Source: an optimization exercise on an open RTL-to-GDS flow (aim: a short achievable clock period and few clock cycles). Production flows keep margins and buffers that such runs may drop.
RTL that was checked went through simulation tests only; none was proved equivalent to the original.
Not every run is shown, and edits may drop behaviour that the tests do not exercise.
No functional check of the RTL was part of runs 3 and 5.
Power figures rest on the tool's default switching activity, not on a simulated workload.

--- flow/constraint.sdc ---
create_clock -name core_clock -period 15.0 [get_ports {clk}]
set_input_delay 3.0000 -clock core_clock [delete_from_list [all_inputs] [get_ports {clk}]]
set_output_delay 3.0000 -clock core_clock [all_outputs]
set_load 0.01 [all_outputs]
--- flow/run.sh ---
#!/bin/bash
# synth_recipe.tcl (not shown) runs the flow's synth.tcl, then flattens the netlist and writes it again
# the make line also repeats each setting of config.mk as NAME=value (left out here)
make -C /OpenROAD-flow-scripts/flow DESIGN_CONFIG=/design/flow/config.mk WORK_HOME=/design/flow/orfs CLKGATE_MAP_FILE= SYNTH_SCRIPT=/design/flow/synth_recipe.tcl finish
--- flow/config.mk ---
export PLATFORM = sky130hd
export DESIGN_NAME = mips_cpu
export DESIGN_NICKNAME = mips_cpu
export VERILOG_FILES = /design/flow/design.v
export SDC_FILE = /design/flow/constraint.sdc
export NUM_CORES = 4
export LEC_CHECK = 0
export ABC_CLOCK_PERIOD_IN_PS = 4000
export CAP_MARGIN = 20
export CORE_MARGIN = 2
export CORE_UTILIZATION = 40
export PLACE_DENSITY = 0.6
export SETUP_SLACK_MARGIN = 5
export SLEW_MARGIN = 20
--- flow/design.v ---
module Registers_file (
		input clk,
		input rst,
		input [4:0] src1,
		input [4:0] src2,
		input [4:0] dest,
		input [31:0] Write_Val,
		input Write_EN,           
		output [31:0] reg1,
		output [31:0] reg2
);
	reg [31:0] regs [1:31];
	integer i;
	always @(posedge clk, posedge rst) begin
		if (rst) begin
			for (i = 1; i < 32; i = i + 1)
				regs[i] <= i;
		end else if (Write_EN)
			regs[dest] <= Write_Val;
	end
	wire [31:0] r1 = (src1 == 5'd0) ? 32'd0 : regs[src1];
	wire [31:0] r2 = (src2 == 5'd0) ? 32'd0 : regs[src2];
	assign reg1 = (Write_EN && dest == src1) ? Write_Val : r1;
	assign reg2 = (Write_EN && dest == src2) ? Write_Val : r2;
endmodule
module mips_cpu(
	input clk,
	input rst,
	output [31:0] imem_addr,
	input  [31:0] imem_data,
	output [17:0] sram_addr,
	output [15:0] sram_dq_out,
	input  [15:0] sram_dq_in,
	output sram_we_n
);
	localparam QD = 4;           
	localparam QB = 3;           
	localparam [5:0] OP_ADD = 6'b000001, OP_SUB = 6'b000011, OP_AND = 6'b000101,
		OP_OR = 6'b000110, OP_NOR = 6'b000111, OP_XOR = 6'b001000, OP_SLA = 6'b001001,
		OP_SLL = 6'b001010, OP_SRA = 6'b001011, OP_SRL = 6'b001100, OP_ADDI = 6'b100000,
		OP_SUBI = 6'b100001, OP_LD = 6'b100100, OP_ST = 6'b100101, OP_BEZ = 6'b101000,
		OP_BNE = 6'b101001, OP_JMP = 6'b101010;
	reg  [31:0] pc;
	reg  [31:0] d_ins;           
	reg  [31:0] d_pc4;
	reg         e_wen, e_load, e_store, e_bez, e_bne, e_jmp, e_brnz, e_pred;
	reg  [4:0]  e_dst;
	reg         e_sub, e_add, e_and, e_or, e_nor, e_xor, e_sll, e_srl, e_sra;
	reg  [31:0] e_a, e_b, e_rt, e_pc4, e_tgt;
	reg  [3:0]  e_fa, e_fb, e_ft;    
	reg         m1_wen, m1_load;
	reg  [4:0]  m1_dst;
	reg  [31:0] m1_res;
	reg         m2_wen, m2_load, m2_usedq;
	reg  [4:0]  m2_dst;
	reg  [31:0] m2_res;
	reg         w_wen;
	reg  [4:0]  w_dst;
	reg  [31:0] w_val;
	reg  [7:0]  q_w [0:QD-1];
	reg  [31:0] q_d [0:QD-1];
	reg  [QB-1:0] q_cnt;
	reg         q_ph;            
	reg  [8:0]  s_addr;
	reg  [15:0] s_dq;
	reg         s_we_n;
	assign imem_addr   = pc;
	assign sram_addr   = {9'd0, s_addr};
	assign sram_dq_out = s_dq;
	assign sram_we_n   = s_we_n;
	wire [5:0]  op  = d_ins[31:26];
	wire [4:0]  rs  = d_ins[25:21];
	wire [4:0]  rt  = d_ins[20:16];
	wire [4:0]  rd  = d_ins[15:11];
	wire [31:0] imm = {{16{d_ins[15]}}, d_ins[15:0]};
	wire        imm_nz = |d_ins[15:0];
	wire i_add  = op == OP_ADD,  i_sub  = op == OP_SUB,  i_and = op == OP_AND;
	wire i_or   = op == OP_OR,   i_nor  = op == OP_NOR,  i_xor = op == OP_XOR;
	wire i_sll  = op == OP_SLA || op == OP_SLL;
	wire i_sra  = op == OP_SRA,  i_srl  = op == OP_SRL;
	wire i_addi = op == OP_ADDI, i_subi = op == OP_SUBI;
	wire i_ld   = op == OP_LD,   i_st   = op == OP_ST;
	wire i_bez  = op == OP_BEZ,  i_bne  = op == OP_BNE,  i_jmp = op == OP_JMP;
	wire i_rtype = i_add | i_sub | i_and | i_or | i_nor | i_xor | i_sll | i_sra | i_srl;
	wire i_itype = i_addi | i_subi | i_ld;
	wire use_rs  = i_rtype | i_itype | i_st | i_bez | i_bne;
	wire use_rt  = i_rtype | i_st | i_bne;
	wire [4:0] dst = i_rtype ? rd : rt;
	wire wen = (i_rtype | i_itype) && dst != 5'd0;
	wire pred = (i_jmp | i_bne | (i_bez & d_ins[15])) & imm_nz;
	wire [31:0] rf_a, rf_b;
	Registers_file rf(.clk(clk), .rst(rst), .src1(rs), .src2(rt), .dest(w_dst),
		.Write_Val(w_val), .Write_EN(w_wen), .reg1(rf_a), .reg2(rf_b));
	wire rs_e  = e_wen  && e_dst  == rs;
	wire rs_m1 = m1_wen && m1_dst == rs;
	wire rs_m2 = m2_wen && m2_dst == rs;
	wire rt_e  = e_wen  && e_dst  == rt;
	wire rt_m1 = m1_wen && m1_dst == rt;
	wire rt_m2 = m2_wen && m2_dst == rt;
	wire [3:0] fa = rs_e ? 4'b0001 : rs_m1 ? 4'b0010 : rs_m2 ? 4'b0100 : 4'b1000;
	wire [3:0] ft = rt_e ? 4'b0001 : rt_m1 ? 4'b0010 : rt_m2 ? 4'b0100 : 4'b1000;
	wire ld_haz = (use_rs && ((rs_e && e_load) || (rs_m1 && m1_load))) ||
	              (use_rt && ((rt_e && e_load) || (rt_m1 && m1_load)));
	wire ld_ld  = i_ld && e_load;
	wire q_full = ({1'b0, q_cnt} + {{QB{1'b0}}, e_store}) >= QD;
	wire id_stall = ld_haz || ld_ld || (i_st && q_full);
	wire [31:0] d_tgt = d_pc4 + {imm[29:0], 2'b00};
	wire [31:0] fwd_a = ({32{e_fa[0]}} & m1_res) | ({32{e_fa[1]}} & m2_res) |
	                    ({32{e_fa[2]}} & w_val)  | ({32{e_fa[3]}} & e_a);
	wire [31:0] fwd_b = ({32{e_fb[0]}} & m1_res) | ({32{e_fb[1]}} & m2_res) |
	                    ({32{e_fb[2]}} & w_val)  | ({32{e_fb[3]}} & e_b);
	wire [31:0] fwd_t = ({32{e_ft[0]}} & m1_res) | ({32{e_ft[1]}} & m2_res) |
	                    ({32{e_ft[2]}} & w_val)  | ({32{e_ft[3]}} & e_rt);
	wire [31:0] sum = fwd_a + (e_sub ? ~fwd_b : fwd_b) + {31'd0, e_sub};
	wire        big = |fwd_b[31:5];
	wire [4:0]  sh  = fwd_b[4:0];
	wire [31:0] r_sll = big ? 32'd0 : (fwd_a << sh);
	wire [31:0] r_srl = big ? 32'd0 : (fwd_a >> sh);
	wire signed [31:0] sra_v = $signed(fwd_a) >>> sh;
	wire [31:0] r_sra = big ? {32{fwd_a[31]}} : sra_v;
	wire [31:0] alu = ({32{e_add}} & sum) |
	                  ({32{e_and}} & (fwd_a & fwd_b)) |
	                  ({32{e_or }} & (fwd_a | fwd_b)) |
	                  ({32{e_nor}} & ~(fwd_a | fwd_b)) |
	                  ({32{e_xor}} & (fwd_a ^ fwd_b)) |
	                  ({32{e_sll}} & r_sll) |
	                  ({32{e_srl}} & r_srl) |
	                  ({32{e_sra}} & r_sra);
	wire taken = e_jmp | (e_bez & (fwd_a == 32'd0)) | (e_bne & (fwd_a != fwd_t));
	wire mispredict = e_brnz & (taken != e_pred);
	wire [31:0] redirect = taken ? e_tgt : e_pc4;
	wire id_redirect = pred & ~id_stall;
	reg        qhit;
	reg [31:0] qdat;
	integer k;
	always @(*) begin
		qhit = 1'b0;
		qdat = 32'd0;
		for (k = 0; k < QD; k = k + 1)
			if (k < q_cnt && q_w[k] == m1_res[9:2]) begin
				qhit = 1'b1;
				qdat = q_d[k];
			end
	end
	wire q_push = e_store;
	wire q_wr   = !m1_load && !e_load && q_cnt != 0;
	wire q_pop  = q_wr && q_ph;
	integer j;
	always @(posedge clk or posedge rst) begin
		if (rst) begin
			s_addr <= 9'd0;
			s_dq   <= 16'd0;
			s_we_n <= 1'b1;
			q_cnt  <= {QB{1'b0}};
			q_ph   <= 1'b0;
		end else begin
			if (m1_load) begin
				s_addr <= {m1_res[9:2], 1'b0};
				s_we_n <= 1'b1;
			end else if (e_load) begin
				s_addr <= {sum[9:2], 1'b1};
				s_we_n <= 1'b1;
			end else if (q_cnt != 0) begin
				s_addr <= {q_w[0], q_ph};
				s_dq   <= q_ph ? q_d[0][31:16] : q_d[0][15:0];
				s_we_n <= 1'b0;
			end else
				s_we_n <= 1'b1;
			if (q_wr) q_ph <= ~q_ph;
			q_cnt <= q_cnt + {{QB-1{1'b0}}, q_push} - {{QB-1{1'b0}}, q_pop};
		end
	end
	always @(posedge clk) begin
		for (j = 0; j < QD; j = j + 1) begin
			if (q_push && j == q_cnt - {{QB-1{1'b0}}, q_pop}) begin
				q_w[j] <= sum[9:2];
				q_d[j] <= fwd_t;
			end else if (q_pop) begin
				if (j < QD - 1) begin
					q_w[j] <= q_w[j+1];
					q_d[j] <= q_d[j+1];
				end
			end
		end
	end
	always @(posedge clk or posedge rst) begin
		if (rst) begin
			pc <= 32'd0;
			d_ins <= 32'd0;
			{e_wen, e_load, e_store, e_bez, e_bne, e_jmp, e_brnz, e_pred} <= 8'd0;
			{m1_wen, m1_load} <= 2'b0;
			{m2_wen, m2_load, m2_usedq} <= 3'b0;
			w_wen <= 1'b0;
		end else begin
			if (mispredict)
				pc <= redirect;
			else if (id_redirect)
				pc <= d_tgt;
			else if (!id_stall)
				pc <= pc + 32'd4;
			if (mispredict || id_redirect)
				d_ins <= 32'd0;
			else if (!id_stall)
				d_ins <= imem_data;
			if (mispredict || id_stall)
				{e_wen, e_load, e_store, e_bez, e_bne, e_jmp, e_brnz, e_pred} <= 8'd0;
			else begin
				e_wen <= wen;
				e_load <= i_ld;
				e_store <= i_st;
				e_bez <= i_bez;
				e_bne <= i_bne;
				e_jmp <= i_jmp;
				e_brnz <= (i_bez | i_bne | i_jmp) & imm_nz;
				e_pred <= pred;
			end
			m1_wen <= e_wen;
			m1_load <= e_load;
			m2_wen <= m1_wen;
			m2_load <= m1_load;
			m2_usedq <= m1_load & ~qhit;
			w_wen <= m2_wen;
		end
	end
	always @(posedge clk) begin
		if (!mispredict && !id_redirect && !id_stall)
			d_pc4 <= pc + 32'd4;
		e_dst <= dst;
		e_sub <= i_sub | i_subi;
		e_add <= i_add | i_sub | i_addi | i_subi | i_ld | i_st;
		e_and <= i_and;
		e_or  <= i_or;
		e_nor <= i_nor;
		e_xor <= i_xor;
		e_sll <= i_sll;
		e_srl <= i_srl;
		e_sra <= i_sra;
		e_a   <= rf_a;
		e_b   <= (i_itype | i_st) ? imm : rf_b;
		e_rt  <= rf_b;
		e_fa  <= fa;
		e_fb  <= (i_itype | i_st) ? 4'b1000 : ft;
		e_ft  <= ft;
		e_pc4 <= d_pc4;
		e_tgt <= d_tgt;
		m1_dst <= e_dst;
		m1_res <= alu;
		m2_dst <= m1_dst;
		m2_res <= m1_load ? (qhit ? qdat : {sram_dq_in, 16'd0}) : m1_res;
		w_dst <= m2_dst;
		w_val <= {m2_res[31:16], m2_usedq ? sram_dq_in : m2_res[15:0]};
	end
endmodule
Figure 1. Local utilization (run 1).
The die is cut into 23 by 23 equal tiles; white is low, dark blue is high, 0 to 100% covered.
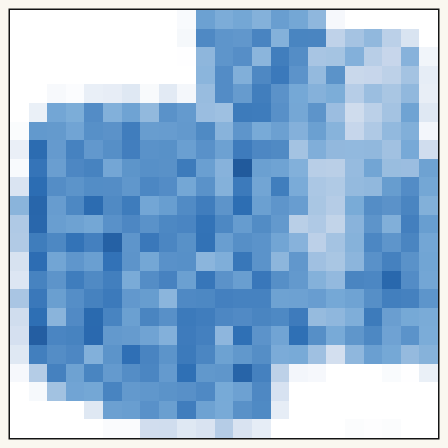
2.6% of the tiles are over 75% full. The emptiest ninth of the die: top left. 16% of the tiles are nearly empty. The fullest tile reaches 83%.

Figure 2. The clock tree on the layout (run 1).
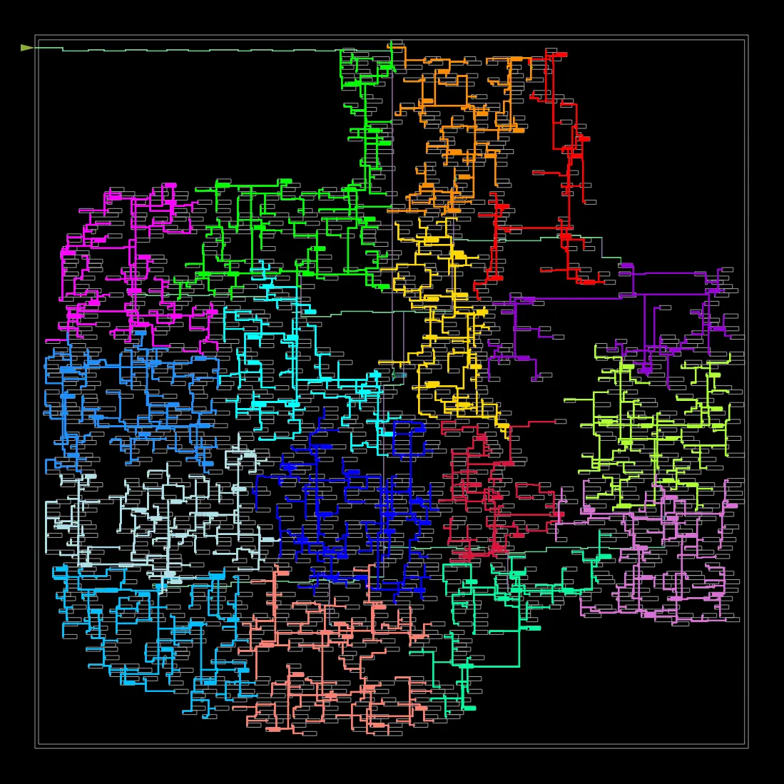
H-tree lvl count: 4
sink count of the clock tree: 1586
Seq cells: 1586

Figure 3. Register map, names as in the netlist (run 1).
Bar = 100 um. Other sequential cells in the stronger gray, the rest of the logic in the fainter gray.
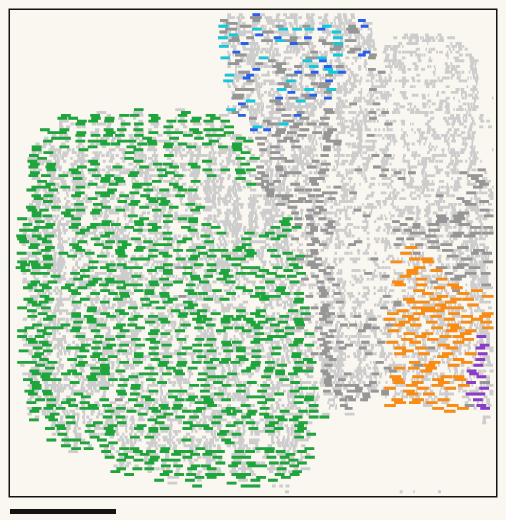
Cyan marks pc, sequential cells 32, where top middle. Purple marks s_dq, sequential cells 16, where bottom right. Green marks rf.regs, sequential cells 992. Orange marks q_d, sequential cells 128. Blue marks e_pc4, sequential cells 30, where top middle.

==> results by group, run 1 <==
Timing
  – Fin worst setup slack: approximately 9.4 ns
  – Measured slew at the worst slew-check pin: 1.35 ns
  – Slew Limit Fails: 0
  – Headroom to the max-slew limit: 0.0935
  – Final Hold Slack: 0.378 ns
  – Skew final: 0.0572 ns
  – Fmax achieved: 0.177 GHz
  – Setup repair after global routing missed its margin: no
  – Share of the cycle needed by the critical path after routing: 0.376
  – Final-report setup violation count: 0

Global route
  – Remaining Overflow, GRT: 0
  – Antenna violations before repair: 25
  – Vias in the first global route: 69.2k
  – Global-route layer with the greatest usage: met2

Power and ir drop
  – Clock network power consumption: 0.00455 W
  – Sequential share of power: 0.441
  – Leak: 40.3 nW
  – Internal power: about 0.0086 W
  – Sequential-cell power consumption: 0.00553 W
  – Combinational fraction of design power: 0.196
  – Clk pwr share: 0.363
  – Sw Share: 0.317
  – PD cells: 134 nW/um^2
  – Switch Pwr: 0.00397 W
  – Overall Power: about 0.013 W

Yosys
  – Area fraction of the dominant cell type after synthesis: 0.306
  – Adder-Cell Fraction of Synth Area: 0.0206
  – Dominant cell by count in the synthesized netlist: sky130_fd_sc_hd__mux2_2
  – Post-synthesis instance total: around 7.7k
  – Basic-gate share of the synthesized area counting and, or, nand and nor cells: 0.0815
  – Synth area leader: sky130_fd_sc_hd__dfrtp_1
  – Combinational family with the most area after synthesis: compound AO/OA/AOI/OAI gates
  – Distinct cell type count of the synthesized netlist: just under 90
  – Fraction of registers with async set or reset after synthesis: 0.693
  – Most common flop cell mapped by yosys: sky130_fd_sc_hd__dfrtp_1
  – Complex-gate fraction of the synthesized area: 0.189
  – Top post-synthesis cells by area: sky130_fd_sc_hd__dfrtp_1, sky130_fd_sc_hd__mux2_2, sky130_fd_sc_hd__dfxtp_1
  – Number of enable-type register cells in the synthesized netlist: 192

Finish
  – Final non-filler cell total: 10.3k
  – Register share of the cell area: 0.420
  – Non-clock inverter count: 152
  – Area of combinational cells with multiple inputs: a little over 40000 um^2
  – Filler cells: ~19k
  – Multi-input combinational cell count: 5185
  – Non-clock buffer contribution to total cell area: 0.0313
  – Sequential standard cell area: 39300 um^2
  – Share of cell area taken by multi-input logic gates: 0.441
  – Area Growth Syn to Fin: 12.4%
  – Top register by number of flip-flops: rf.regs
  – Non-Filler Cell Area, Final: slightly above 90000 um^2
  – Final Util: 0.452
  – Total of plain and repair buffers excluding clock buffers: 340
  – Largest registers: rf.regs: 992 flops, q_d: 128 flops
  – Antenna cells: 14

Critical path
  – Number of buffers and inverters on the critical path: 4
  – CP Launch Point: w_val[3]$_DFF_P_
  – Highest net fanout along the worst path: 62
  – Cell family contributing the most delay on the critical path: compound AO/OA/AOI/OAI gates
  – Origin of the critical flop-to-flop path: w_val[3]$_DFF_P_
  – Number of cell instances on the worst register-to-register path: 15
  – Critical path data arrival time: roughly 6.3 ns
  – Crit path largest cell delay: about 0.8 ns
  – Terminus of the critical flop-to-flop path: m1_res[29]$_DFF_P_
  – Cell with the largest stage delay on the worst path: sky130_fd_sc_hd__dfxtp_2
  – Endpoint kind of the worst setup timing path: flip-flop

Placed design
  – Placed cells: 9965
  – Minimum setup slack after placement: 8.83 ns
  – Routability congestion estimate from global placement: 0.995
  – Port-buffer cells: 107
  – HPWL reported at the end of detailed placement: 235000 um

Clock tree
  – Clk Latency, worst-skew pair: 0.87 ns
  – Register clock-pin slew on the reported worst setup and hold paths: roughly 0.060 ns
  – Post-CTS Repair Setup Buffers: 0
  – CTS tree: done
  – Hold_buf cts: 0
  – CTS Root Buffer Type: sky130_fd_sc_hd__clkbuf_16

Floorplan
  – DIE AREA: between 200000 and 250000 um^2
  – Width of the die: approximately 460 um
  – Die outline height: 460 um
  – Core Box Area: 207000 um^2
  – Well tap count: between 2k and 3k
  – Effective utilization at floorplan: 0.402

Worst hold path
  – Hold Path Stages: 0
  – Worst Hold Path EP: e_pc4[25]$_DFF_P_
  – Hold Crit Class: flip-flop to flip-flop

Route
  – DR WL met2: 159000 um
  – Drt total wl: 389000 um
  – Count of nets left with antenna violations after detail routing: 0

Status
  – Outcome: finished clean

Run
  – Max-cap violations: 0
Testbench counts for the RTL of run 1, summed over its fixed seeds: cycles 26,935.
## run 1: cell usage in the layout (no fill, tap or decap), types with 132 or more instances in the layout
master                      netlist  layout
sky130_fd_sc_hd__a21oi_1        295     295
sky130_fd_sc_hd__a221oi_1       230     230
sky130_fd_sc_hd__a22o_1         280     280
sky130_fd_sc_hd__a22oi_1        633     633
sky130_fd_sc_hd__buf_4           10     224
sky130_fd_sc_hd__clkbuf_16        0     178
sky130_fd_sc_hd__dfrtp_1       1018    1014
sky130_fd_sc_hd__dfxtp_1        295     284
sky130_fd_sc_hd__edfxtp_1       192     192
sky130_fd_sc_hd__ha_1           132     132
sky130_fd_sc_hd__inv_1          149     146
sky130_fd_sc_hd__mux2_2        1095    1095
sky130_fd_sc_hd__mux2i_1        235     235
sky130_fd_sc_hd__nand2_1        441     423
sky130_fd_sc_hd__nand3_1        138     135
sky130_fd_sc_hd__nand4_1        192     192
sky130_fd_sc_hd__nor2_1         262     193
sky130_fd_sc_hd__o21ai_0        237     236
Figure 4. Routing congestion map (run 1).
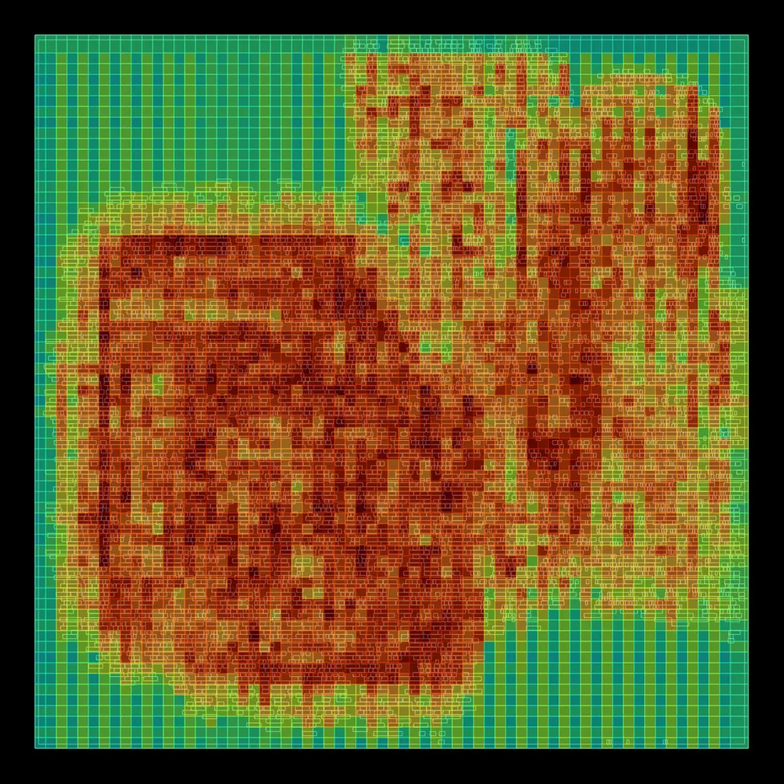

## Run 2: what changed since run 1
==> flow/flow/run.sh (new file) <==
#!/bin/bash
# Standard ORFS layout; timing repair aims at a margin below the clock period so that the
# achieved period (clock period less setup slack) is as short as the logic allows.
set -euo pipefail
bash standard.sh SETUP_SLACK_MARGIN=10.5 finish > orfs_finish.log 2>&1
==> flow/standard.sh (new file) <==
#!/bin/bash
# synth_recipe.tcl (not shown) runs the flow's synth.tcl, then flattens the netlist and writes it again
# the make line also repeats each setting of config.mk as NAME=value (left out here)
make -C /OpenROAD-flow-scripts/flow DESIGN_CONFIG=/design/flow/config.mk WORK_HOME=/design/flow/orfs CLKGATE_MAP_FILE= SYNTH_SCRIPT=/design/flow/synth_recipe.tcl "${@:-finish}"
--- a/flow/config.mk
+++ b/flow/config.mk
@@ -12,3 +12,2 @@
 export PLACE_DENSITY = 0.6
-export SETUP_SLACK_MARGIN = 5
 export SLEW_MARGIN = 20
removed: flow/run.sh
Figure 5. Routing congestion map (run 2).
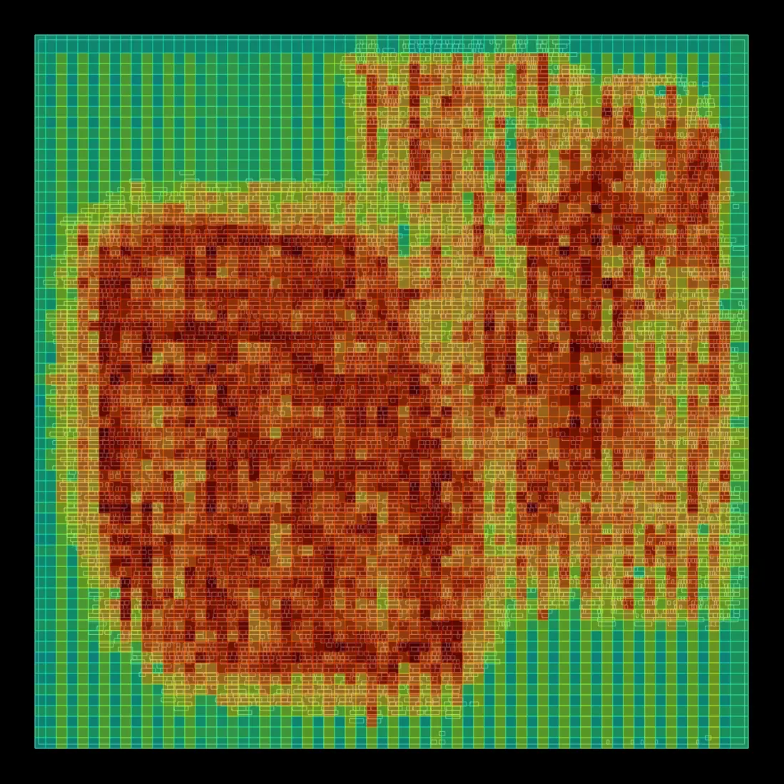
GRT met2 Usage: 0.506
met1 usage in global routing: 0.438

Figure 6. Metal 3 (run 2).
Bar = 100 um. Cells faint in the background.
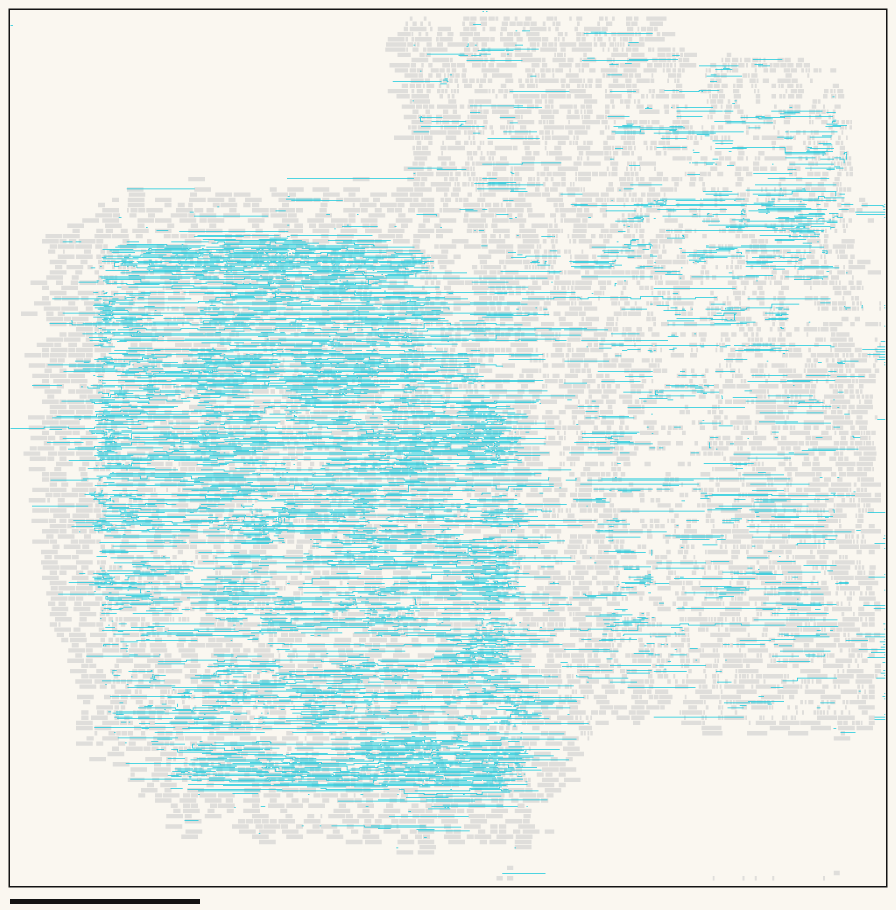
1190 nets have wire on it. The longest straight run is 206 um. The wires run mostly horizontal.

==> run 2 against run 1 <==
Net effect:
- wire length fell by 0.30%
- largest cell class unchanged
- maximum frequency rose by 20%
- hold slack got worse by 0.034 ns
- total power grew 0.23%
- register-to-register slack gained 0.93 ns
- critical path depth down 8
- highest routed layer unchanged
- sequential power down 0.7%
- non-clock buffer count up 58
- die area did not move
- clock skew increased by 0.037 ns
- critical endpoint is now e_a[8]$_DFF_P_
- critical path type unchanged
==> results by group, run 2 <==
Status
  – Outcome: finished clean

Yosys
  – Number of enable-type register cells in the synthesized netlist: 192 (unchanged)
  – Synth area leader: sky130_fd_sc_hd__dfrtp_1
  – Area fraction of the dominant cell type after synthesis: 0.306 (unchanged)
  – Most used standard cells in the synthesized netlist: sky130_fd_sc_hd__mux2_2, sky130_fd_sc_hd__dfrtp_1, sky130_fd_sc_hd__a22oi_1, sky130_fd_sc_hd__clkbuf_1, sky130_fd_sc_hd__nand2_1
  – Distinct cell type count of the synthesized netlist: 87 (unchanged)
  – Post-synthesis instance total: 7653 (unchanged)
  – Top post-synthesis cells by area: sky130_fd_sc_hd__dfrtp_1, sky130_fd_sc_hd__mux2_2, sky130_fd_sc_hd__dfxtp_1

Critical path
  – CP Launch Point: d_ins[25]$_DFFE_PP0P_
  – Endpoint kind of the worst setup timing path: flip-flop
  – Number of cell instances on the worst register-to-register path: 7 (-8)
  – Origin of the critical flop-to-flop path: d_ins[25]$_DFFE_PP0P_
  – Terminus of the critical flop-to-flop path: e_a[8]$_DFF_P_
  – Highest net fanout along the worst path: 17 (-73%)
  – Critical path data arrival time: 5.35 ns (-0.99 ns)

Power and ir drop
  – Sw Share: 0.319 (+0.00281)
  – Overall Power: 0.0126 W (+0.23%)
  – Clock network power consumption: 0.00452 W (about the same)
  – Sequential-cell power consumption: 0.00549 W (-0.7%)
  – Sequential share of power: 0.437 (-0.004)
  – Internal power: 0.00855 W (-0.18%)
  – Switch Pwr: 0.00401 W (+1.1%)
  – Leak: 40.8 nW (+1.2%)
  – PD cells: 133 nW/um^2 (-0.68%)

Finish
  – Non-Filler Cell Area, Final: 94400 um^2 (+0.92%)
  – Area Growth Syn to Fin: 13.4%
  – Area of combinational cells with multiple inputs: 41500 um^2 (+0.42%)
  – Top register by number of flip-flops: rf.regs
  – Largest registers: rf.regs: 992 flops, q_d: 128 flops
  – Final Util: 0.456 (+0.00416)
  – Final non-filler cell total: 10.4k (+0.50%)
  – Filler cells: 19.0k (-0.71%)
  – Most frequent cells in the layout: sky130_fd_sc_hd__mux2_2, sky130_fd_sc_hd__dfrtp_1, sky130_fd_sc_hd__a22oi_1
  – Sequential standard cell area: 39300 um^2 (about the same)

Clock tree
  – Register clock-pin slew on the reported worst setup and hold paths: 0.06 ns (about the same)
  – CTS tree: done
  – Sink count of the clock tree: 1586 (unchanged)
  – Hold_buf cts: 0 (unchanged)
  – H-tree lvl count: 4 (unchanged)
  – Post-CTS Repair Setup Buffers: 43 (+43)
  – Clk Latency, worst-skew pair: 0.88 ns (about the same)

Timing
  – Headroom to the max-slew limit: 0.166 (+0.0725)
  – Final-report setup violation count: 0 (unchanged)
  – Setup repair after global routing missed its margin: yes
  – Measured slew at the worst slew-check pin: 1.25 ns (-0.100 ns)
  – Final Hold Slack: 0.344 ns (-0.0342 ns)
  – Fmax achieved: 0.212 GHz (+20%)
  – Slew Limit Fails: 0 (unchanged)
  – Skew final: 0.0942 ns (+0.0370 ns)
  – Fin worst setup slack: 10.28 ns (+0.927 ns)
  – Share of the cycle needed by the critical path after routing: 0.315 (-0.0618)

Floorplan
  – Die outline height: 460 um (unchanged)
  – Width of the die: 460 um (unchanged)
  – DIE AREA: 212000 um^2 (unchanged)
  – Effective utilization at floorplan: 0.402 (unchanged)

Global route
  – Antenna violations before repair: 25 (unchanged)
  – Vias in the first global route: 69.3k (+0.078%)
  – Remaining Overflow, GRT: 0 (unchanged)
  – Global-route layer with the greatest usage: met2

Route
  – Drt total wl: 388000 um (-0.30%)
  – Count of nets left with antenna violations after detail routing: 0 (unchanged)

Placed design
  – Minimum setup slack after placement: 8.20 ns (-0.630 ns)
  – Routability congestion estimate from global placement: 0.998 (+0.34%)
  – Port-buffer cells: 107 (unchanged)
  – Placed cells: 9965 (unchanged)
  – HPWL reported at the end of detailed placement: 236000 um (+0.55%)

Worst hold path
  – Hold Crit Class: flip-flop to flip-flop
  – Hold Path Stages: 0 (unchanged)

Run
  – Max-cap violations: 0 (unchanged)
Figure 7. Register map, names as in the netlist (run 2).
Bar = 100 um. Other sequential cells in the stronger gray, the rest of the logic in the fainter gray.
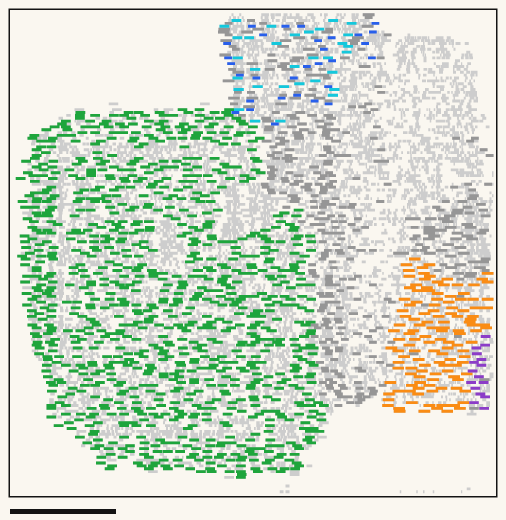
Cyan marks pc, sequential cells 32, where top middle. Green marks rf.regs, sequential cells 992. Orange marks q_d, sequential cells 128. Purple marks s_dq, sequential cells 16, where bottom right. Blue marks e_pc4, sequential cells 30, where top middle.
Another 388 sequential cells are not colored.

[run 2: cell type report]
class,count,share of cell area
clock buffers,255,0.0534
flip-flops and latches,1586,0.417
diodes,12,0.000318
repair inverters,1,0.0000530
well taps,2704,0.0358
multi-input cells,5185,0.439
repair buffers,398,0.0382
inverters,152,0.00612
clock inverters,68,0.0101
[run 2: critical path, stage by stage (launching register included)]
cell	delay [ns]
sky130_fd_sc_hd__dfrtp_1	0.78
sky130_fd_sc_hd__nand2b_1	0.63
sky130_fd_sc_hd__nor2_4	0.95
sky130_fd_sc_hd__buf_4	0.67
sky130_fd_sc_hd__a222oi_1	0.23
sky130_fd_sc_hd__nand3_1	0.15
sky130_fd_sc_hd__nor4_1	0.08
sky130_fd_sc_hd__o31ai_1	0.97
[run 2: kinds of logic after synthesis]
logic type | after synthesis | synth area share
xor+xnor | 174 | 0.0183
simple gates | 1394 | 0.0815
flops | 1586 | 0.472
fa+ha+maj | 135 | 0.0206
compound gates | 2141 | 0.189
mux | 1332 | 0.177
other cells | 1 | 0.0000451
buf+inv | 890 | 0.0413
Figure 8. Local utilization (run 2).
The die is cut into 23 by 23 equal tiles; white is low, dark blue is high, 0 to 100% covered.
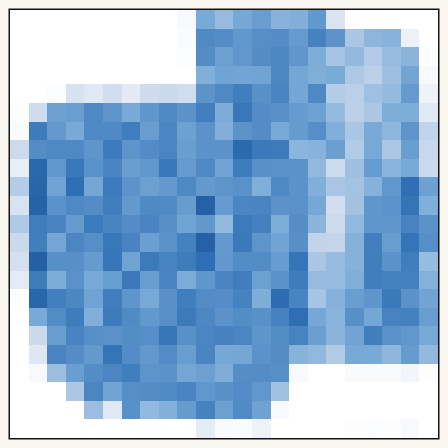

## Run 3: what changed since run 2
--- a/flow/design.v
+++ b/flow/design.v
@@ -1 +1,27 @@
+module ALU(
+    input  [31:0] a,
+    input  [31:0] b,
+    input         cin,
+    output [31:0] s
+);
+    wire [191:0] G, P;
+    wire [31:0] p0 = a ^ b;
+    assign G[31:0] = {a[31:1] & b[31:1], (a[0] & b[0]) | (p0[0] & cin)};
+    assign P[31:0] = p0;
+    genvar l, i;
+    generate
+        for (l = 1; l <= 5; l = l + 1) begin : lvl
+            for (i = 0; i < 32; i = i + 1) begin : col
+                if (i >= (1 << (l - 1))) begin : merge
+                    assign G[32*l+i] = G[32*(l-1)+i] | (P[32*(l-1)+i] & G[32*(l-1)+i-(1<<(l-1))]);
+                    assign P[32*l+i] = P[32*(l-1)+i] & P[32*(l-1)+i-(1<<(l-1))];
+                end else begin : pass
+                    assign G[32*l+i] = G[32*(l-1)+i];
+                    assign P[32*l+i] = P[32*(l-1)+i];
+                end
+            end
+        end
+    endgenerate
+    assign s = p0 ^ {G[32*5 +: 31], cin};
+endmodule
 module Registers_file (
@@ -37,2 +63,3 @@
 	localparam QB = 3;           
+	localparam BN = 8;           
 	localparam [5:0] OP_ADD = 6'b000001, OP_SUB = 6'b000011, OP_AND = 6'b000101,
@@ -45,2 +72,8 @@
 	reg  [31:0] d_pc4;
+	reg  [29:0] d_pc;            
+	reg         d_btb;           
+	reg         bt_v  [0:BN-1];
+	reg  [29:0] bt_pc [0:BN-1];
+	reg  [29:0] bt_tg [0:BN-1];
+	reg  [2:0]  bt_ptr;
 	reg         e_wen, e_load, e_store, e_bez, e_bne, e_jmp, e_brnz, e_pred;
@@ -113,3 +146,4 @@
 	                    ({32{e_ft[2]}} & w_val)  | ({32{e_ft[3]}} & e_rt);
-	wire [31:0] sum = fwd_a + (e_sub ? ~fwd_b : fwd_b) + {31'd0, e_sub};
+	wire [31:0] sum;
+	ALU adder(.a(fwd_a), .b(e_sub ? ~fwd_b : fwd_b), .cin(e_sub), .s(sum));
 	wire        big = |fwd_b[31:5];
@@ -131,3 +165,33 @@
 	wire [31:0] redirect = taken ? e_tgt : e_pc4;
-	wire id_redirect = pred & ~id_stall;
+	wire id_redirect = (pred != d_btb) & ~id_stall;
+	wire [31:0] id_target = pred ? d_tgt : d_pc4;
+	wire bt_install = pred & ~d_btb & ~id_stall;
+	reg        bt_hit;
+	reg [29:0] bt_nxt;
+	integer b;
+	always @(*) begin
+		bt_hit = 1'b0;
+		bt_nxt = 30'd0;
+		for (b = 0; b < BN; b = b + 1)
+			if (bt_v[b] && bt_pc[b] == pc[31:2]) begin
+				bt_hit = 1'b1;
+				bt_nxt = bt_tg[b];
+			end
+	end
+	integer bi;
+	always @(posedge clk or posedge rst) begin
+		if (rst) begin
+			for (bi = 0; bi < BN; bi = bi + 1)
+				bt_v[bi] <= 1'b0;
+			bt_ptr <= 3'd0;
+		end else if (bt_install) begin
+			bt_v[bt_ptr] <= 1'b1;
+			bt_ptr <= bt_ptr + 3'd1;
+		end
+	end
+	always @(posedge clk)
+		if (bt_install) begin
+			bt_pc[bt_ptr] <= d_pc;
+			bt_tg[bt_ptr] <= d_tgt[31:2];
+		end
 	reg        qhit;
@@ -189,2 +253,3 @@
 			d_ins <= 32'd0;
+			d_btb <= 1'b0;
 			{e_wen, e_load, e_store, e_bez, e_bne, e_jmp, e_brnz, e_pred} <= 8'd0;
@@ -197,9 +262,12 @@
 			else if (id_redirect)
-				pc <= d_tgt;
+				pc <= id_target;
 			else if (!id_stall)
-				pc <= pc + 32'd4;
-			if (mispredict || id_redirect)
+				pc <= bt_hit ? {bt_nxt, 2'b00} : pc + 32'd4;
+			if (mispredict || id_redirect) begin
 				d_ins <= 32'd0;
-			else if (!id_stall)
+				d_btb <= 1'b0;
+			end else if (!id_stall) begin
 				d_ins <= imem_data;
+				d_btb <= bt_hit;
+			end
 			if (mispredict || id_stall)
@@ -225,4 +293,6 @@
 	always @(posedge clk) begin
-		if (!mispredict && !id_redirect && !id_stall)
+		if (!mispredict && !id_redirect && !id_stall) begin
 			d_pc4 <= pc + 32'd4;
+			d_pc  <= pc[31:2];
+		end
 		e_dst <= dst;
Figure 9. Local utilization (run 3).
The die is cut into 26 by 26 equal tiles; white is low, dark blue is high, 0 to 100% covered.
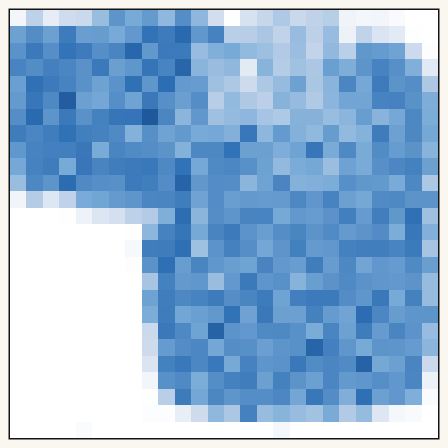
20% of the tiles are nearly empty. The emptiest ninth of the die: bottom left. The mean over all tiles is 43%. The fullest tile reaches 84%.

Figure 10. The clock tree on the layout (run 3).
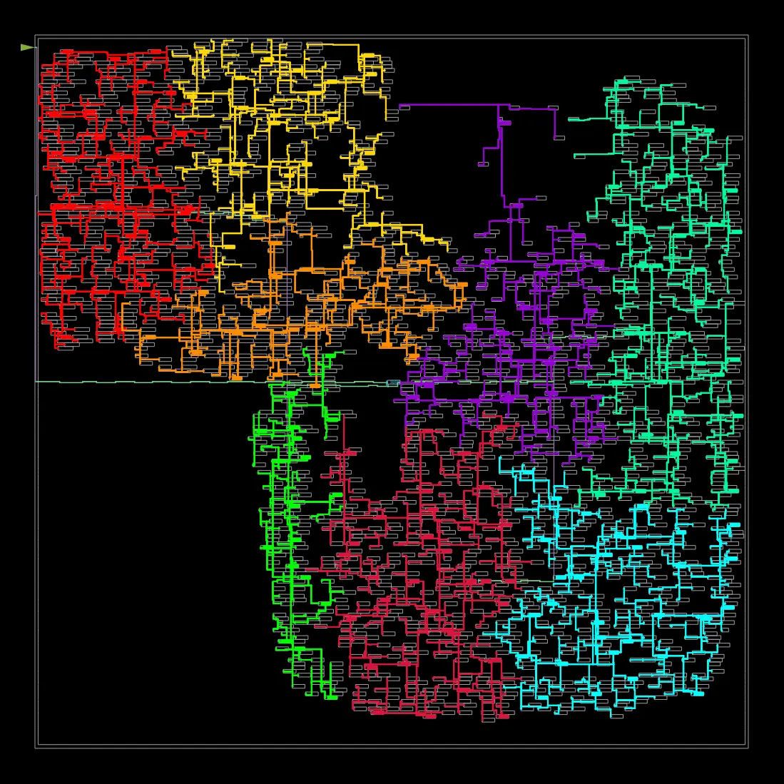
CTS Root Buffer Type: sky130_fd_sc_hd__clkbuf_16
CTS buffer count: 226
Seq cells: 2108
sink count of the clock tree: 2108

==> run 3 against run 2 <==
Net effect:
- utilization increased by 0.11 points
- non-clock buffer count up 94
- global-route usage shrank 1.1 points
- sequential power is 41% higher
- critical path depth is 5 higher
- combinational power grew 62%
- clock-buffer cell count is 78 higher
==> results by group, run 3 <==
Clock tree
  – Post-CTS Repair Setup Buffers: 71 (+65%)
  – H-tree lvl count: 4 (unchanged)
  – Clk Latency, worst-skew pair: 0.92 ns (+0.04 ns)
  – Register clock-pin slew on the reported worst setup and hold paths: 0.06 ns (about the same)
  – CTS tree: done

Power and ir drop
  – Sw Share: 0.332 (+0.0123)
  – Clock network power consumption: 0.00580 W (+28%)
  – Sequential-cell power consumption: 0.00772 W (+41%)
  – Sequential share of power: 0.437 (about the same)
  – Leak: 48.8 nW (+20%)
  – Internal power: 0.0118 W (+38%)

Timing
  – Skew final: 0.113 ns (+0.0184 ns)
  – Final number of hold-violating endpoints: 0
  – Fin worst setup slack: 10.28 ns (+0.000800 ns)
  – Measured slew at the worst slew-check pin: 1.29 ns (+0.0448 ns)
  – Final-report setup violation count: 0 (unchanged)
  – Fmax achieved: 0.212 GHz (about the same)
  – Share of the cycle needed by the critical path after routing: 0.315 (about the same)
  – Setup repair after global routing missed its margin: yes
  – Headroom to the max-slew limit: 0.130 (-0.0358)

Yosys
  – Most common flop cell mapped by yosys: sky130_fd_sc_hd__dfrtp_1
  – Parity-gate share of the synthesized area counting xor and xnor cells: 0.0353 (+0.0169)
  – Share of synthesized area spent on multiplexers: 0.141 (-0.0363)
  – Most used standard cells in the synthesized netlist: sky130_fd_sc_hd__mux2_2, sky130_fd_sc_hd__dfrtp_1, sky130_fd_sc_hd__edfxtp_1, sky130_fd_sc_hd__a22oi_1, sky130_fd_sc_hd__clkbuf_1
  – Combinational family with the most area after synthesis: compound AO/OA/AOI/OAI gates
  – Distinct cell type count of the synthesized netlist: 92 (+5.7%)
  – Adder-Cell Fraction of Synth Area: 0.0171 (-0.00345)
  – Number of enable-type register cells in the synthesized netlist: 702 (+270%)
  – Post-synthesis instance total: 9190 (+20%)
  – Top post-synthesis cells by area: sky130_fd_sc_hd__dfrtp_1, sky130_fd_sc_hd__edfxtp_1, sky130_fd_sc_hd__mux2_2
  – Area fraction of the dominant cell type after synthesis: 0.245 (-0.0609)
  – Complex-gate fraction of the synthesized area: 0.160 (-0.0299)
  – Synth area leader: sky130_fd_sc_hd__dfrtp_1

Global route
  – Antenna violations before repair: 33 (+32%)
  – Remaining Overflow, GRT: 0 (unchanged)
  – Met1 usage in global routing: 0.444 (+0.00581)
  – GRT met2 Usage: 0.497 (-0.00889)

Critical path
  – Critical path data arrival time: 5.51 ns (+0.16 ns)
  – Origin of the critical flop-to-flop path: d_ins[16]$_DFFE_PP0P_
  – Cell with the largest stage delay on the worst path: sky130_fd_sc_hd__buf_4
  – Endpoint kind of the worst setup timing path: flip-flop
  – Number of buffers and inverters on the critical path: 4 (+3)
  – Count of cell instances traversed by the critical path: 12 (+5)
  – CP Launch Point: d_ins[16]$_DFFE_PP0P_
  – Crit-path cells: buf_4 -> buf_4 -> nand3b_1 -> nor2_4 -> buf_4 -> buf_4 -> a22oi_1 -> nand3_1 -> nor4_1 -> a21oi_1 -> mux2_2 -> mux2_2
  – Highest net fanout along the worst path: 23 (+6)

Route
  – Count of nets left with antenna violations after detail routing: 0 (unchanged)
  – Max layer used: met5
  – Drt total wl: 474000 um (+22%)

Placed design
  – Port-buffer cells: 107 (unchanged)
  – Routability congestion estimate from global placement: 0.983 (-1.5%)
  – Placed cells: 12.3k (+23%)
  – HPWL reported at the end of detailed placement: 275000 um (+16%)
  – Minimum setup slack after placement: 8.08 ns (-0.116 ns)

Worst hold path
  – Hold Path Stages: 0 (unchanged)
  – Hold Crit Class: flip-flop to flip-flop

Floorplan
  – Width of the die: 517 um (+12%)
  – DIE AREA: 267000 um^2 (+26%)
  – Effective utilization at floorplan: 0.402 (-0.000784)
  – Die outline height: 517 um (+12%)

Status
  – Outcome: finished clean

Finish
  – Top register by number of flip-flops: rf.regs
  – Largest registers: rf.regs: 992 flops, bt_pc: 240 flops, bt_tg: 240 flops
  – Final non-filler cell total: 12.8k (+24%)
  – Non-Filler Cell Area, Final: 120000 um^2 (+27%)
  – Area Growth Syn to Fin: 13.9%
  – Most frequent cells in the layout: sky130_fd_sc_hd__mux2_2, sky130_fd_sc_hd__dfrtp_1, sky130_fd_sc_hd__edfxtp_1

Run
  – Max-cap violations: 0 (unchanged)
Figure 11. Routing congestion map (run 3).
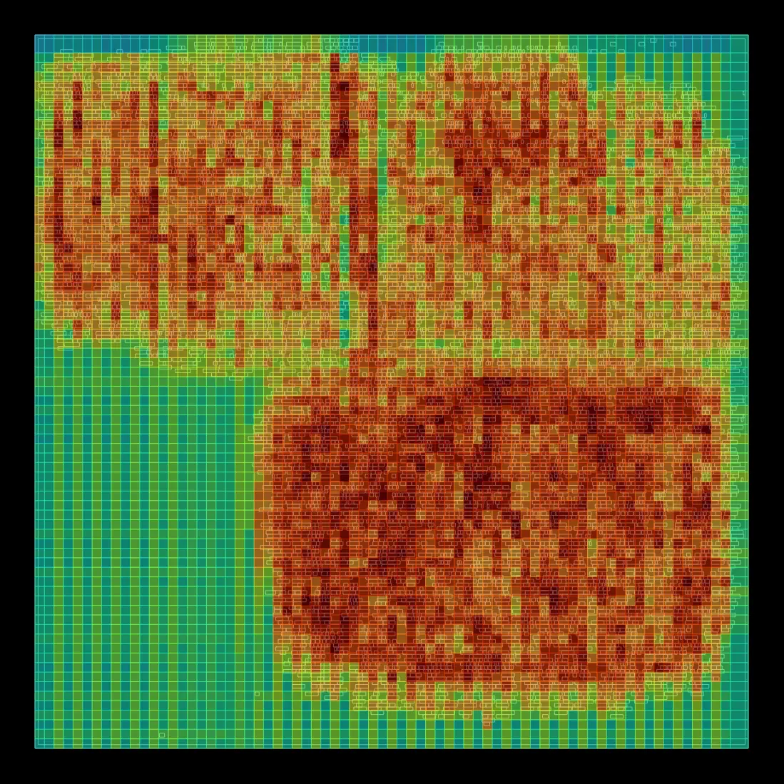
Final Util: 0.457
global-route layer with the greatest usage: met2
WL per Instance: 37.0 um
GR Util met3: 0.113

==> run 3: cell types whose count changed in the layout (fill, tap and decap cells not counted), sizes merged, moves of 84 or more <==
cell	previous run	this run
edfxtp	192	702
xnor2	91	350
buf	309	437
nand2	441	552
nand4	192	303
nor2	262	358
a21oi	295	379
==> run 3: area by class of cell <==
type | count | area (um^2)
diodes | 21 | 52.6
clock buffers | 333 | 6610
clock inverters | 81 | 953
fillers | 23900 | 142000
inverters | 170 | 653
multi-input cells | 6102 | 47400
flip-flops and latches | 2108 | 54900
well taps | 3515 | 4400
repair buffers | 492 | 4750
repair inverters | 2 | 11.3
==> run 3: through the flow <==
step | setup TNS [ns] | hold slack (ns) | utilization | power (W)
final | 0 | 0.337 | 0.457 | 0.0176
after global routing | 0 | 0.382 | 0.457 | 0.0181
after CTS | 0 | 0.359 | 0.456 | 0.0175
after detailed placement | 0 | 0.366 | 0.422 | 0.0114
after global placement | 0 | 0.358 | 0.422 | 0.0113
after floorplan | -3362.65 | 0.348 | - | 0.00963
Figure 12. Metal 3 (run 3).
Bar = 200 um. Cells faint in the background.
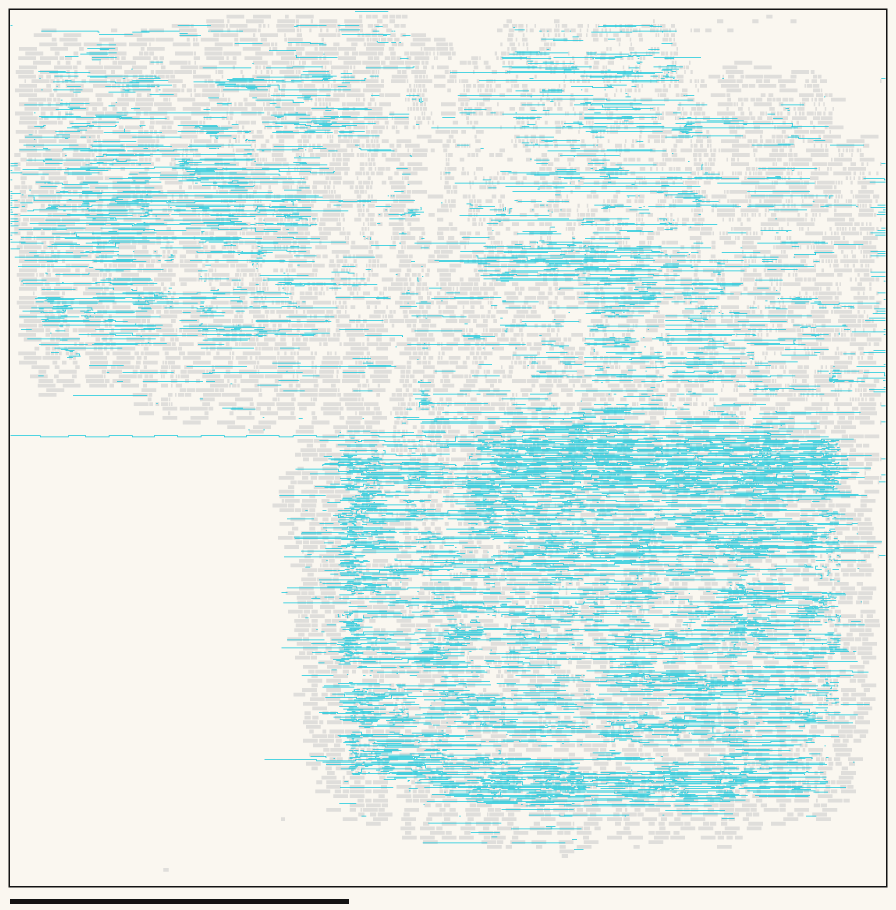

## Run 4: what changed since run 3
--- a/flow/design.v
+++ b/flow/design.v
@@ -31,2 +31,4 @@
 		input [4:0] src2,
+		input [31:0] src1_oh,
+		input [31:0] src2_oh,
 		input [4:0] dest,
@@ -46,4 +48,12 @@
 	end
-	wire [31:0] r1 = (src1 == 5'd0) ? 32'd0 : regs[src1];
-	wire [31:0] r2 = (src2 == 5'd0) ? 32'd0 : regs[src2];
+	reg [31:0] r1, r2;
+	integer k;
+	always @(*) begin
+		r1 = 32'd0;
+		r2 = 32'd0;
+		for (k = 1; k < 32; k = k + 1) begin
+			r1 = r1 | ({32{src1_oh[k]}} & regs[k]);
+			r2 = r2 | ({32{src2_oh[k]}} & regs[k]);
+		end
+	end
 	assign reg1 = (Write_EN && dest == src1) ? Write_Val : r1;
@@ -74,2 +84,3 @@
 	reg         d_btb;           
+	reg  [31:0] d_rs_oh, d_rt_oh;    
 	reg         bt_v  [0:BN-1];
@@ -124,3 +135,4 @@
 	wire [31:0] rf_a, rf_b;
-	Registers_file rf(.clk(clk), .rst(rst), .src1(rs), .src2(rt), .dest(w_dst),
+	Registers_file rf(.clk(clk), .rst(rst), .src1(rs), .src2(rt),
+		.src1_oh(d_rs_oh), .src2_oh(d_rt_oh), .dest(w_dst),
 		.Write_Val(w_val), .Write_EN(w_wen), .reg1(rf_a), .reg2(rf_b));
@@ -254,2 +266,4 @@
 			d_btb <= 1'b0;
+			d_rs_oh <= 32'd1;
+			d_rt_oh <= 32'd1;
 			{e_wen, e_load, e_store, e_bez, e_bne, e_jmp, e_brnz, e_pred} <= 8'd0;
@@ -268,2 +282,4 @@
 				d_btb <= 1'b0;
+				d_rs_oh <= 32'd1;
+				d_rt_oh <= 32'd1;
 			end else if (!id_stall) begin
@@ -271,2 +287,4 @@
 				d_btb <= bt_hit;
+				d_rs_oh <= 32'd1 << imem_data[25:21];
+				d_rt_oh <= 32'd1 << imem_data[20:16];
 			end
Figure 13. Metal 3 (run 4).
Bar = 200 um. Cells faint in the background.
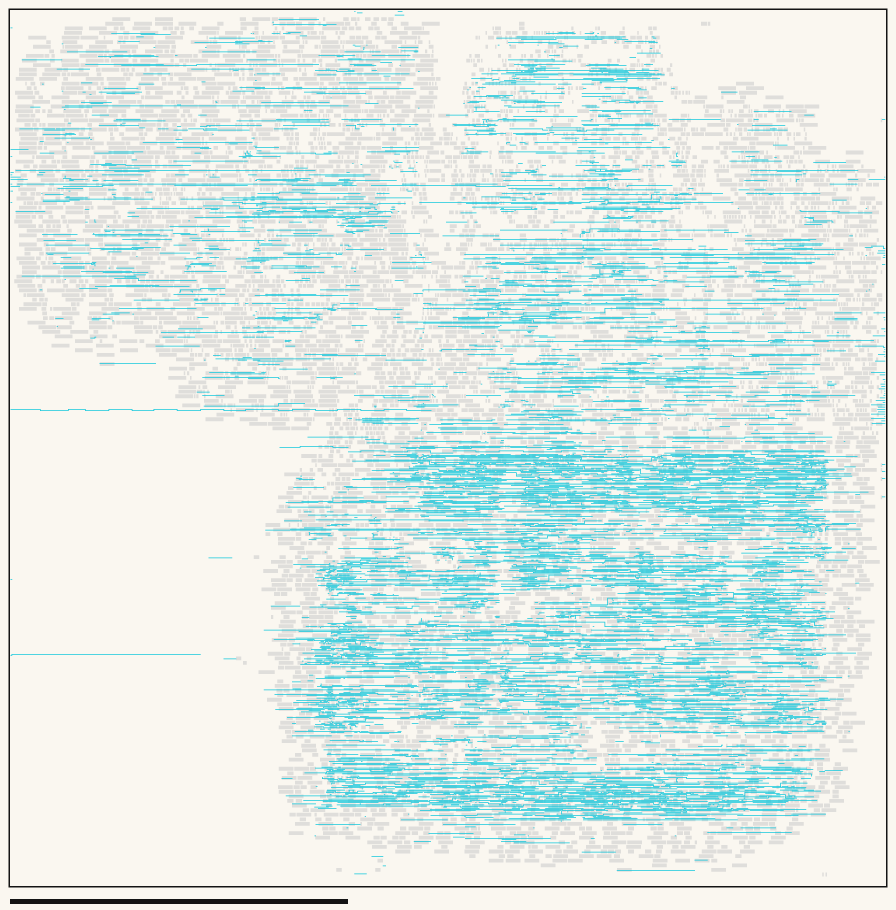
The layer carries 61.0 mm of wire. The layer holds 13% of the routed length. The wires run mostly horizontal. The longest straight run is 249 um.

Figure 14. Routing congestion map (run 4).
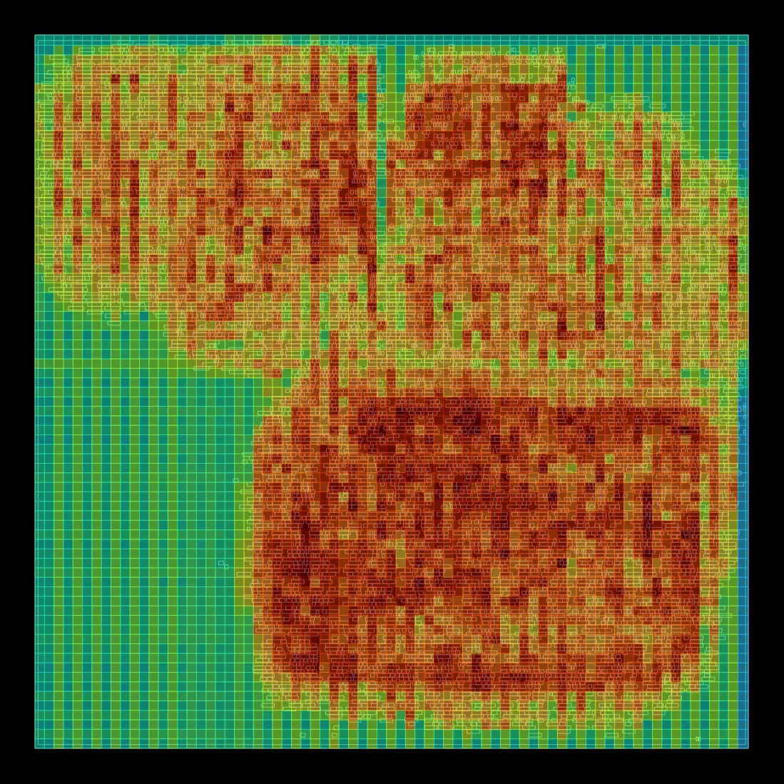
global-route usage over all layers: 0.330
met1 usage in global routing: 0.427

Figure 15. Local utilization (run 4).
The die is cut into 26 by 26 equal tiles; white is low, dark blue is high, 0 to 100% covered.
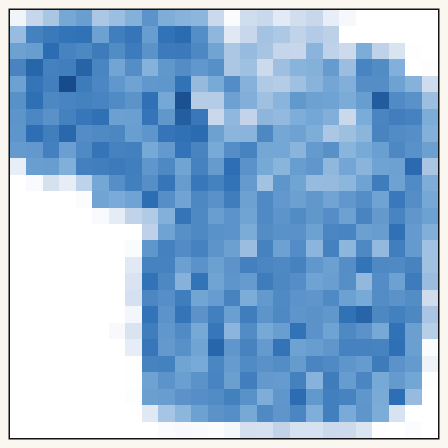
2.4% of the tiles are over 75% full. The mean over all tiles is 43%. 20% of the tiles are nearly empty. The emptiest ninth of the die: bottom left. The fullest tile reaches 89%.

==> run 4 against run 3 <==
Net effect:
- still clean
- flip-flop and latch count increased by 62
- cell area increased by 0.38%
- global-route usage decreased by 1.4 points
- utilization about the same
- largest cell class unchanged
==> results by group, run 4 <==
Status
  – Outcome: finished clean

Route
  – DR WL met2: roughly 190000 um
  – Count of nets left with antenna violations after detail routing: 0 (unchanged)
  – Max layer used: met5
  – Drt total wl: 463000 um (-2.5%)
  – WL per Instance: 36.5 um (-1.5%)

Finish
  – Final non-filler cell total: 12.7k (-1.0%)
  – Non-clock buffer contribution to total cell area: 0.0361 (-0.00361)
  – Antenna cells: 18 (-14%)
  – Largest contributor to cell area by class: sequential cells
  – Fraction of area in clock buffers and inverters: 0.0660 (+0.00282)
  – Non-Filler Cell Area, Final: 120000 um^2 (+0.38%)
  – Register share of the cell area: 0.471 (+0.0121)
  – Non-clock inverter count: 169 (-1.7%)
  – Largest registers: rf.regs: 992 flops, bt_pc: 240 flops, bt_tg: 240 flops
  – Final Util: 0.458 (about the same)
  – Multi-input combinational cell count: 5945 (-2.6%)
  – Filler cells: 23.8k (-0.47%)
  – Sequential standard cell area: 56600 um^2 (+3.0%)
  – Seq cells: 2170 (+2.9%)
  – Area of combinational cells with multiple inputs: 46200 um^2 (-2.5%)
  – Area Growth Syn to Fin: 13.7%
  – Most frequent cells in the layout: sky130_fd_sc_hd__mux2_2, sky130_fd_sc_hd__dfrtp_1, sky130_fd_sc_hd__edfxtp_1
  – Share of cell area taken by multi-input logic gates: 0.384 (-0.0113)
  – Top register by number of flip-flops: rf.regs

Run
  – Max-cap violations: 0 (unchanged)

Timing
  – Measured slew at the worst slew-check pin: 1.31 ns (+0.0220 ns)
  – Headroom to the max-slew limit: 0.117 (-0.0135)
  – Fmax achieved: 0.218 GHz (+2.8%)
  – Setup repair after global routing missed its margin: yes
  – Final-report setup violation count: 0 (unchanged)
  – Skew final: 0.139 ns (+0.0260 ns)
  – Total negative slack: 0 ns (unchanged)
  – Share of the cycle needed by the critical path after routing: 0.306 (-0.00853)
  – Final number of hold-violating endpoints: 0 (unchanged)
  – Final Hold Slack: 0.370 ns (+0.0323 ns)

Placed design
  – Routability congestion estimate from global placement: 0.965 (-1.8%)
  – Minimum setup slack after placement: 8.19 ns (+0.102 ns)
  – Placed cells: 12.2k (-1.1%)
  – Port-buffer cells: 107 (unchanged)
  – HPWL reported at the end of detailed placement: 272000 um (-1.1%)

Power and ir drop
  – Leak: 50.2 nW (+2.9%)
  – Sw Share: 0.308 (-0.0232)
  – Clock network power consumption: 0.00601 W (+3.6%)
  – Sequential-cell power consumption: 0.00772 W (about the same)
  – Sequential share of power: 0.453 (+0.016)
  – Internal power: 0.0118 W (-0.20%)
  – Overall Power: 0.0170 W (-3.6%)

Clock tree
  – Sink count of the clock tree: 2170 (+2.9%)
  – Post-CTS Repair Setup Buffers: 45 (-37%)
  – CTS tree: done
  – CTS Root Buffer Type: sky130_fd_sc_hd__clkbuf_16
  – H-tree lvl count: 4 (unchanged)
  – Register clock-pin slew on the reported worst setup and hold paths: 0.06 ns (about the same)
  – CTS buffer count: 234 (+3.5%)
  – Clk Latency, worst-skew pair: 0.94 ns (+0.02 ns)

Yosys
  – Post-synthesis instance total: 9067 (-1.3%)
  – Top post-synthesis cells by area: sky130_fd_sc_hd__dfrtp_1, sky130_fd_sc_hd__edfxtp_1, sky130_fd_sc_hd__mux2_2
  – Most common flop cell mapped by yosys: sky130_fd_sc_hd__dfrtp_1
  – Area fraction of the dominant cell type after synthesis: 0.258 (+0.0132)
  – Synth area leader: sky130_fd_sc_hd__dfrtp_1
  – Number of enable-type register cells in the synthesized netlist: 702 (unchanged)
  – Distinct cell type count of the synthesized netlist: 88 (-4.3%)

Global route
  – GRT met2 Usage: 0.476 (-0.0211)
  – Global-route layer with the greatest usage: met2
  – GR Util met3: 0.109 (-0.00394)
  – Remaining Overflow, GRT: 0 (unchanged)
  – Antenna violations before repair: 32 (-3.0%)

Floorplan
  – Width of the die: 518 um (+0.29%)
  – Effective utilization at floorplan: 0.402 (+0.000905)
  – DIE AREA: 268000 um^2 (+0.58%)
  – Die outline height: 518 um (+0.29%)

Critical path
  – Endpoint kind of the worst setup timing path: output pin
  – CP Launch Point: pc[21]$_DFFE_PP0P_
  – Origin of the critical flop-to-flop path: e_fa[2]$_SDFF_PP0_

Worst hold path
  – Hold Path Stages: 0 (unchanged)
  – Hold Crit Class: flip-flop to flip-flop
Testbench counts for the RTL of run 4, summed over its fixed seeds: cycles 26,673.
[run 4: changes by cell type after synthesis, sizes merged, moves of 62 or more]
| cell | before | now |
|---|---|---|
| nand4 | 303 | 205 |
| a221oi | 212 | 297 |
| a21oi | 379 | 281 |
| xnor2 | 350 | 276 |
| a22oi | 694 | 554 |
| dfrtp | 1030 | 1092 |
| xor2 | 71 | 150 |
| a22o | 255 | 382 |
[run 4: cell families (layout without fill, tap and decap cells)]
| group | Yosys count | in the layout | share of synthesized area |
|---|---|---|---|
| buffers and inverters | 966 | 1044 | 0.0356 |
| AO/OA/AOI/OAI | 2300 | 2300 | 0.163 |
| flip-flops | 2170 | 2170 | 0.534 |
| AND/OR/NAND/NOR | 1763 | 1769 | 0.0799 |
| multiplexers | 1298 | 1298 | 0.135 |
| other | 1 | 27 | 0.0000355 |
| adder cells (fa/ha/maj) | 143 | 143 | 0.0171 |
| XOR/XNOR | 426 | 426 | 0.0353 |
[run 4: critical path: stages, from the launching register on]
cell and delay [ns]:
sky130_fd_sc_hd__dfrtp_2 0.43, sky130_fd_sc_hd__buf_12 0.14, sky130_fd_sc_hd__buf_6 0.11
Figure 16. Register map, names as in the netlist (run 4).
Bar = 200 um. Other sequential cells in the stronger gray, the rest of the logic in the fainter gray.
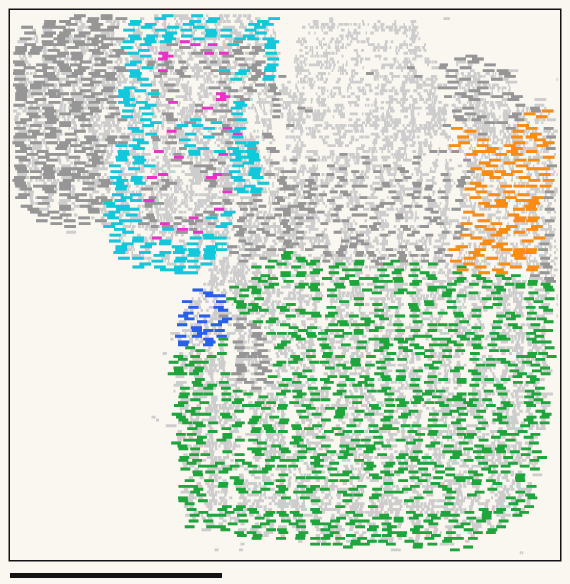

## Run 5: what changed since run 4
--- a/flow/design.v
+++ b/flow/design.v
@@ -73,3 +73,2 @@
 	localparam QB = 3;           
-	localparam BN = 8;           
 	localparam [5:0] OP_ADD = 6'b000001, OP_SUB = 6'b000011, OP_AND = 6'b000101,
@@ -79,12 +78,11 @@
 		OP_BNE = 6'b101001, OP_JMP = 6'b101010;
-	reg  [31:0] pc;
-	reg  [31:0] d_ins;           
+	reg  [31:0] pc;              
+	reg  [31:0] pcn;             
+	reg  [5:0]  d_op;            
+	reg  [25:0] d_fld;           
+	wire [31:0] d_ins = {d_op, d_fld};
 	reg  [31:0] d_pc4;
-	reg  [29:0] d_pc;            
-	reg         d_btb;           
+	reg  [31:0] d_pc8;           
+	reg         d_pred;          
 	reg  [31:0] d_rs_oh, d_rt_oh;    
-	reg         bt_v  [0:BN-1];
-	reg  [29:0] bt_pc [0:BN-1];
-	reg  [29:0] bt_tg [0:BN-1];
-	reg  [2:0]  bt_ptr;
 	reg         e_wen, e_load, e_store, e_bez, e_bne, e_jmp, e_brnz, e_pred;
@@ -92,3 +90,4 @@
 	reg         e_sub, e_add, e_and, e_or, e_nor, e_xor, e_sll, e_srl, e_sra;
-	reg  [31:0] e_a, e_b, e_rt, e_pc4, e_tgt;
+	reg  [31:0] e_a, e_b, e_rt;
+	reg  [31:0] e_alt, e_alt4;
 	reg  [3:0]  e_fa, e_fb, e_ft;    
@@ -109,3 +108,3 @@
 	reg  [15:0] s_dq;
-	reg         s_we_n;
+	reg         s_we;            
 	assign imem_addr   = pc;
@@ -113,3 +112,3 @@
 	assign sram_dq_out = s_dq;
-	assign sram_we_n   = s_we_n;
+	assign sram_we_n   = ~s_we;
 	wire [5:0]  op  = d_ins[31:26];
@@ -133,3 +132,2 @@
 	wire wen = (i_rtype | i_itype) && dst != 5'd0;
-	wire pred = (i_jmp | i_bne | (i_bez & d_ins[15])) & imm_nz;
 	wire [31:0] rf_a, rf_b;
@@ -151,3 +149,2 @@
 	wire id_stall = ld_haz || ld_ld || (i_st && q_full);
-	wire [31:0] d_tgt = d_pc4 + {imm[29:0], 2'b00};
 	wire [31:0] fwd_a = ({32{e_fa[0]}} & m1_res) | ({32{e_fa[1]}} & m2_res) |
@@ -160,3 +157,4 @@
 	ALU adder(.a(fwd_a), .b(e_sub ? ~fwd_b : fwd_b), .cin(e_sub), .s(sum));
-	wire        big = |fwd_b[31:5];
+	wire        big = (e_fb[0] & (|m1_res[31:5])) | (e_fb[1] & (|m2_res[31:5])) |
+	                  (e_fb[2] & (|w_val[31:5]))  | (e_fb[3] & (|e_b[31:5]));
 	wire [4:0]  sh  = fwd_b[4:0];
@@ -176,34 +174,21 @@
 	wire mispredict = e_brnz & (taken != e_pred);
-	wire [31:0] redirect = taken ? e_tgt : e_pc4;
-	wire id_redirect = (pred != d_btb) & ~id_stall;
-	wire [31:0] id_target = pred ? d_tgt : d_pc4;
-	wire bt_install = pred & ~d_btb & ~id_stall;
-	reg        bt_hit;
-	reg [29:0] bt_nxt;
-	integer b;
-	always @(*) begin
-		bt_hit = 1'b0;
-		bt_nxt = 30'd0;
-		for (b = 0; b < BN; b = b + 1)
-			if (bt_v[b] && bt_pc[b] == pc[31:2]) begin
-				bt_hit = 1'b1;
-				bt_nxt = bt_tg[b];
-			end
-	end
-	integer bi;
-	always @(posedge clk or posedge rst) begin
-		if (rst) begin
-			for (bi = 0; bi < BN; bi = bi + 1)
-				bt_v[bi] <= 1'b0;
-			bt_ptr <= 3'd0;
-		end else if (bt_install) begin
-			bt_v[bt_ptr] <= 1'b1;
-			bt_ptr <= bt_ptr + 3'd1;
-		end
-	end
-	always @(posedge clk)
-		if (bt_install) begin
-			bt_pc[bt_ptr] <= d_pc;
-			bt_tg[bt_ptr] <= d_tgt[31:2];
-		end
+	wire [5:0]  f_op    = imem_data[31:26];
+	wire        f_short = (imem_data[15:8] == 8'h00) || (imem_data[15:8] == 8'hFF);
+	wire        f_br    = f_op == OP_JMP || f_op == OP_BNE || (f_op == OP_BEZ && imem_data[15]);
+	wire [10:0] f_off   = {imem_data[8:0], 2'b00};    
+	wire [31:0] f_pc8   = pcn + 32'd4;
+	wire [31:0] f_tgt, f_tgt4;
+	wire [11:0] f_lo    = {1'b0, pcn[10:0]}   + {1'b0, f_off};
+	wire [11:0] f_lo4   = {1'b0, f_pc8[10:0]} + {1'b0, f_off};
+	wire        f_same  = (f_lo[11] == f_off[10]) && (f_lo4[11] == f_off[10]) &&
+	                      (f_pc8[31:11] == pcn[31:11]);
+	wire        f_pred  = f_br && f_short && f_same;
+	assign f_tgt  = {pcn[31:11], f_lo[10:0]};
+	assign f_tgt4 = {pcn[31:11], f_lo4[10:0]};
+	wire [31:0] imm4 = {imm[29:0], 2'b00};
+	wire [31:0] d_tgt, d_tgt4;
+	ALU tgt_adder(.a(d_pc4), .b(imm4), .cin(1'b0), .s(d_tgt));
+	ALU tgt4_adder(.a(d_pc8), .b(imm4), .cin(1'b0), .s(d_tgt4));
+	wire pred = (i_jmp | i_bne | (i_bez & d_ins[15])) & imm_nz;
+	wire id_redirect = pred & ~d_pred & ~id_stall;
 	reg        qhit;
@@ -224,7 +209,15 @@
 	integer j;
+	always @(posedge clk) begin
+		if (m1_load)
+			s_addr <= {m1_res[9:2], 1'b0};
+		else if (e_load)
+			s_addr <= {sum[9:2], 1'b1};
+		else if (q_cnt != 0) begin
+			s_addr <= {q_w[0], q_ph};
+			s_dq   <= q_ph ? q_d[0][31:16] : q_d[0][15:0];
+		end
+	end
 	always @(posedge clk or posedge rst) begin
 		if (rst) begin
-			s_addr <= 9'd0;
-			s_dq   <= 16'd0;
-			s_we_n <= 1'b1;
+			s_we <= 1'b0;
 			q_cnt  <= {QB{1'b0}};
@@ -232,14 +225,3 @@
 		end else begin
-			if (m1_load) begin
-				s_addr <= {m1_res[9:2], 1'b0};
-				s_we_n <= 1'b1;
-			end else if (e_load) begin
-				s_addr <= {sum[9:2], 1'b1};
-				s_we_n <= 1'b1;
-			end else if (q_cnt != 0) begin
-				s_addr <= {q_w[0], q_ph};
-				s_dq   <= q_ph ? q_d[0][31:16] : q_d[0][15:0];
-				s_we_n <= 1'b0;
-			end else
-				s_we_n <= 1'b1;
+			s_we <= q_wr;
 			if (q_wr) q_ph <= ~q_ph;
@@ -264,6 +246,5 @@
 			pc <= 32'd0;
-			d_ins <= 32'd0;
-			d_btb <= 1'b0;
-			d_rs_oh <= 32'd1;
-			d_rt_oh <= 32'd1;
+			pcn <= 32'd4;
+			d_op <= 6'd0;
+			d_pred <= 1'b0;
 			{e_wen, e_load, e_store, e_bez, e_bne, e_jmp, e_brnz, e_pred} <= 8'd0;
@@ -273,18 +254,18 @@
 		end else begin
-			if (mispredict)
-				pc <= redirect;
-			else if (id_redirect)
-				pc <= id_target;
-			else if (!id_stall)
-				pc <= bt_hit ? {bt_nxt, 2'b00} : pc + 32'd4;
+			if (mispredict) begin
+				pc  <= e_alt;
+				pcn <= e_alt4;
+			end else if (id_redirect) begin
+				pc  <= d_tgt;
+				pcn <= d_tgt4;
+			end else if (!id_stall) begin
+				pc  <= f_pred ? f_tgt  : pcn;
+				pcn <= f_pred ? f_tgt4 : f_pc8;
+			end
 			if (mispredict || id_redirect) begin
-				d_ins <= 32'd0;
-				d_btb <= 1'b0;
-				d_rs_oh <= 32'd1;
-				d_rt_oh <= 32'd1;
+				d_op <= 6'd0;
+				d_pred <= 1'b0;
 			end else if (!id_stall) begin
-				d_ins <= imem_data;
-				d_btb <= bt_hit;
-				d_rs_oh <= 32'd1 << imem_data[25:21];
-				d_rt_oh <= 32'd1 << imem_data[20:16];
+				d_op <= imem_data[31:26];
+				d_pred <= f_pred;
 			end
@@ -311,5 +292,8 @@
 	always @(posedge clk) begin
-		if (!mispredict && !id_redirect && !id_stall) begin
-			d_pc4 <= pc + 32'd4;
-			d_pc  <= pc[31:2];
+		if (!id_stall) begin
+			d_fld <= imem_data[25:0];
+			d_rs_oh <= 32'd1 << imem_data[25:21];
+			d_rt_oh <= 32'd1 << imem_data[20:16];
+			d_pc4 <= pcn;
+			d_pc8 <= f_pc8;
 		end
@@ -331,4 +315,4 @@
 		e_ft  <= ft;
-		e_pc4 <= d_pc4;
-		e_tgt <= d_tgt;
+		e_alt  <= pred ? d_pc4 : d_tgt;
+		e_alt4 <= pred ? d_pc8 : d_tgt4;
 		m1_dst <= e_dst;
--- a/flow/flow/run.sh
+++ b/flow/flow/run.sh
@@ -4,2 +4,2 @@
 set -euo pipefail
-bash standard.sh SETUP_SLACK_MARGIN=10.5 finish > orfs_finish.log 2>&1
+bash standard.sh SETUP_SLACK_MARGIN=10.8 finish > orfs_finish.log 2>&1
Figure 17. Register map, names as in the netlist (run 5).
Bar = 100 um. Other sequential cells in the stronger gray, the rest of the logic in the fainter gray.
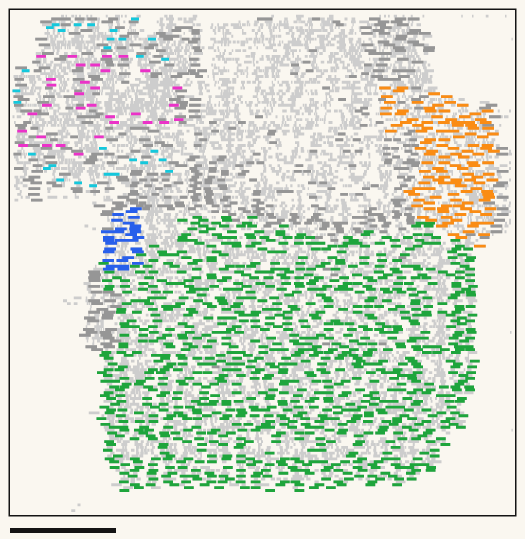
Blue marks d_rs_oh, sequential cells 31, where left middle. Orange marks q_d, sequential cells 128. Green marks rf.regs, sequential cells 992. Magenta marks pcn, sequential cells 32, where top left. Cyan marks e_alt, sequential cells 30, where top left.
Another 498 sequential cells are not colored.

Figure 18. Routing congestion map (run 5).
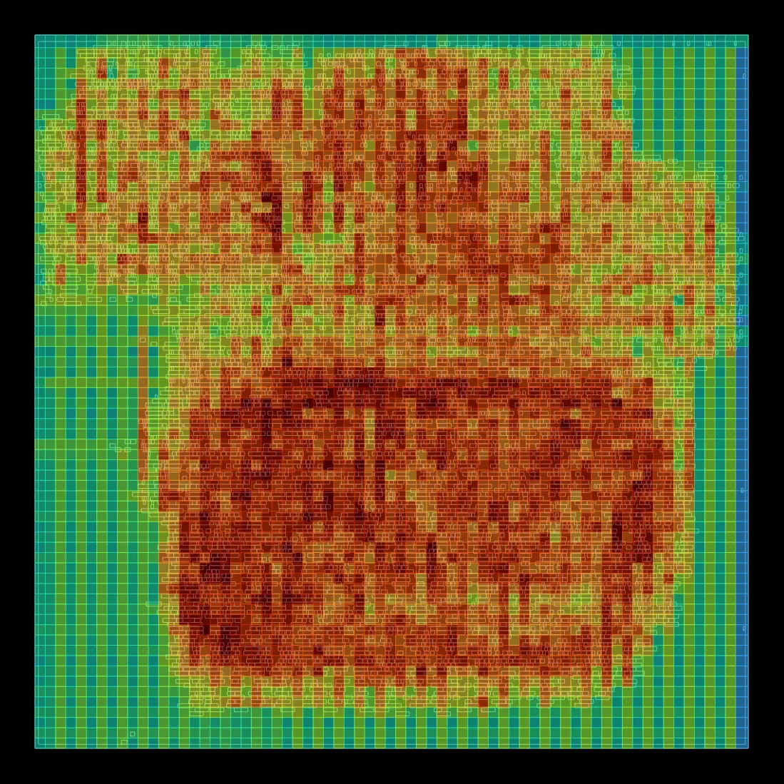
Final Util: 0.461
GRT met2 Usage: 0.484

==> run 5 against run 4 <==
Net effect:
- global-route usage is 1.5 points higher
- wire length is 11% lower
- area after synthesis is 15% lower
- first-iteration DRC count is 9.9% lower
- cell area is 15% lower
- cell count is 10% lower
- flip-flop and latch count is 459 lower
- critical path depth is 11 higher
- register-to-register slack better by 0.23 ns
- clock-buffer cell count is 56 lower
- largest power group unchanged
- highest routed layer unchanged
==> results by group, run 5 <==
Status
  – Outcome: finished clean

Finish
  – Area of combinational cells with multiple inputs: 44300 um^2 (-4.2%)
  – Top register by number of flip-flops: rf.regs
  – Largest registers: rf.regs: 992 flops, q_d: 128 flops
  – Largest contributor to cell area by class: multi-input gates
  – Filler cells: 20.4k (-14%)
  – Non-clock buffer contribution to total cell area: 0.0434 (+0.00730)
  – Fraction of area in clock buffers and inverters: 0.0619 (-0.00405)
  – Antenna cells: 14 (-4)
  – Multi-input combinational cell count: 5708 (-4.0%)
  – Sequential standard cell area: 43100 um^2 (-24%)
  – Final non-filler cell total: 11.4k (-10%)
  – Most frequent cells in the layout: sky130_fd_sc_hd__mux2_2, sky130_fd_sc_hd__dfrtp_1, sky130_fd_sc_hd__nand2_1
  – Non-clock inverter count: 187 (+11%)
  – Seq cells: 1711 (-21%)
  – Register share of the cell area: 0.420 (-0.0507)

Route
  – WL per Instance: 35.9 um (-1.4%)
  – Max layer used: met5
  – Drt total wl: 410000 um (-11%)
  – DR WL met2: 165000 um (-14%)

Critical path
  – Cell with the largest stage delay on the worst path: sky130_fd_sc_hd__or3_4
  – Crit path largest cell delay: 0.40 ns (-0.03 ns)
  – Cell family contributing the most delay on the critical path: compound AO/OA/AOI/OAI gates
  – Endpoint kind of the worst setup timing path: flip-flop
  – Crit-path cells: buf_12 -> ha_4 -> a21oi_4 -> o2111ai_2 -> a41o_1 -> or3_4 -> a21oi_4 -> buf_6 -> buf_12 -> buf_16 -> and3_4 -> o31ai_2 -> mux2_4
  – Number of buffers and inverters on the critical path: 4 (+2)

Timing
  – Fmax achieved: 0.215 GHz (-1.4%)
  – Final Hold Slack: 0.392 ns (+0.0224 ns)
  – Share of the cycle needed by the critical path after routing: 0.310 (+0.00425)
  – Skew final: 0.0761 ns (-0.0626 ns)
  – Measured slew at the worst slew-check pin: 1.38 ns (+0.0685 ns)
  – Final number of hold-violating endpoints: 0 (unchanged)

Global route
  – GR Util met3: 0.136 (+0.0271)
  – Global-route usage over all layers: 0.346 (+0.0155)
  – Remaining Overflow, GRT: 0 (unchanged)
  – Global-route layer with the greatest usage: met2
  – Met1 usage in global routing: 0.455 (+0.0278)

Floorplan
  – Effective utilization at floorplan: 0.403 (+0.000492)
  – DIE AREA: 228000 um^2 (-15%)
  – Width of the die: 478 um (-7.8%)
  – Die outline height: 478 um (-7.8%)

Yosys
  – Post-synthesis instance total: 8323 (-8.2%)
  – Number of enable-type register cells in the synthesized netlist: 334 (-52%)
  – Basic-gate share of the synthesized area counting and, or, nand and nor cells: 0.0909 (+0.0109)
  – Adder-Cell Fraction of Synth Area: 0.0264 (+0.00930)
  – Parity-gate share of the synthesized area counting xor and xnor cells: 0.0223 (-0.0130)
  – Share of synthesized area spent on multiplexers: 0.154 (+0.0183)
  – Most common flop cell mapped by yosys: sky130_fd_sc_hd__dfrtp_1
  – Synth area leader: sky130_fd_sc_hd__dfrtp_1
  – Combinational family with the most area after synthesis: compound AO/OA/AOI/OAI gates
  – Top post-synthesis cells by area: sky130_fd_sc_hd__dfrtp_1, sky130_fd_sc_hd__mux2_2, sky130_fd_sc_hd__edfxtp_1
  – Distinct cell type count of the synthesized netlist: 89 (+1.1%)
  – Complex-gate fraction of the synthesized area: 0.186 (+0.0234)

Clock tree
  – Clk Latency, worst-skew pair: 0.87 ns (-0.07 ns)
  – Post-CTS Repair Setup Buffers: 42 (-6.7%)
  – CTS tree: done
  – CTS Root Buffer Type: sky130_fd_sc_hd__clkbuf_16
  – Sink count of the clock tree: 1711 (-21%)
  – H-tree lvl count: 4 (unchanged)
  – CTS buffer count: 185 (-21%)

Placed design
  – Placed cells: 10.9k (-10%)
  – Port-buffer cells: 107 (unchanged)
  – Minimum setup slack after placement: 8.12 ns (-0.0639 ns)
  – Routability congestion estimate from global placement: 0.995 (+3.1%)
  – HPWL reported at the end of detailed placement: 240000 um (-12%)

Power and ir drop
  – Leak: 44.8 nW (-11%)
  – Clock network power consumption: 0.00478 W (-20%)
  – Sw Share: 0.327 (+0.0187)
  – Sequential share of power: 0.427 (-0.026)
  – Internal power: 0.00944 W (-20%)
  – Sequential-cell power consumption: 0.00599 W (-22%)

Run
  – Max-cap violations: 0 (unchanged)

Worst hold path
  – Hold Crit Class: flip-flop to flip-flop
Figure 19. Metal 3 (run 5).
Bar = 100 um. Cells faint in the background.
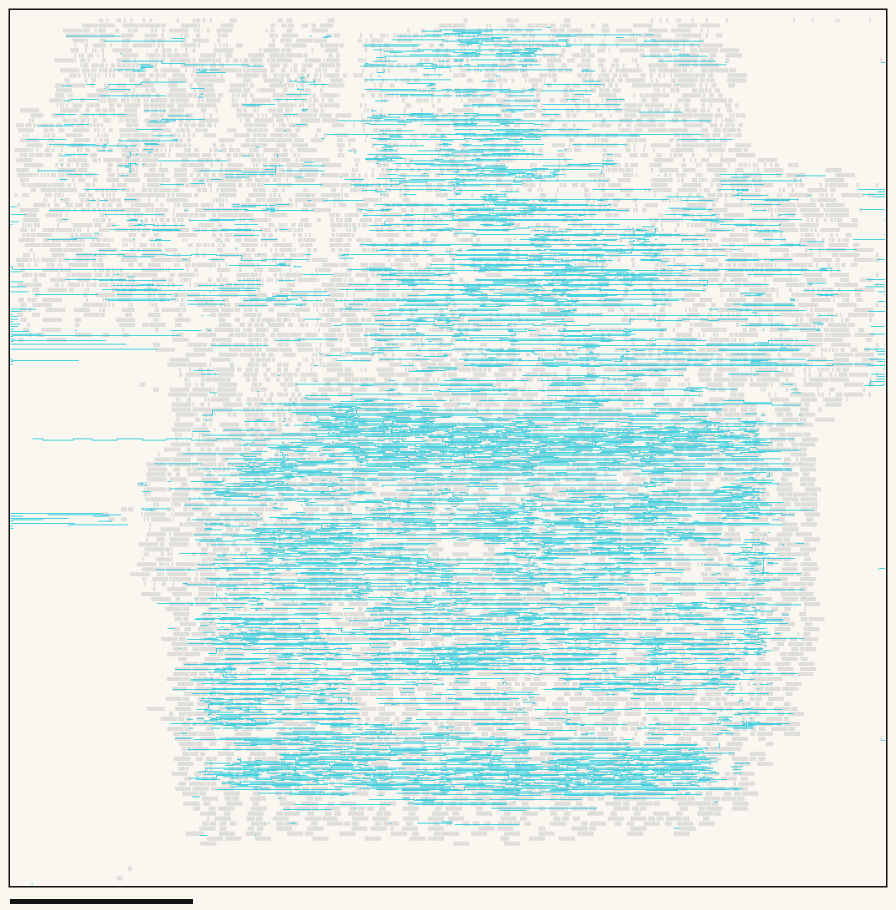
The layer carries 59.1 mm of wire. The layer holds 14% of the routed length. The wires run mostly horizontal. 1322 nets have wire on it.

-- run 5: cell families after synthesis --
group,after synthesis
AO/OA/AOI/OAI,2289
AND/OR/NAND/NOR,1758
flip-flops,1711
multiplexers,1240
buffers and inverters,912
XOR/XNOR,226
adder cells (fa/ha/maj),186
other,1
-- run 5: metrics by stage --
stage | cell area, um^2 | TNS, ns
2_1_floorplan | 89800 | -2845.09
3_5_place_dp | 93900 | 0
3_3_place_gp | 93900 | 0
5_1_grt | 103000 | 0
4_1_cts | 102000 | 0
6_report | 103000 | 0
-- run 5: path summary, 6_finish.rpt --
check	depth (start not counted)	endpoint	slack [ns]	from
setup reg to reg	15	pc[7]$_DFFE_PP0P_	10.70	pcn[2]$_DFFE_PP1P_
hold / removal	0	m2_dst[4]$_DFF_P_	0.39	m1_dst[4]$_DFF_P_
max in group asynchronous	5	rf.regs[29][0]$_DFFE_PP1P_	10.99	rst
setup / recovery	13	pc[7]$_DFFE_PP0P_	10.34	imem_data[1]
min in group asynchronous	2	rf.regs[30][13]$_DFFE_PP0P_	2.65	rst
hold reg to reg	0	m2_dst[4]$_DFF_P_	0.39	m1_dst[4]$_DFF_P_
Figure 20. The clock tree on the layout (run 5).
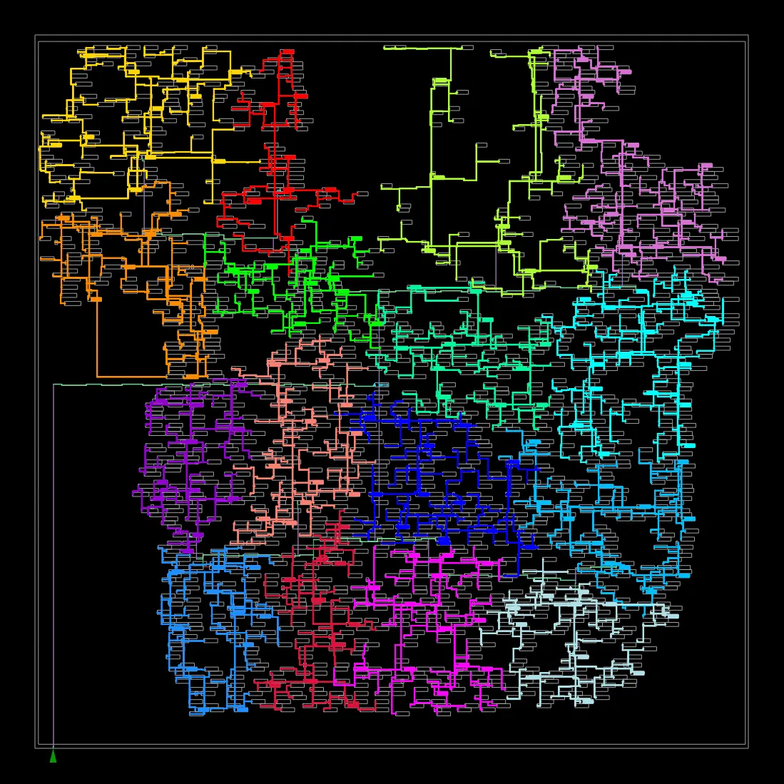

## Run 6: what changed since run 5
--- a/flow/design.v
+++ b/flow/design.v
@@ -182,5 +182,3 @@
 	wire [11:0] f_lo4   = {1'b0, f_pc8[10:0]} + {1'b0, f_off};
-	wire        f_same  = (f_lo[11] == f_off[10]) && (f_lo4[11] == f_off[10]) &&
-	                      (f_pc8[31:11] == pcn[31:11]);
-	wire        f_pred  = f_br && f_short && f_same;
+	wire        f_pred  = f_br && f_short;
 	assign f_tgt  = {pcn[31:11], f_lo[10:0]};
@@ -192,3 +190,8 @@
 	wire pred = (i_jmp | i_bne | (i_bez & d_ins[15])) & imm_nz;
-	wire id_redirect = pred & ~d_pred & ~id_stall;
+	wire [10:0] d_off  = {d_ins[8:0], 2'b00};
+	wire [11:0] d_lo   = {1'b0, d_pc4[10:0]} + {1'b0, d_off};
+	wire [11:0] d_lo4  = {1'b0, d_pc8[10:0]} + {1'b0, d_off};
+	wire        d_same = (d_lo[11] == d_off[10]) && (d_lo4[11] == d_off[10]) &&
+	                     (d_pc8[31:11] == d_pc4[31:11]);
+	wire id_redirect = pred & ~(d_pred & d_same) & ~id_stall;
 	reg        qhit;
@@ -214,6 +217,5 @@
 			s_addr <= {sum[9:2], 1'b1};
-		else if (q_cnt != 0) begin
+		else
 			s_addr <= {q_w[0], q_ph};
-			s_dq   <= q_ph ? q_d[0][31:16] : q_d[0][15:0];
-		end
+		s_dq <= q_ph ? q_d[0][31:16] : q_d[0][15:0];
 	end
@@ -261,4 +263,4 @@
 			end else if (!id_stall) begin
-				pc  <= f_pred ? f_tgt  : pcn;
-				pcn <= f_pred ? f_tgt4 : f_pc8;
+				pc  <= {pcn[31:11],   f_pred ? f_tgt[10:0]  : pcn[10:0]};
+				pcn <= {f_pc8[31:11], f_pred ? f_tgt4[10:0] : f_pc8[10:0]};
 			end
==> flow/flow/run.sh (replaced) <==
#!/bin/bash
# Standard ORFS layout, with two changes to how it is made:
# - timing repair aims at a margin below the clock period, so that the achieved period
#   (clock period less setup slack) is as short as the logic allows;
# - every input and output port still gets its buffer, but a buf_8 rather than the
#   slow delay cell buffer_ports picks by default.
# The make output goes to orfs_finish.log; ORFS keeps each step's log under orfs/logs/.
set -euo pipefail
bash standard.sh SETUP_SLACK_MARGIN=10.8 "BUFFER_PORTS_ARGS=-buffer_cell sky130_fd_sc_hd__buf_8" finish > orfs_finish.log 2>&1
Figure 21. The clock tree on the layout (run 6).
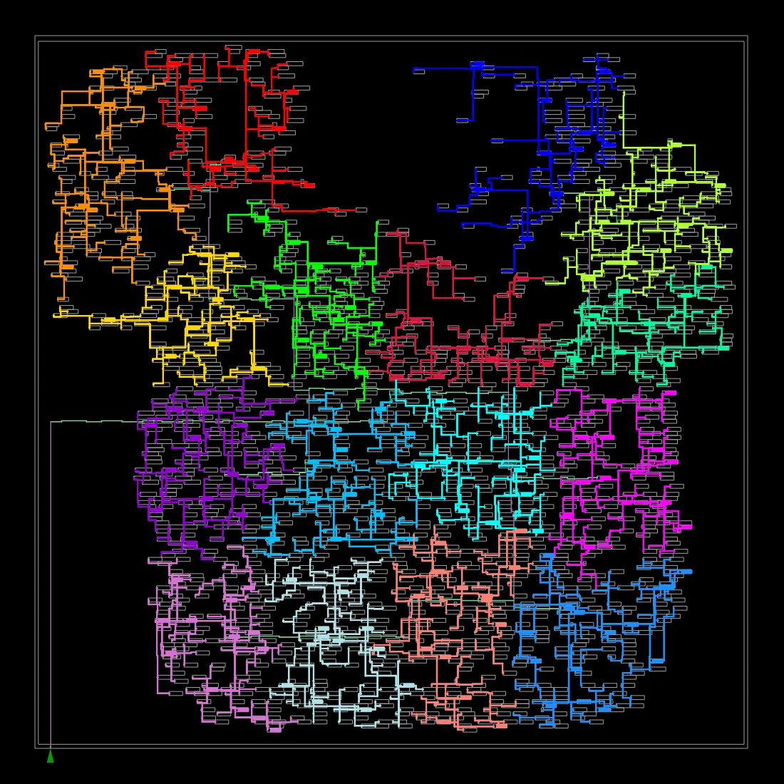
CTS buffer count: 189
Seq cells: 1711
sink count of the clock tree: 1711

Figure 22. Routing congestion map (run 6).
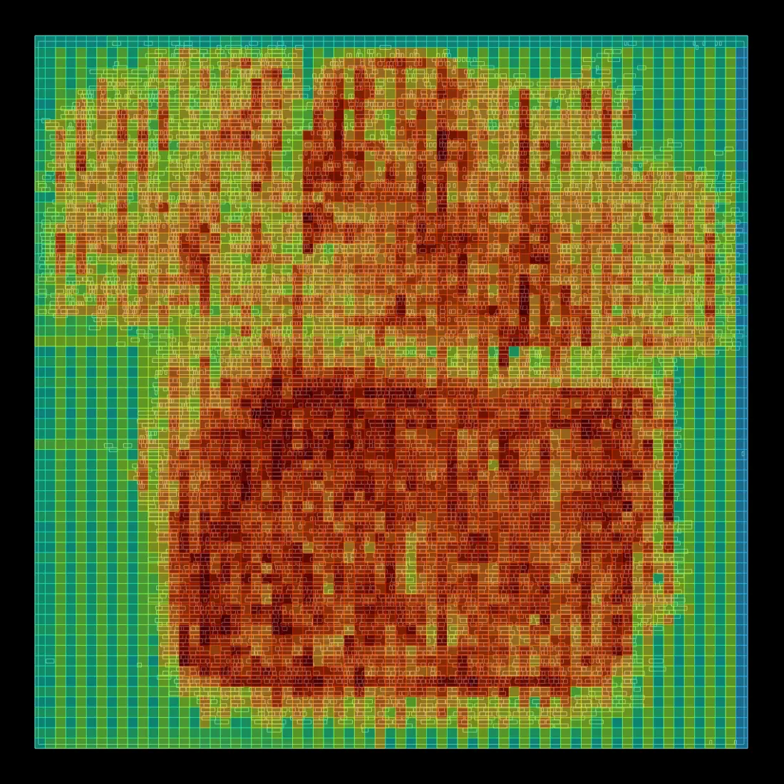
WL per Instance: 36.1 um
met1 usage in global routing: 0.456
global-route usage over all layers: 0.344

Figure 23. Register map, names as in the netlist (run 6).
Bar = 100 um. Other sequential cells in the stronger gray, the rest of the logic in the fainter gray.
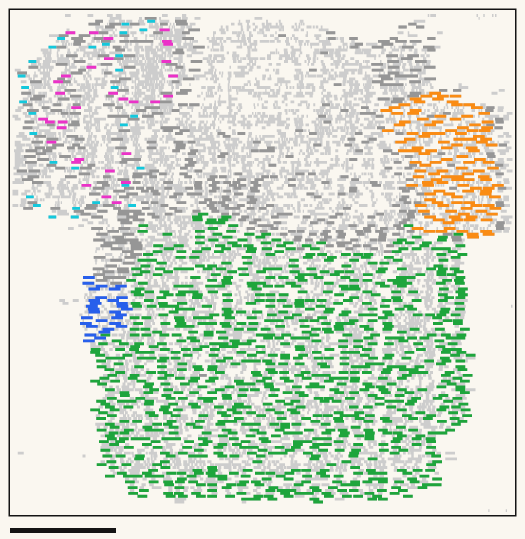
Orange marks q_d, sequential cells 128. Magenta marks pcn, sequential cells 32, where top left. Green marks rf.regs, sequential cells 992. Cyan marks e_alt, sequential cells 30, where top left. Blue marks d_rs_oh, sequential cells 31, where left middle.

==> run 6 against run 5 <==
Net effect:
- still clean on timing, DRC and antenna
- utilization up 0.26 points
- synthesized cell count is 0.85% lower
- clock-buffer cell count decreased by 3
- non-clock buffer count is 3 lower
- cell area increased by 0.37%
- sequential share of layout area decreased by 0.33 points
- maximum frequency grew 2.0%
- area after synthesis down 0.23%
- wire length barely moved
- flip-flop and latch count stayed put
- via count is 0.33% lower
- setup slack gained 0.092 ns
- largest cell class unchanged
- largest power group unchanged
- highest routed layer unchanged
==> results by group, run 6 <==
Finish
  – Fraction of area in clock buffers and inverters: 0.0643 (+0.00238)
  – Largest contributor to cell area by class: multi-input gates
  – Non-clock buffer contribution to total cell area: 0.0487 (+0.00529)
  – Final non-filler cell total: 11.3k (-0.49%)
  – Multi-input combinational cell count: 5663 (-0.79%)
  – Sequential standard cell area: 43000 um^2 (-0.40%)
  – Non-Filler Cell Area, Final: 103000 um^2 (+0.37%)
  – Final Util: 0.464 (+0.00263)
  – Non-clock inverter count: 168 (-10%)

Critical path
  – Endpoint kind of the worst setup timing path: flip-flop
  – Number of cell instances on the worst register-to-register path: 17 (+2)
  – Number of buffers and inverters on the critical path: 1 (-3)
  – Crit path largest cell delay: 0.37 ns (-0.03 ns)

Route
  – DR WL met2: 162000 um (-1.9%)
  – Drt total wl: 410000 um (about the same)
  – Max layer used: met5

Yosys
  – Adder-Cell Fraction of Synth Area: 0.0261 (-0.000357)
  – Most common flop cell mapped by yosys: sky130_fd_sc_hd__dfrtp_1
  – Basic-gate share of the synthesized area counting and, or, nand and nor cells: 0.0908 (-0.000122)
  – Share of synthesized area spent on multiplexers: 0.162 (+0.00799)
  – Complex-gate fraction of the synthesized area: 0.180 (-0.00571)
  – Top post-synthesis cells by area: sky130_fd_sc_hd__dfrtp_1, sky130_fd_sc_hd__mux2_2, sky130_fd_sc_hd__edfxtp_1

Placed design
  – Routability congestion estimate from global placement: 0.967 (-2.8%)
  – HPWL reported at the end of detailed placement: 241000 um (+0.28%)
  – Area after detailed placement: 94400 um^2 (+0.45%)
  – Port-buffer cells: 107 (unchanged)

Timing
  – Share of the cycle needed by the critical path after routing: 0.304 (-0.00617)
  – Final number of hold-violating endpoints: 0 (unchanged)
  – Skew final: 0.0283 ns (-0.0477 ns)
  – Fmax achieved: 0.219 GHz (+2.0%)

Floorplan
  – Effective utilization at floorplan: 0.403 (about the same)
  – Width of the die: 477 um (-0.12%)

Clock tree
  – H-tree lvl count: 4 (unchanged)
  – CTS tree: done

Power and ir drop
  – Sw Share: 0.322 (-0.00497)
  – Clock network power consumption: 0.00501 W (+4.8%)

Worst hold path
  – Hold Path Stages: 0 (unchanged)

Run
  – Max-cap violations: 0 (unchanged)

Status
  – Outcome: finished clean

Global route
  – Remaining Overflow, GRT: 0 (unchanged)
  – Global-route layer with the greatest usage: met2
Testbench counts for the RTL of run 6, summed over its fixed seeds: cycles 26,150.
run 6: final timing paths:
kind / slack, ns / start / endpoint
setup / recovery: 10.44 / imem_data[0] / pcn[10]$_DFFE_PP0N_
hold / removal: 0.37 / d_pc4[0]$_DFFE_PN_ / e_alt4[0]$_DFF_P_
hold reg to reg: 0.37 / d_pc4[0]$_DFFE_PN_ / e_alt4[0]$_DFF_P_
setup reg to reg: 10.84 / e_fb[2]$_SDFF_PP0_ / m1_res[30]$_DFF_P_
min in group asynchronous: 2.13 / rst / rf.regs[8][8]$_DFFE_PP0P_
max in group asynchronous: 11.03 / rst / rf.regs[24][26]$_DFFE_PP0P_
run 6: cells by family (layout without fill, tap and decap cells):
| kind of cell | count (synthesis) | after routing |
|---|---|---|
| AOI/OAI and AO/OA | 2182 | 2182 |
| xor gates and xnor gates | 245 | 245 |
| adders and majority gates | 183 | 183 |
| buffers and inverters | 888 | 980 |
| DFF | 1711 | 1711 |
| muxes | 1305 | 1305 |
| other | 1 | 22 |
| and+or+nand+nor | 1737 | 1739 |
run 6: timing repair:
action	in CTS	in global routing
buffers inserted	23	56
setup endpoints to repair	944	586
gates resized for setup	154	105
gates cloned	6	12
pin swaps	28	37
Figure 24. Metal 3 (run 6).
Bar = 100 um. Cells faint in the background.
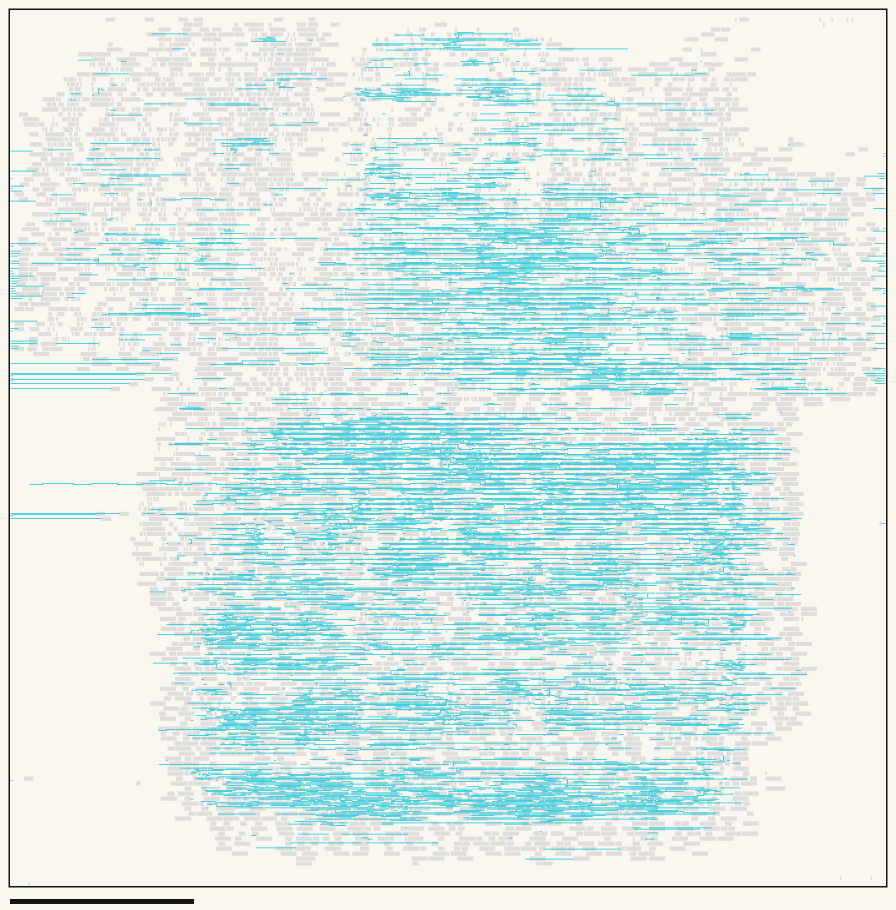

## Run 7: what changed since run 6
==> flow/flow/run.sh (replaced) <==
#!/bin/bash
# Standard ORFS layout, with three changes to how it is made:
# - timing repair aims at a margin below the clock period, so that the achieved period
#   (clock period less setup slack) is as short as the logic allows;
# - repair may resize a cell to any drive strength, not only to one of the same footprint;
# - every input and output port still gets its buffer, but a buf_8 rather than the
#   slow delay cell buffer_ports picks by default.
# The make output goes to orfs_finish.log; ORFS keeps each step's log under orfs/logs/.
set -euo pipefail
bash standard.sh SETUP_SLACK_MARGIN=10.8 MATCH_CELL_FOOTPRINT=0 "BUFFER_PORTS_ARGS=-buffer_cell sky130_fd_sc_hd__buf_8" finish > orfs_finish.log 2>&1
Figure 25. Metal 3 (run 7).
Bar = 100 um. Cells faint in the background.
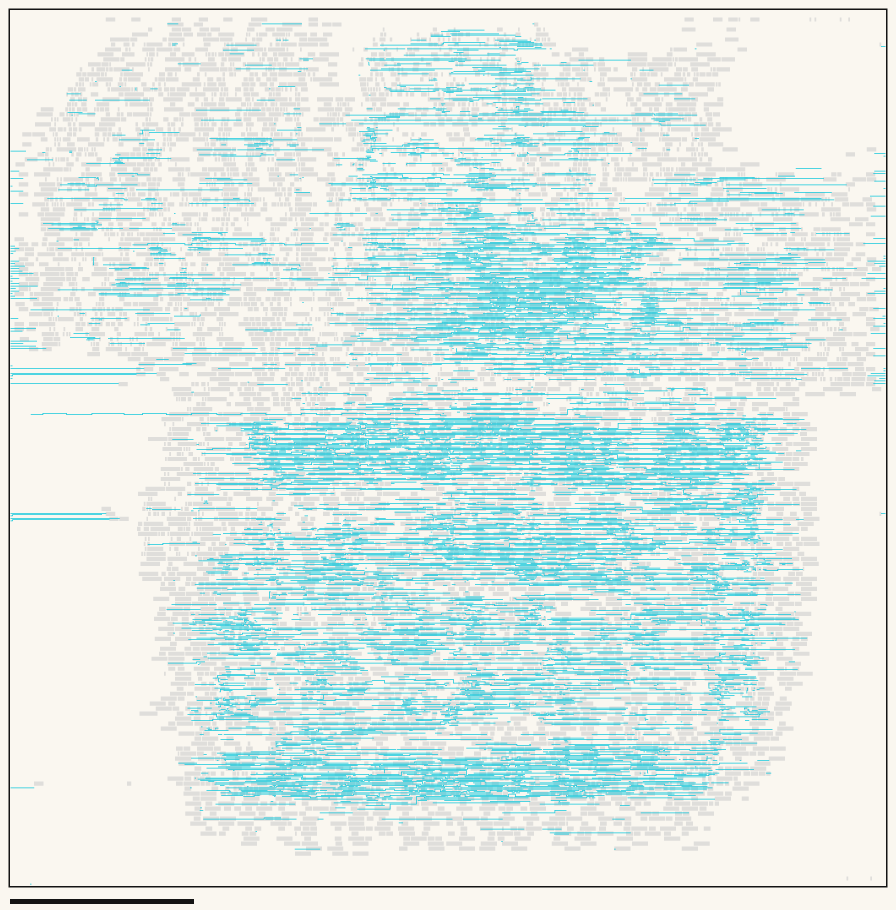
The longest straight run is 201 um. The layer holds 15% of the routed length. The wires run mostly horizontal. 1397 nets have wire on it. The layer carries 62.0 mm of wire.

Figure 26. Register map, names as in the netlist (run 7).
Bar = 100 um. Other sequential cells in the stronger gray, the rest of the logic in the fainter gray.
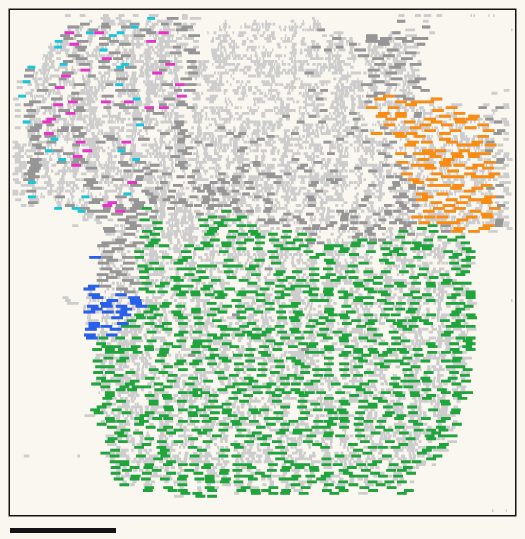
Magenta marks pcn, sequential cells 32, where top left. Green marks rf.regs, sequential cells 992. Cyan marks e_alt, sequential cells 30, where top left. Orange marks q_d, sequential cells 128. Blue marks d_rs_oh, sequential cells 31, where left middle.

Figure 27. Routing congestion map (run 7).
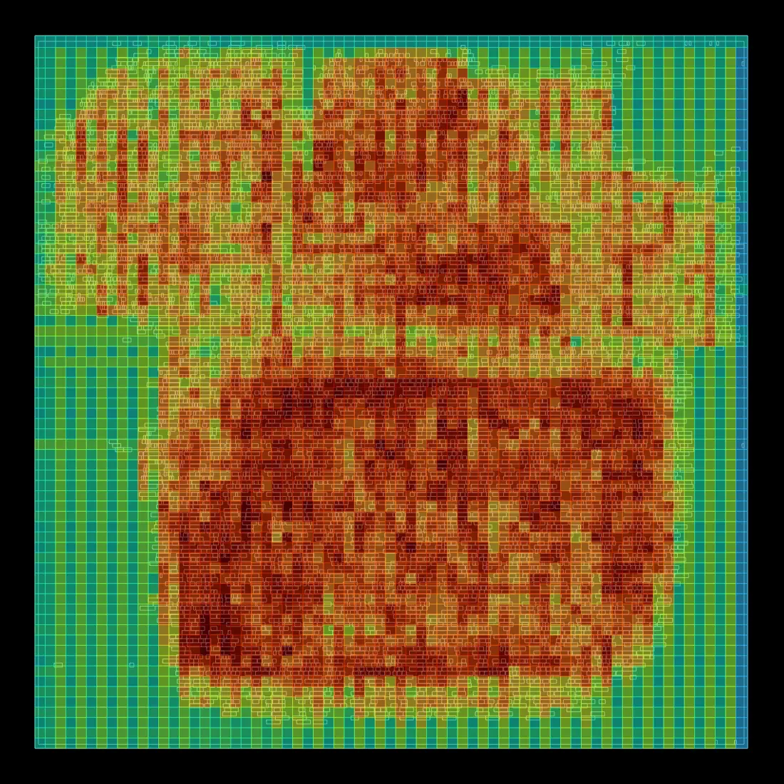
GRT met2 Usage: 0.467
met1 usage in global routing: 0.448
Final Util: 0.462
WL per Instance: 36.0 um

==> run 7 against run 6 <==
Net effect:
- non-clock buffer count shrank 11
- maximum frequency grew 1.1%
- first-iteration DRC count grew 4.6%
- clock skew grew 0.038 ns
- synthesized cell count is the same
- utilization shrank 0.19 points
- critical path type unchanged
- critical endpoint unchanged
- highest routed layer unchanged
==> results by group, run 7 <==
Status
  – Outcome: finished clean

Timing
  – Fmax achieved: 0.222 GHz (+1.1%)
  – Share of the cycle needed by the critical path after routing: 0.301 (-0.00337)
  – Headroom to the max-slew limit: 0.158
  – Fin worst setup slack: 10.49 ns
  – Skew final: 0.0660 ns (+0.0377 ns)
  – Total negative slack: 0 ns
  – Final number of hold-violating endpoints: 0 (unchanged)

Power and ir drop
  – Leak: 45.2 nW
  – Overall Power: 0.0142 W
  – Worst ir drop on vdd: 0.000120 V

Finish
  – Area Growth Syn to Fin: 14.6%
  – Fraction of area in clock buffers and inverters: 0.0613 (-0.00296)
  – Largest registers: rf.regs: 992 flops, q_d: 128 flops
  – Most common cell after layout, fill and taps aside: sky130_fd_sc_hd__mux2_2
  – Share of cell area taken by multi-input logic gates: 0.429
  – Sequential standard cell area: 43000 um^2 (about the same)
  – Antenna cells: 28
  – Filler cells: 20.3k
  – Multi-input combinational cell count: 5665 (+0.035%)
  – Largest contributor to cell area by class: multi-input gates
  – Seq cells: 1711 (unchanged)
  – Register share of the cell area: 0.419
  – Largest register FFs: 992
  – Non-clock buffer contribution to total cell area: 0.0477 (-0.00100)
  – Non-clock inverter count: 169 (+0.60%)
  – Non-Filler Cell Area, Final: 103000 um^2 (-0.42%)
  – Final non-filler cell total: 11.3k (-0.035%)
  – Clock Buffer Count: 289

Floorplan
  – Width of the die: 477 um (unchanged)
  – Effective utilization at floorplan: 0.403 (unchanged)

Clock tree
  – Clk Latency, worst-skew pair: 0.87 ns
  – CTS tree: done
  – CTS Root Buffer Type: sky130_fd_sc_hd__clkbuf_16
  – CTS buffer count: 188 (-0.53%)
  – Sink count of the clock tree: 1711 (unchanged)
  – H-tree lvl count: 4 (unchanged)

Yosys
  – Post-synthesis instance total: 8252
  – Most common flop cell mapped by yosys: sky130_fd_sc_hd__dfrtp_1
  – Synth area leader: sky130_fd_sc_hd__dfrtp_1
  – Share of synthesized area spent on multiplexers: 0.162 (unchanged)
  – Top post-synthesis cells by area: sky130_fd_sc_hd__dfrtp_1, sky130_fd_sc_hd__mux2_2, sky130_fd_sc_hd__edfxtp_1
  – Most used standard cells in the synthesized netlist: sky130_fd_sc_hd__mux2_2, sky130_fd_sc_hd__dfrtp_1, sky130_fd_sc_hd__clkbuf_1, sky130_fd_sc_hd__nand2_1, sky130_fd_sc_hd__a22oi_1
  – Adder-Cell Fraction of Synth Area: 0.0261 (unchanged)
  – Basic-gate share of the synthesized area counting and, or, nand and nor cells: 0.0908 (unchanged)
  – Sequential share of the synthesized area: 0.479
  – Dominant cell by count in the synthesized netlist: sky130_fd_sc_hd__mux2_2
  – Per-instance average area after synthesis: 10.8 um^2
  – Complex-gate fraction of the synthesized area: 0.180 (unchanged)

Placed design
  – Routability congestion estimate from global placement: 1.01 (+4.3%)
  – Area after detailed placement: 94400 um^2 (about the same)
  – Minimum setup slack after placement: 8.68 ns
  – HPWL reported at the end of detailed placement: 241000 um (-0.17%)
  – Port-buffer cells: 107 (unchanged)

Global route
  – Global-route usage over all layers: 0.342 (-0.00241)
  – Antenna violations before repair: 25
  – Remaining Overflow, GRT: 0 (unchanged)

Route
  – Initial DRC count: 15.9k
  – Drt total wl: 408000 um (-0.31%)
  – Overall via count from detail_route: between 70k and 80k

Critical path
  – Highest net fanout along the worst path: 2
  – Crit path largest cell delay: 0.37 ns (about the same)
  – Worst path required time: 15.75 ns
  – Endpoint kind of the worst setup timing path: flip-flop
  – Number of buffers and inverters on the critical path: 1 (unchanged)
  – Number of cell instances on the worst register-to-register path: 12 (-5)

Worst hold path
  – Hold Crit Class: flip-flop to flip-flop
  – Hold Path Stages: 0 (unchanged)

Run
  – Max-cap violations: 0 (unchanged)
-- run 7: power breakdown --
group | internal, W | switching [W] | leakage [nW]
registers | 0.00546 | 0.000562 | 20.5
logic | 0.00137 | 0.00200 | 21.6
clock network | 0.00271 | 0.00205 | 3.06
-- run 7: routing by layer --
| layer | GRT usage | wire length (um) |
|---|---|---|
| met1 | 0.448 | 155000 |
| met2 | 0.467 | 161000 |
| met3 | 0.143 | 62000 |
| met4 | 0.199 | 29600 |
| met5 | 0.0107 | 527 |
-- run 7: final timing paths --
kind	slack [ns]	start	endpoint
min in group asynchronous	2.22	rst	rf.regs[28][8]$_DFFE_PP0P_
min	0.38	d_pc4[0]$_DFFE_PN_	e_alt4[0]$_DFF_P_
max in group asynchronous	10.99	rst	pc[10]$_DFFE_PP0N_
min reg2reg	0.38	d_pc4[0]$_DFFE_PN_	e_alt4[0]$_DFF_P_
max reg2reg	10.62	e_b[8]$_DFF_P_	m1_res[24]$_DFF_P_
max	10.49	imem_data[0]	pcn[10]$_DFFE_PP0N_
-- run 7: what timing repair did --
item,in CTS,in global routing
resized for setup,177,88
gates cloned,9,11
setup buffers,29,33
pin swaps,32,41
setup endpoints to repair,1032,650
Figure 28. The clock tree on the layout (run 7).
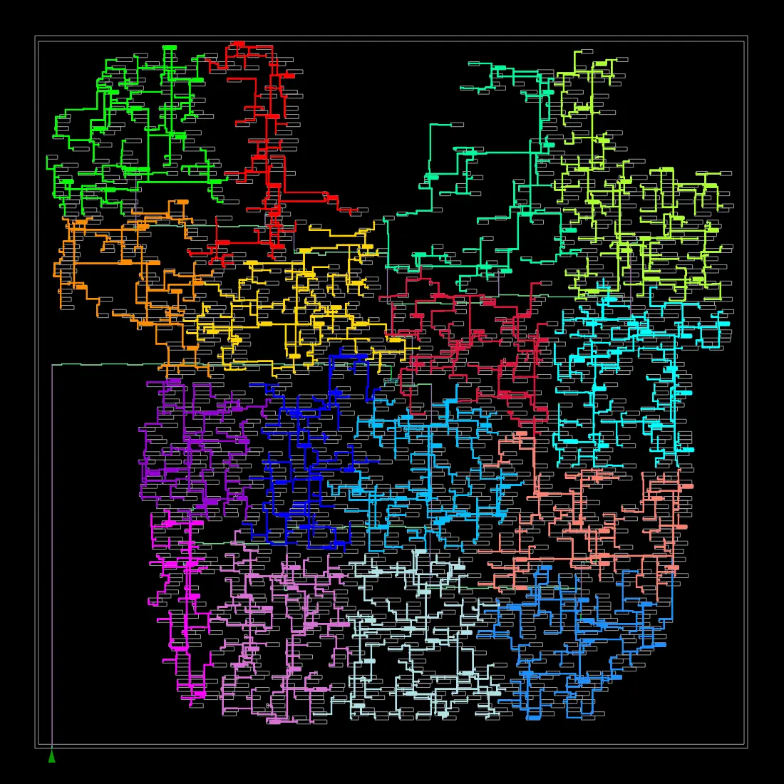

## Run 8: what changed since run 7
--- a/flow/design.v
+++ b/flow/design.v
@@ -26,2 +26,29 @@
 endmodule
+module PrefixAdder #(parameter W = 11, parameter L = 4) (
+    input  [W-1:0] a,
+    input  [W-1:0] b,
+    output [W-1:0] s,
+    output         co
+);
+    wire [W*(L+1)-1:0] G, P;
+    wire [W-1:0] p0 = a ^ b;
+    assign G[W-1:0] = a & b;
+    assign P[W-1:0] = p0;
+    genvar l, i;
+    generate
+        for (l = 1; l <= L; l = l + 1) begin : lvl
+            for (i = 0; i < W; i = i + 1) begin : col
+                if (i >= (1 << (l - 1))) begin : merge
+                    assign G[W*l+i] = G[W*(l-1)+i] | (P[W*(l-1)+i] & G[W*(l-1)+i-(1<<(l-1))]);
+                    assign P[W*l+i] = P[W*(l-1)+i] & P[W*(l-1)+i-(1<<(l-1))];
+                end else begin : pass
+                    assign G[W*l+i] = G[W*(l-1)+i];
+                    assign P[W*l+i] = P[W*(l-1)+i];
+                end
+            end
+        end
+    endgenerate
+    assign s  = p0 ^ {G[W*L +: W-1], 1'b0};
+    assign co = G[W*L + W-1];
+endmodule
 module Registers_file (
@@ -180,4 +207,5 @@
 	wire [31:0] f_tgt, f_tgt4;
-	wire [11:0] f_lo    = {1'b0, pcn[10:0]}   + {1'b0, f_off};
-	wire [11:0] f_lo4   = {1'b0, f_pc8[10:0]} + {1'b0, f_off};
+	wire [11:0] f_lo, f_lo4;
+	PrefixAdder #(.W(11), .L(4)) f_lo_add(.a(pcn[10:0]), .b(f_off), .s(f_lo[10:0]), .co(f_lo[11]));
+	PrefixAdder #(.W(11), .L(4)) f_lo4_add(.a(f_pc8[10:0]), .b(f_off), .s(f_lo4[10:0]), .co(f_lo4[11]));
 	wire        f_pred  = f_br && f_short;
Figure 29. The clock tree on the layout (run 8).
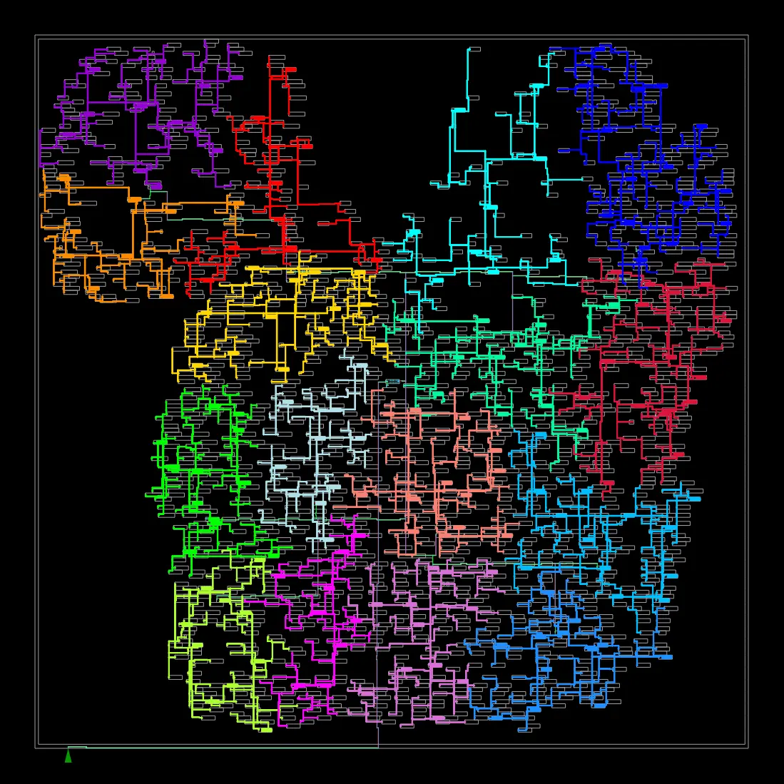
CTS buffer count: 187

Figure 30. Routing congestion map (run 8).
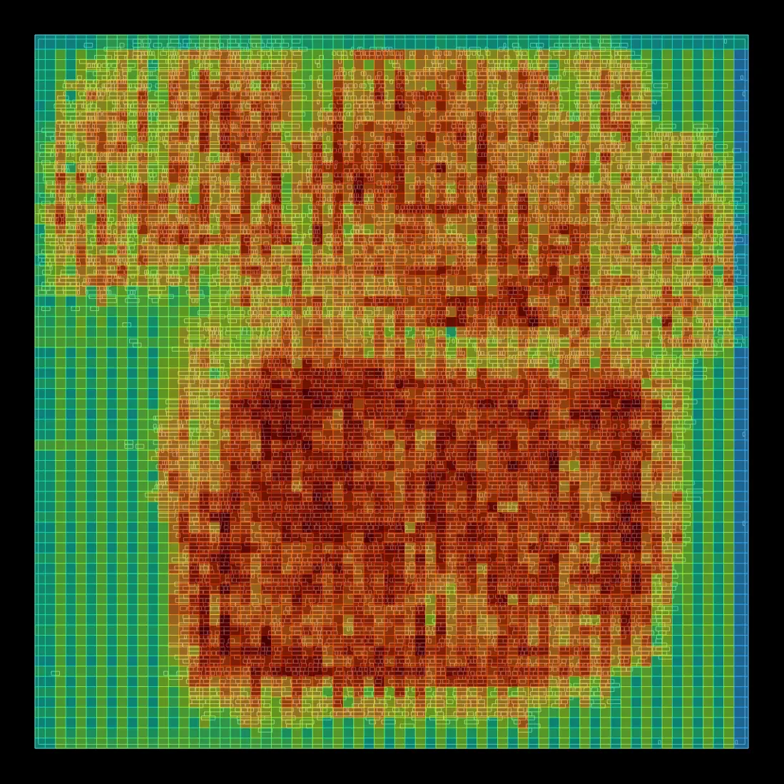
met1 usage in global routing: 0.463
Final Util: 0.457
GRT met2 Usage: 0.491

==> run 8 against run 7 <==
Net effect:
- via count rose by 0.57%
- largest power group unchanged
- synthesized cell count rose by 1.4%
- area after synthesis increased by 0.72%
- clock skew is 0.0084 ns lower
- global-route usage increased by 1.0 points
- still clean on timing, DRC and antenna
- setup slack got worse by 0.13 ns
- critical path type unchanged
- utilization fell by 0.46 points
- hold slack improved by 0.0014 ns
- die area grew 0.72%
- highest routed layer unchanged
==> results by group, run 8 <==
Status
  – Outcome: finished clean

Finish
  – Share of cell area taken by multi-input logic gates: 0.434 (+0.00475)
  – Final non-filler cell total: 11.4k (+0.52%)
  – Fraction of area in clock buffers and inverters: 0.0644 (+0.00306)
  – Register share of the cell area: 0.418 (about the same)
  – Sequential standard cell area: 42900 um^2 (about the same)
  – Non-Filler Cell Area, Final: 103000 um^2 (about the same)
  – Non-clock buffer contribution to total cell area: 0.0403 (-0.00741)
  – Most common cell after layout, fill and taps aside: sky130_fd_sc_hd__mux2_2
  – Non-clock inverter count: 161 (-4.7%)
  – Antenna cells: 22 (-21%)
  – Largest contributor to cell area by class: multi-input gates

Route
  – Max layer used: met5
  – Total routed wire length on the met1 layer: 159000 um (+2.9%)
  – Overall via count from detail_route: 79.9k (+0.57%)
  – Initial DRC count: 15.4k (-3.4%)
  – Drt total wl: 418000 um (+2.5%)

Yosys
  – Synth area leader: sky130_fd_sc_hd__dfrtp_1
  – Adder-Cell Fraction of Synth Area: 0.0259 (-0.000187)
  – Per-instance average area after synthesis: 10.8 um^2 (-0.64%)
  – Most used standard cells in the synthesized netlist: sky130_fd_sc_hd__mux2_2, sky130_fd_sc_hd__dfrtp_1, sky130_fd_sc_hd__clkbuf_1, sky130_fd_sc_hd__nand2_1, sky130_fd_sc_hd__a22oi_1
  – Post-synthesis instance total: 8365 (+1.4%)
  – Share of synthesized area spent on multiplexers: 0.160 (-0.00188)
  – Dominant cell by count in the synthesized netlist: sky130_fd_sc_hd__mux2_2
  – Complex-gate fraction of the synthesized area: 0.185 (+0.00464)
  – Sequential share of the synthesized area: 0.475 (-0.00343)

Power and ir drop
  – Comb pwr: 0.00339 W (about the same)
  – Switch Pwr: 0.00474 W (+2.5%)
  – Sw Share: 0.330 (+0.00345)
  – Clk pwr share: 0.344 (+0.008)
  – Sequential share of power: 0.420 (-0.005)
  – Sequential-cell power consumption: 0.00603 W (about the same)
  – Heaviest power group: sequential cells
  – Overall Power: 0.0144 W (+1.5%)
  – Leak: 44.8 nW (-0.73%)

Clock tree
  – Sink count of the clock tree: 1711 (unchanged)
  – Post-CTS Repair Setup Buffers: 8 (-72%)
  – CTS Root Buffer Type: sky130_fd_sc_hd__clkbuf_16
  – H-tree lvl count: 4 (unchanged)

Run
  – Max-cap violations: 0 (unchanged)

Critical path
  – Worst path required time: 15.73 ns (-0.02 ns)
  – Terminus of the critical flop-to-flop path: pc[28]$_DFFE_PP0N_
  – Endpoint kind of the worst setup timing path: flip-flop
  – Number of buffers and inverters on the critical path: 1 (unchanged)
  – CP Launch Point: imem_data[0]

Timing
  – Headroom to the max-slew limit: 0.0972 (-0.0611)
  – Share of the cycle needed by the critical path after routing: 0.310 (+0.00887)
  – Final number of hold-violating endpoints: 0 (unchanged)
  – Total negative slack: 0 ns (unchanged)
  – Fmax achieved: 0.215 GHz (-2.9%)
  – Fin worst setup slack: 10.35 ns (-0.133 ns)

Global route
  – Global-route usage over all layers: 0.352 (+0.0101)

Placed design
  – Area after detailed placement: 95000 um^2 (+0.56%)
  – HPWL reported at the end of detailed placement: 250000 um (+3.8%)
  – Port-buffer cells: 107 (unchanged)

Worst hold path
  – Worst Hold Path EP: m2_dst[2]$_DFF_P_

Floorplan
  – Width of the die: 479 um (+0.36%)
Testbench counts for the RTL of run 8, summed over its fixed seeds: cycles 26,150.
Figure 31. Local utilization (run 8).
The die is cut into 24 by 24 equal tiles; white is low, dark blue is high, 0 to 100% covered.
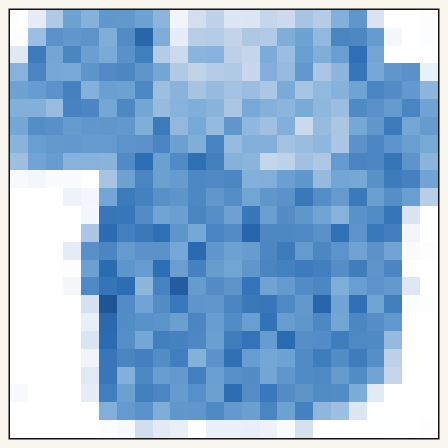
The densest ninth of the die: middle. 2.4% of the tiles are over 75% full. The mean over all tiles is 43%.

## run 8: cell count changes in the layout (fill, tap and decap cells not counted), moves of 20 or more
| cell | before | now |
|---|---|---|
| sky130_fd_sc_hd__a21oi_1 | 291 | 319 |
| sky130_fd_sc_hd__nand2_1 | 536 | 556 |
| sky130_fd_sc_hd__a221oi_1 | 314 | 290 |
| sky130_fd_sc_hd__buf_4 | 263 | 236 |
| sky130_fd_sc_hd__nor2_1 | 445 | 412 |
| sky130_fd_sc_hd__o211ai_1 | 47 | 70 |
| sky130_fd_sc_hd__a211oi_1 | 53 | 80 |
| sky130_fd_sc_hd__a211o_1 | 24 | 45 |
| sky130_fd_sc_hd__o21ai_0 | 223 | 257 |
| sky130_fd_sc_hd__clkbuf_1 | 56 | 33 |
| sky130_fd_sc_hd__a22oi_1 | 520 | 556 |
## run 8: per-layer routing
metal | up-vias | global-route usage
met1 | 39700 | 0.463
met5 | - | 0.00228
li1 | 31500 | -
met3 | 1851 | 0.140
met4 | 16 | 0.195
met2 | 6790 | 0.491

==> re-timing with driven ports <==
The results above use ideal ports. As a check the final layouts listed here were re-extracted and re-timed, cells and wires unchanged. Step 1 assumes that a clkbuf_16 drives the clock port and a buf_2 every other input. Step 2, shift: input delay + t, output delay - t, t = (earliest + latest rising clock arrival at the registers) / 2. This alone moves slack from input paths to output paths. a / b / c = ideal ports / drivers / drivers and shift; a / b = the first two.
run	shift t [ns]	slack for setup (ns)	latest minus earliest clock arrival (ns)	slew at the worst register clock pin (ns)
run 1	0.930	9.353 / 9.353 / 8.909	0.061 / 0.061	0.07 / 0.07
run 2	0.922	10.280 / 10.280 / 9.780	0.100 / 0.100	0.08 / 0.08
run 3	0.956	10.281 / 10.281 / 9.705	0.137 / 0.137	0.08 / 0.08
run 4	0.957	10.408 / 10.318 / 9.672	0.142 / 0.142	0.07 / 0.07
run 5	0.930	10.345 / 10.352 / 9.422	0.077 / 0.076	0.07 / 0.07
run 6	0.955	10.437 / 10.428 / 9.538	0.030 / 0.030	0.07 / 0.07
run 7	0.940	10.488 / 10.406 / 9.604	0.079 / 0.079	0.07 / 0.07
run 8	0.953	10.355 / 10.401 / 9.451	0.068 / 0.068	0.07 / 0.07
After both steps every run listed still meets setup and hold. For run 5, which loses most, drivers alone change the setup slack by +0.007 ns; drivers and shift together by -0.923 ns. Setup slack includes reset recovery checks.
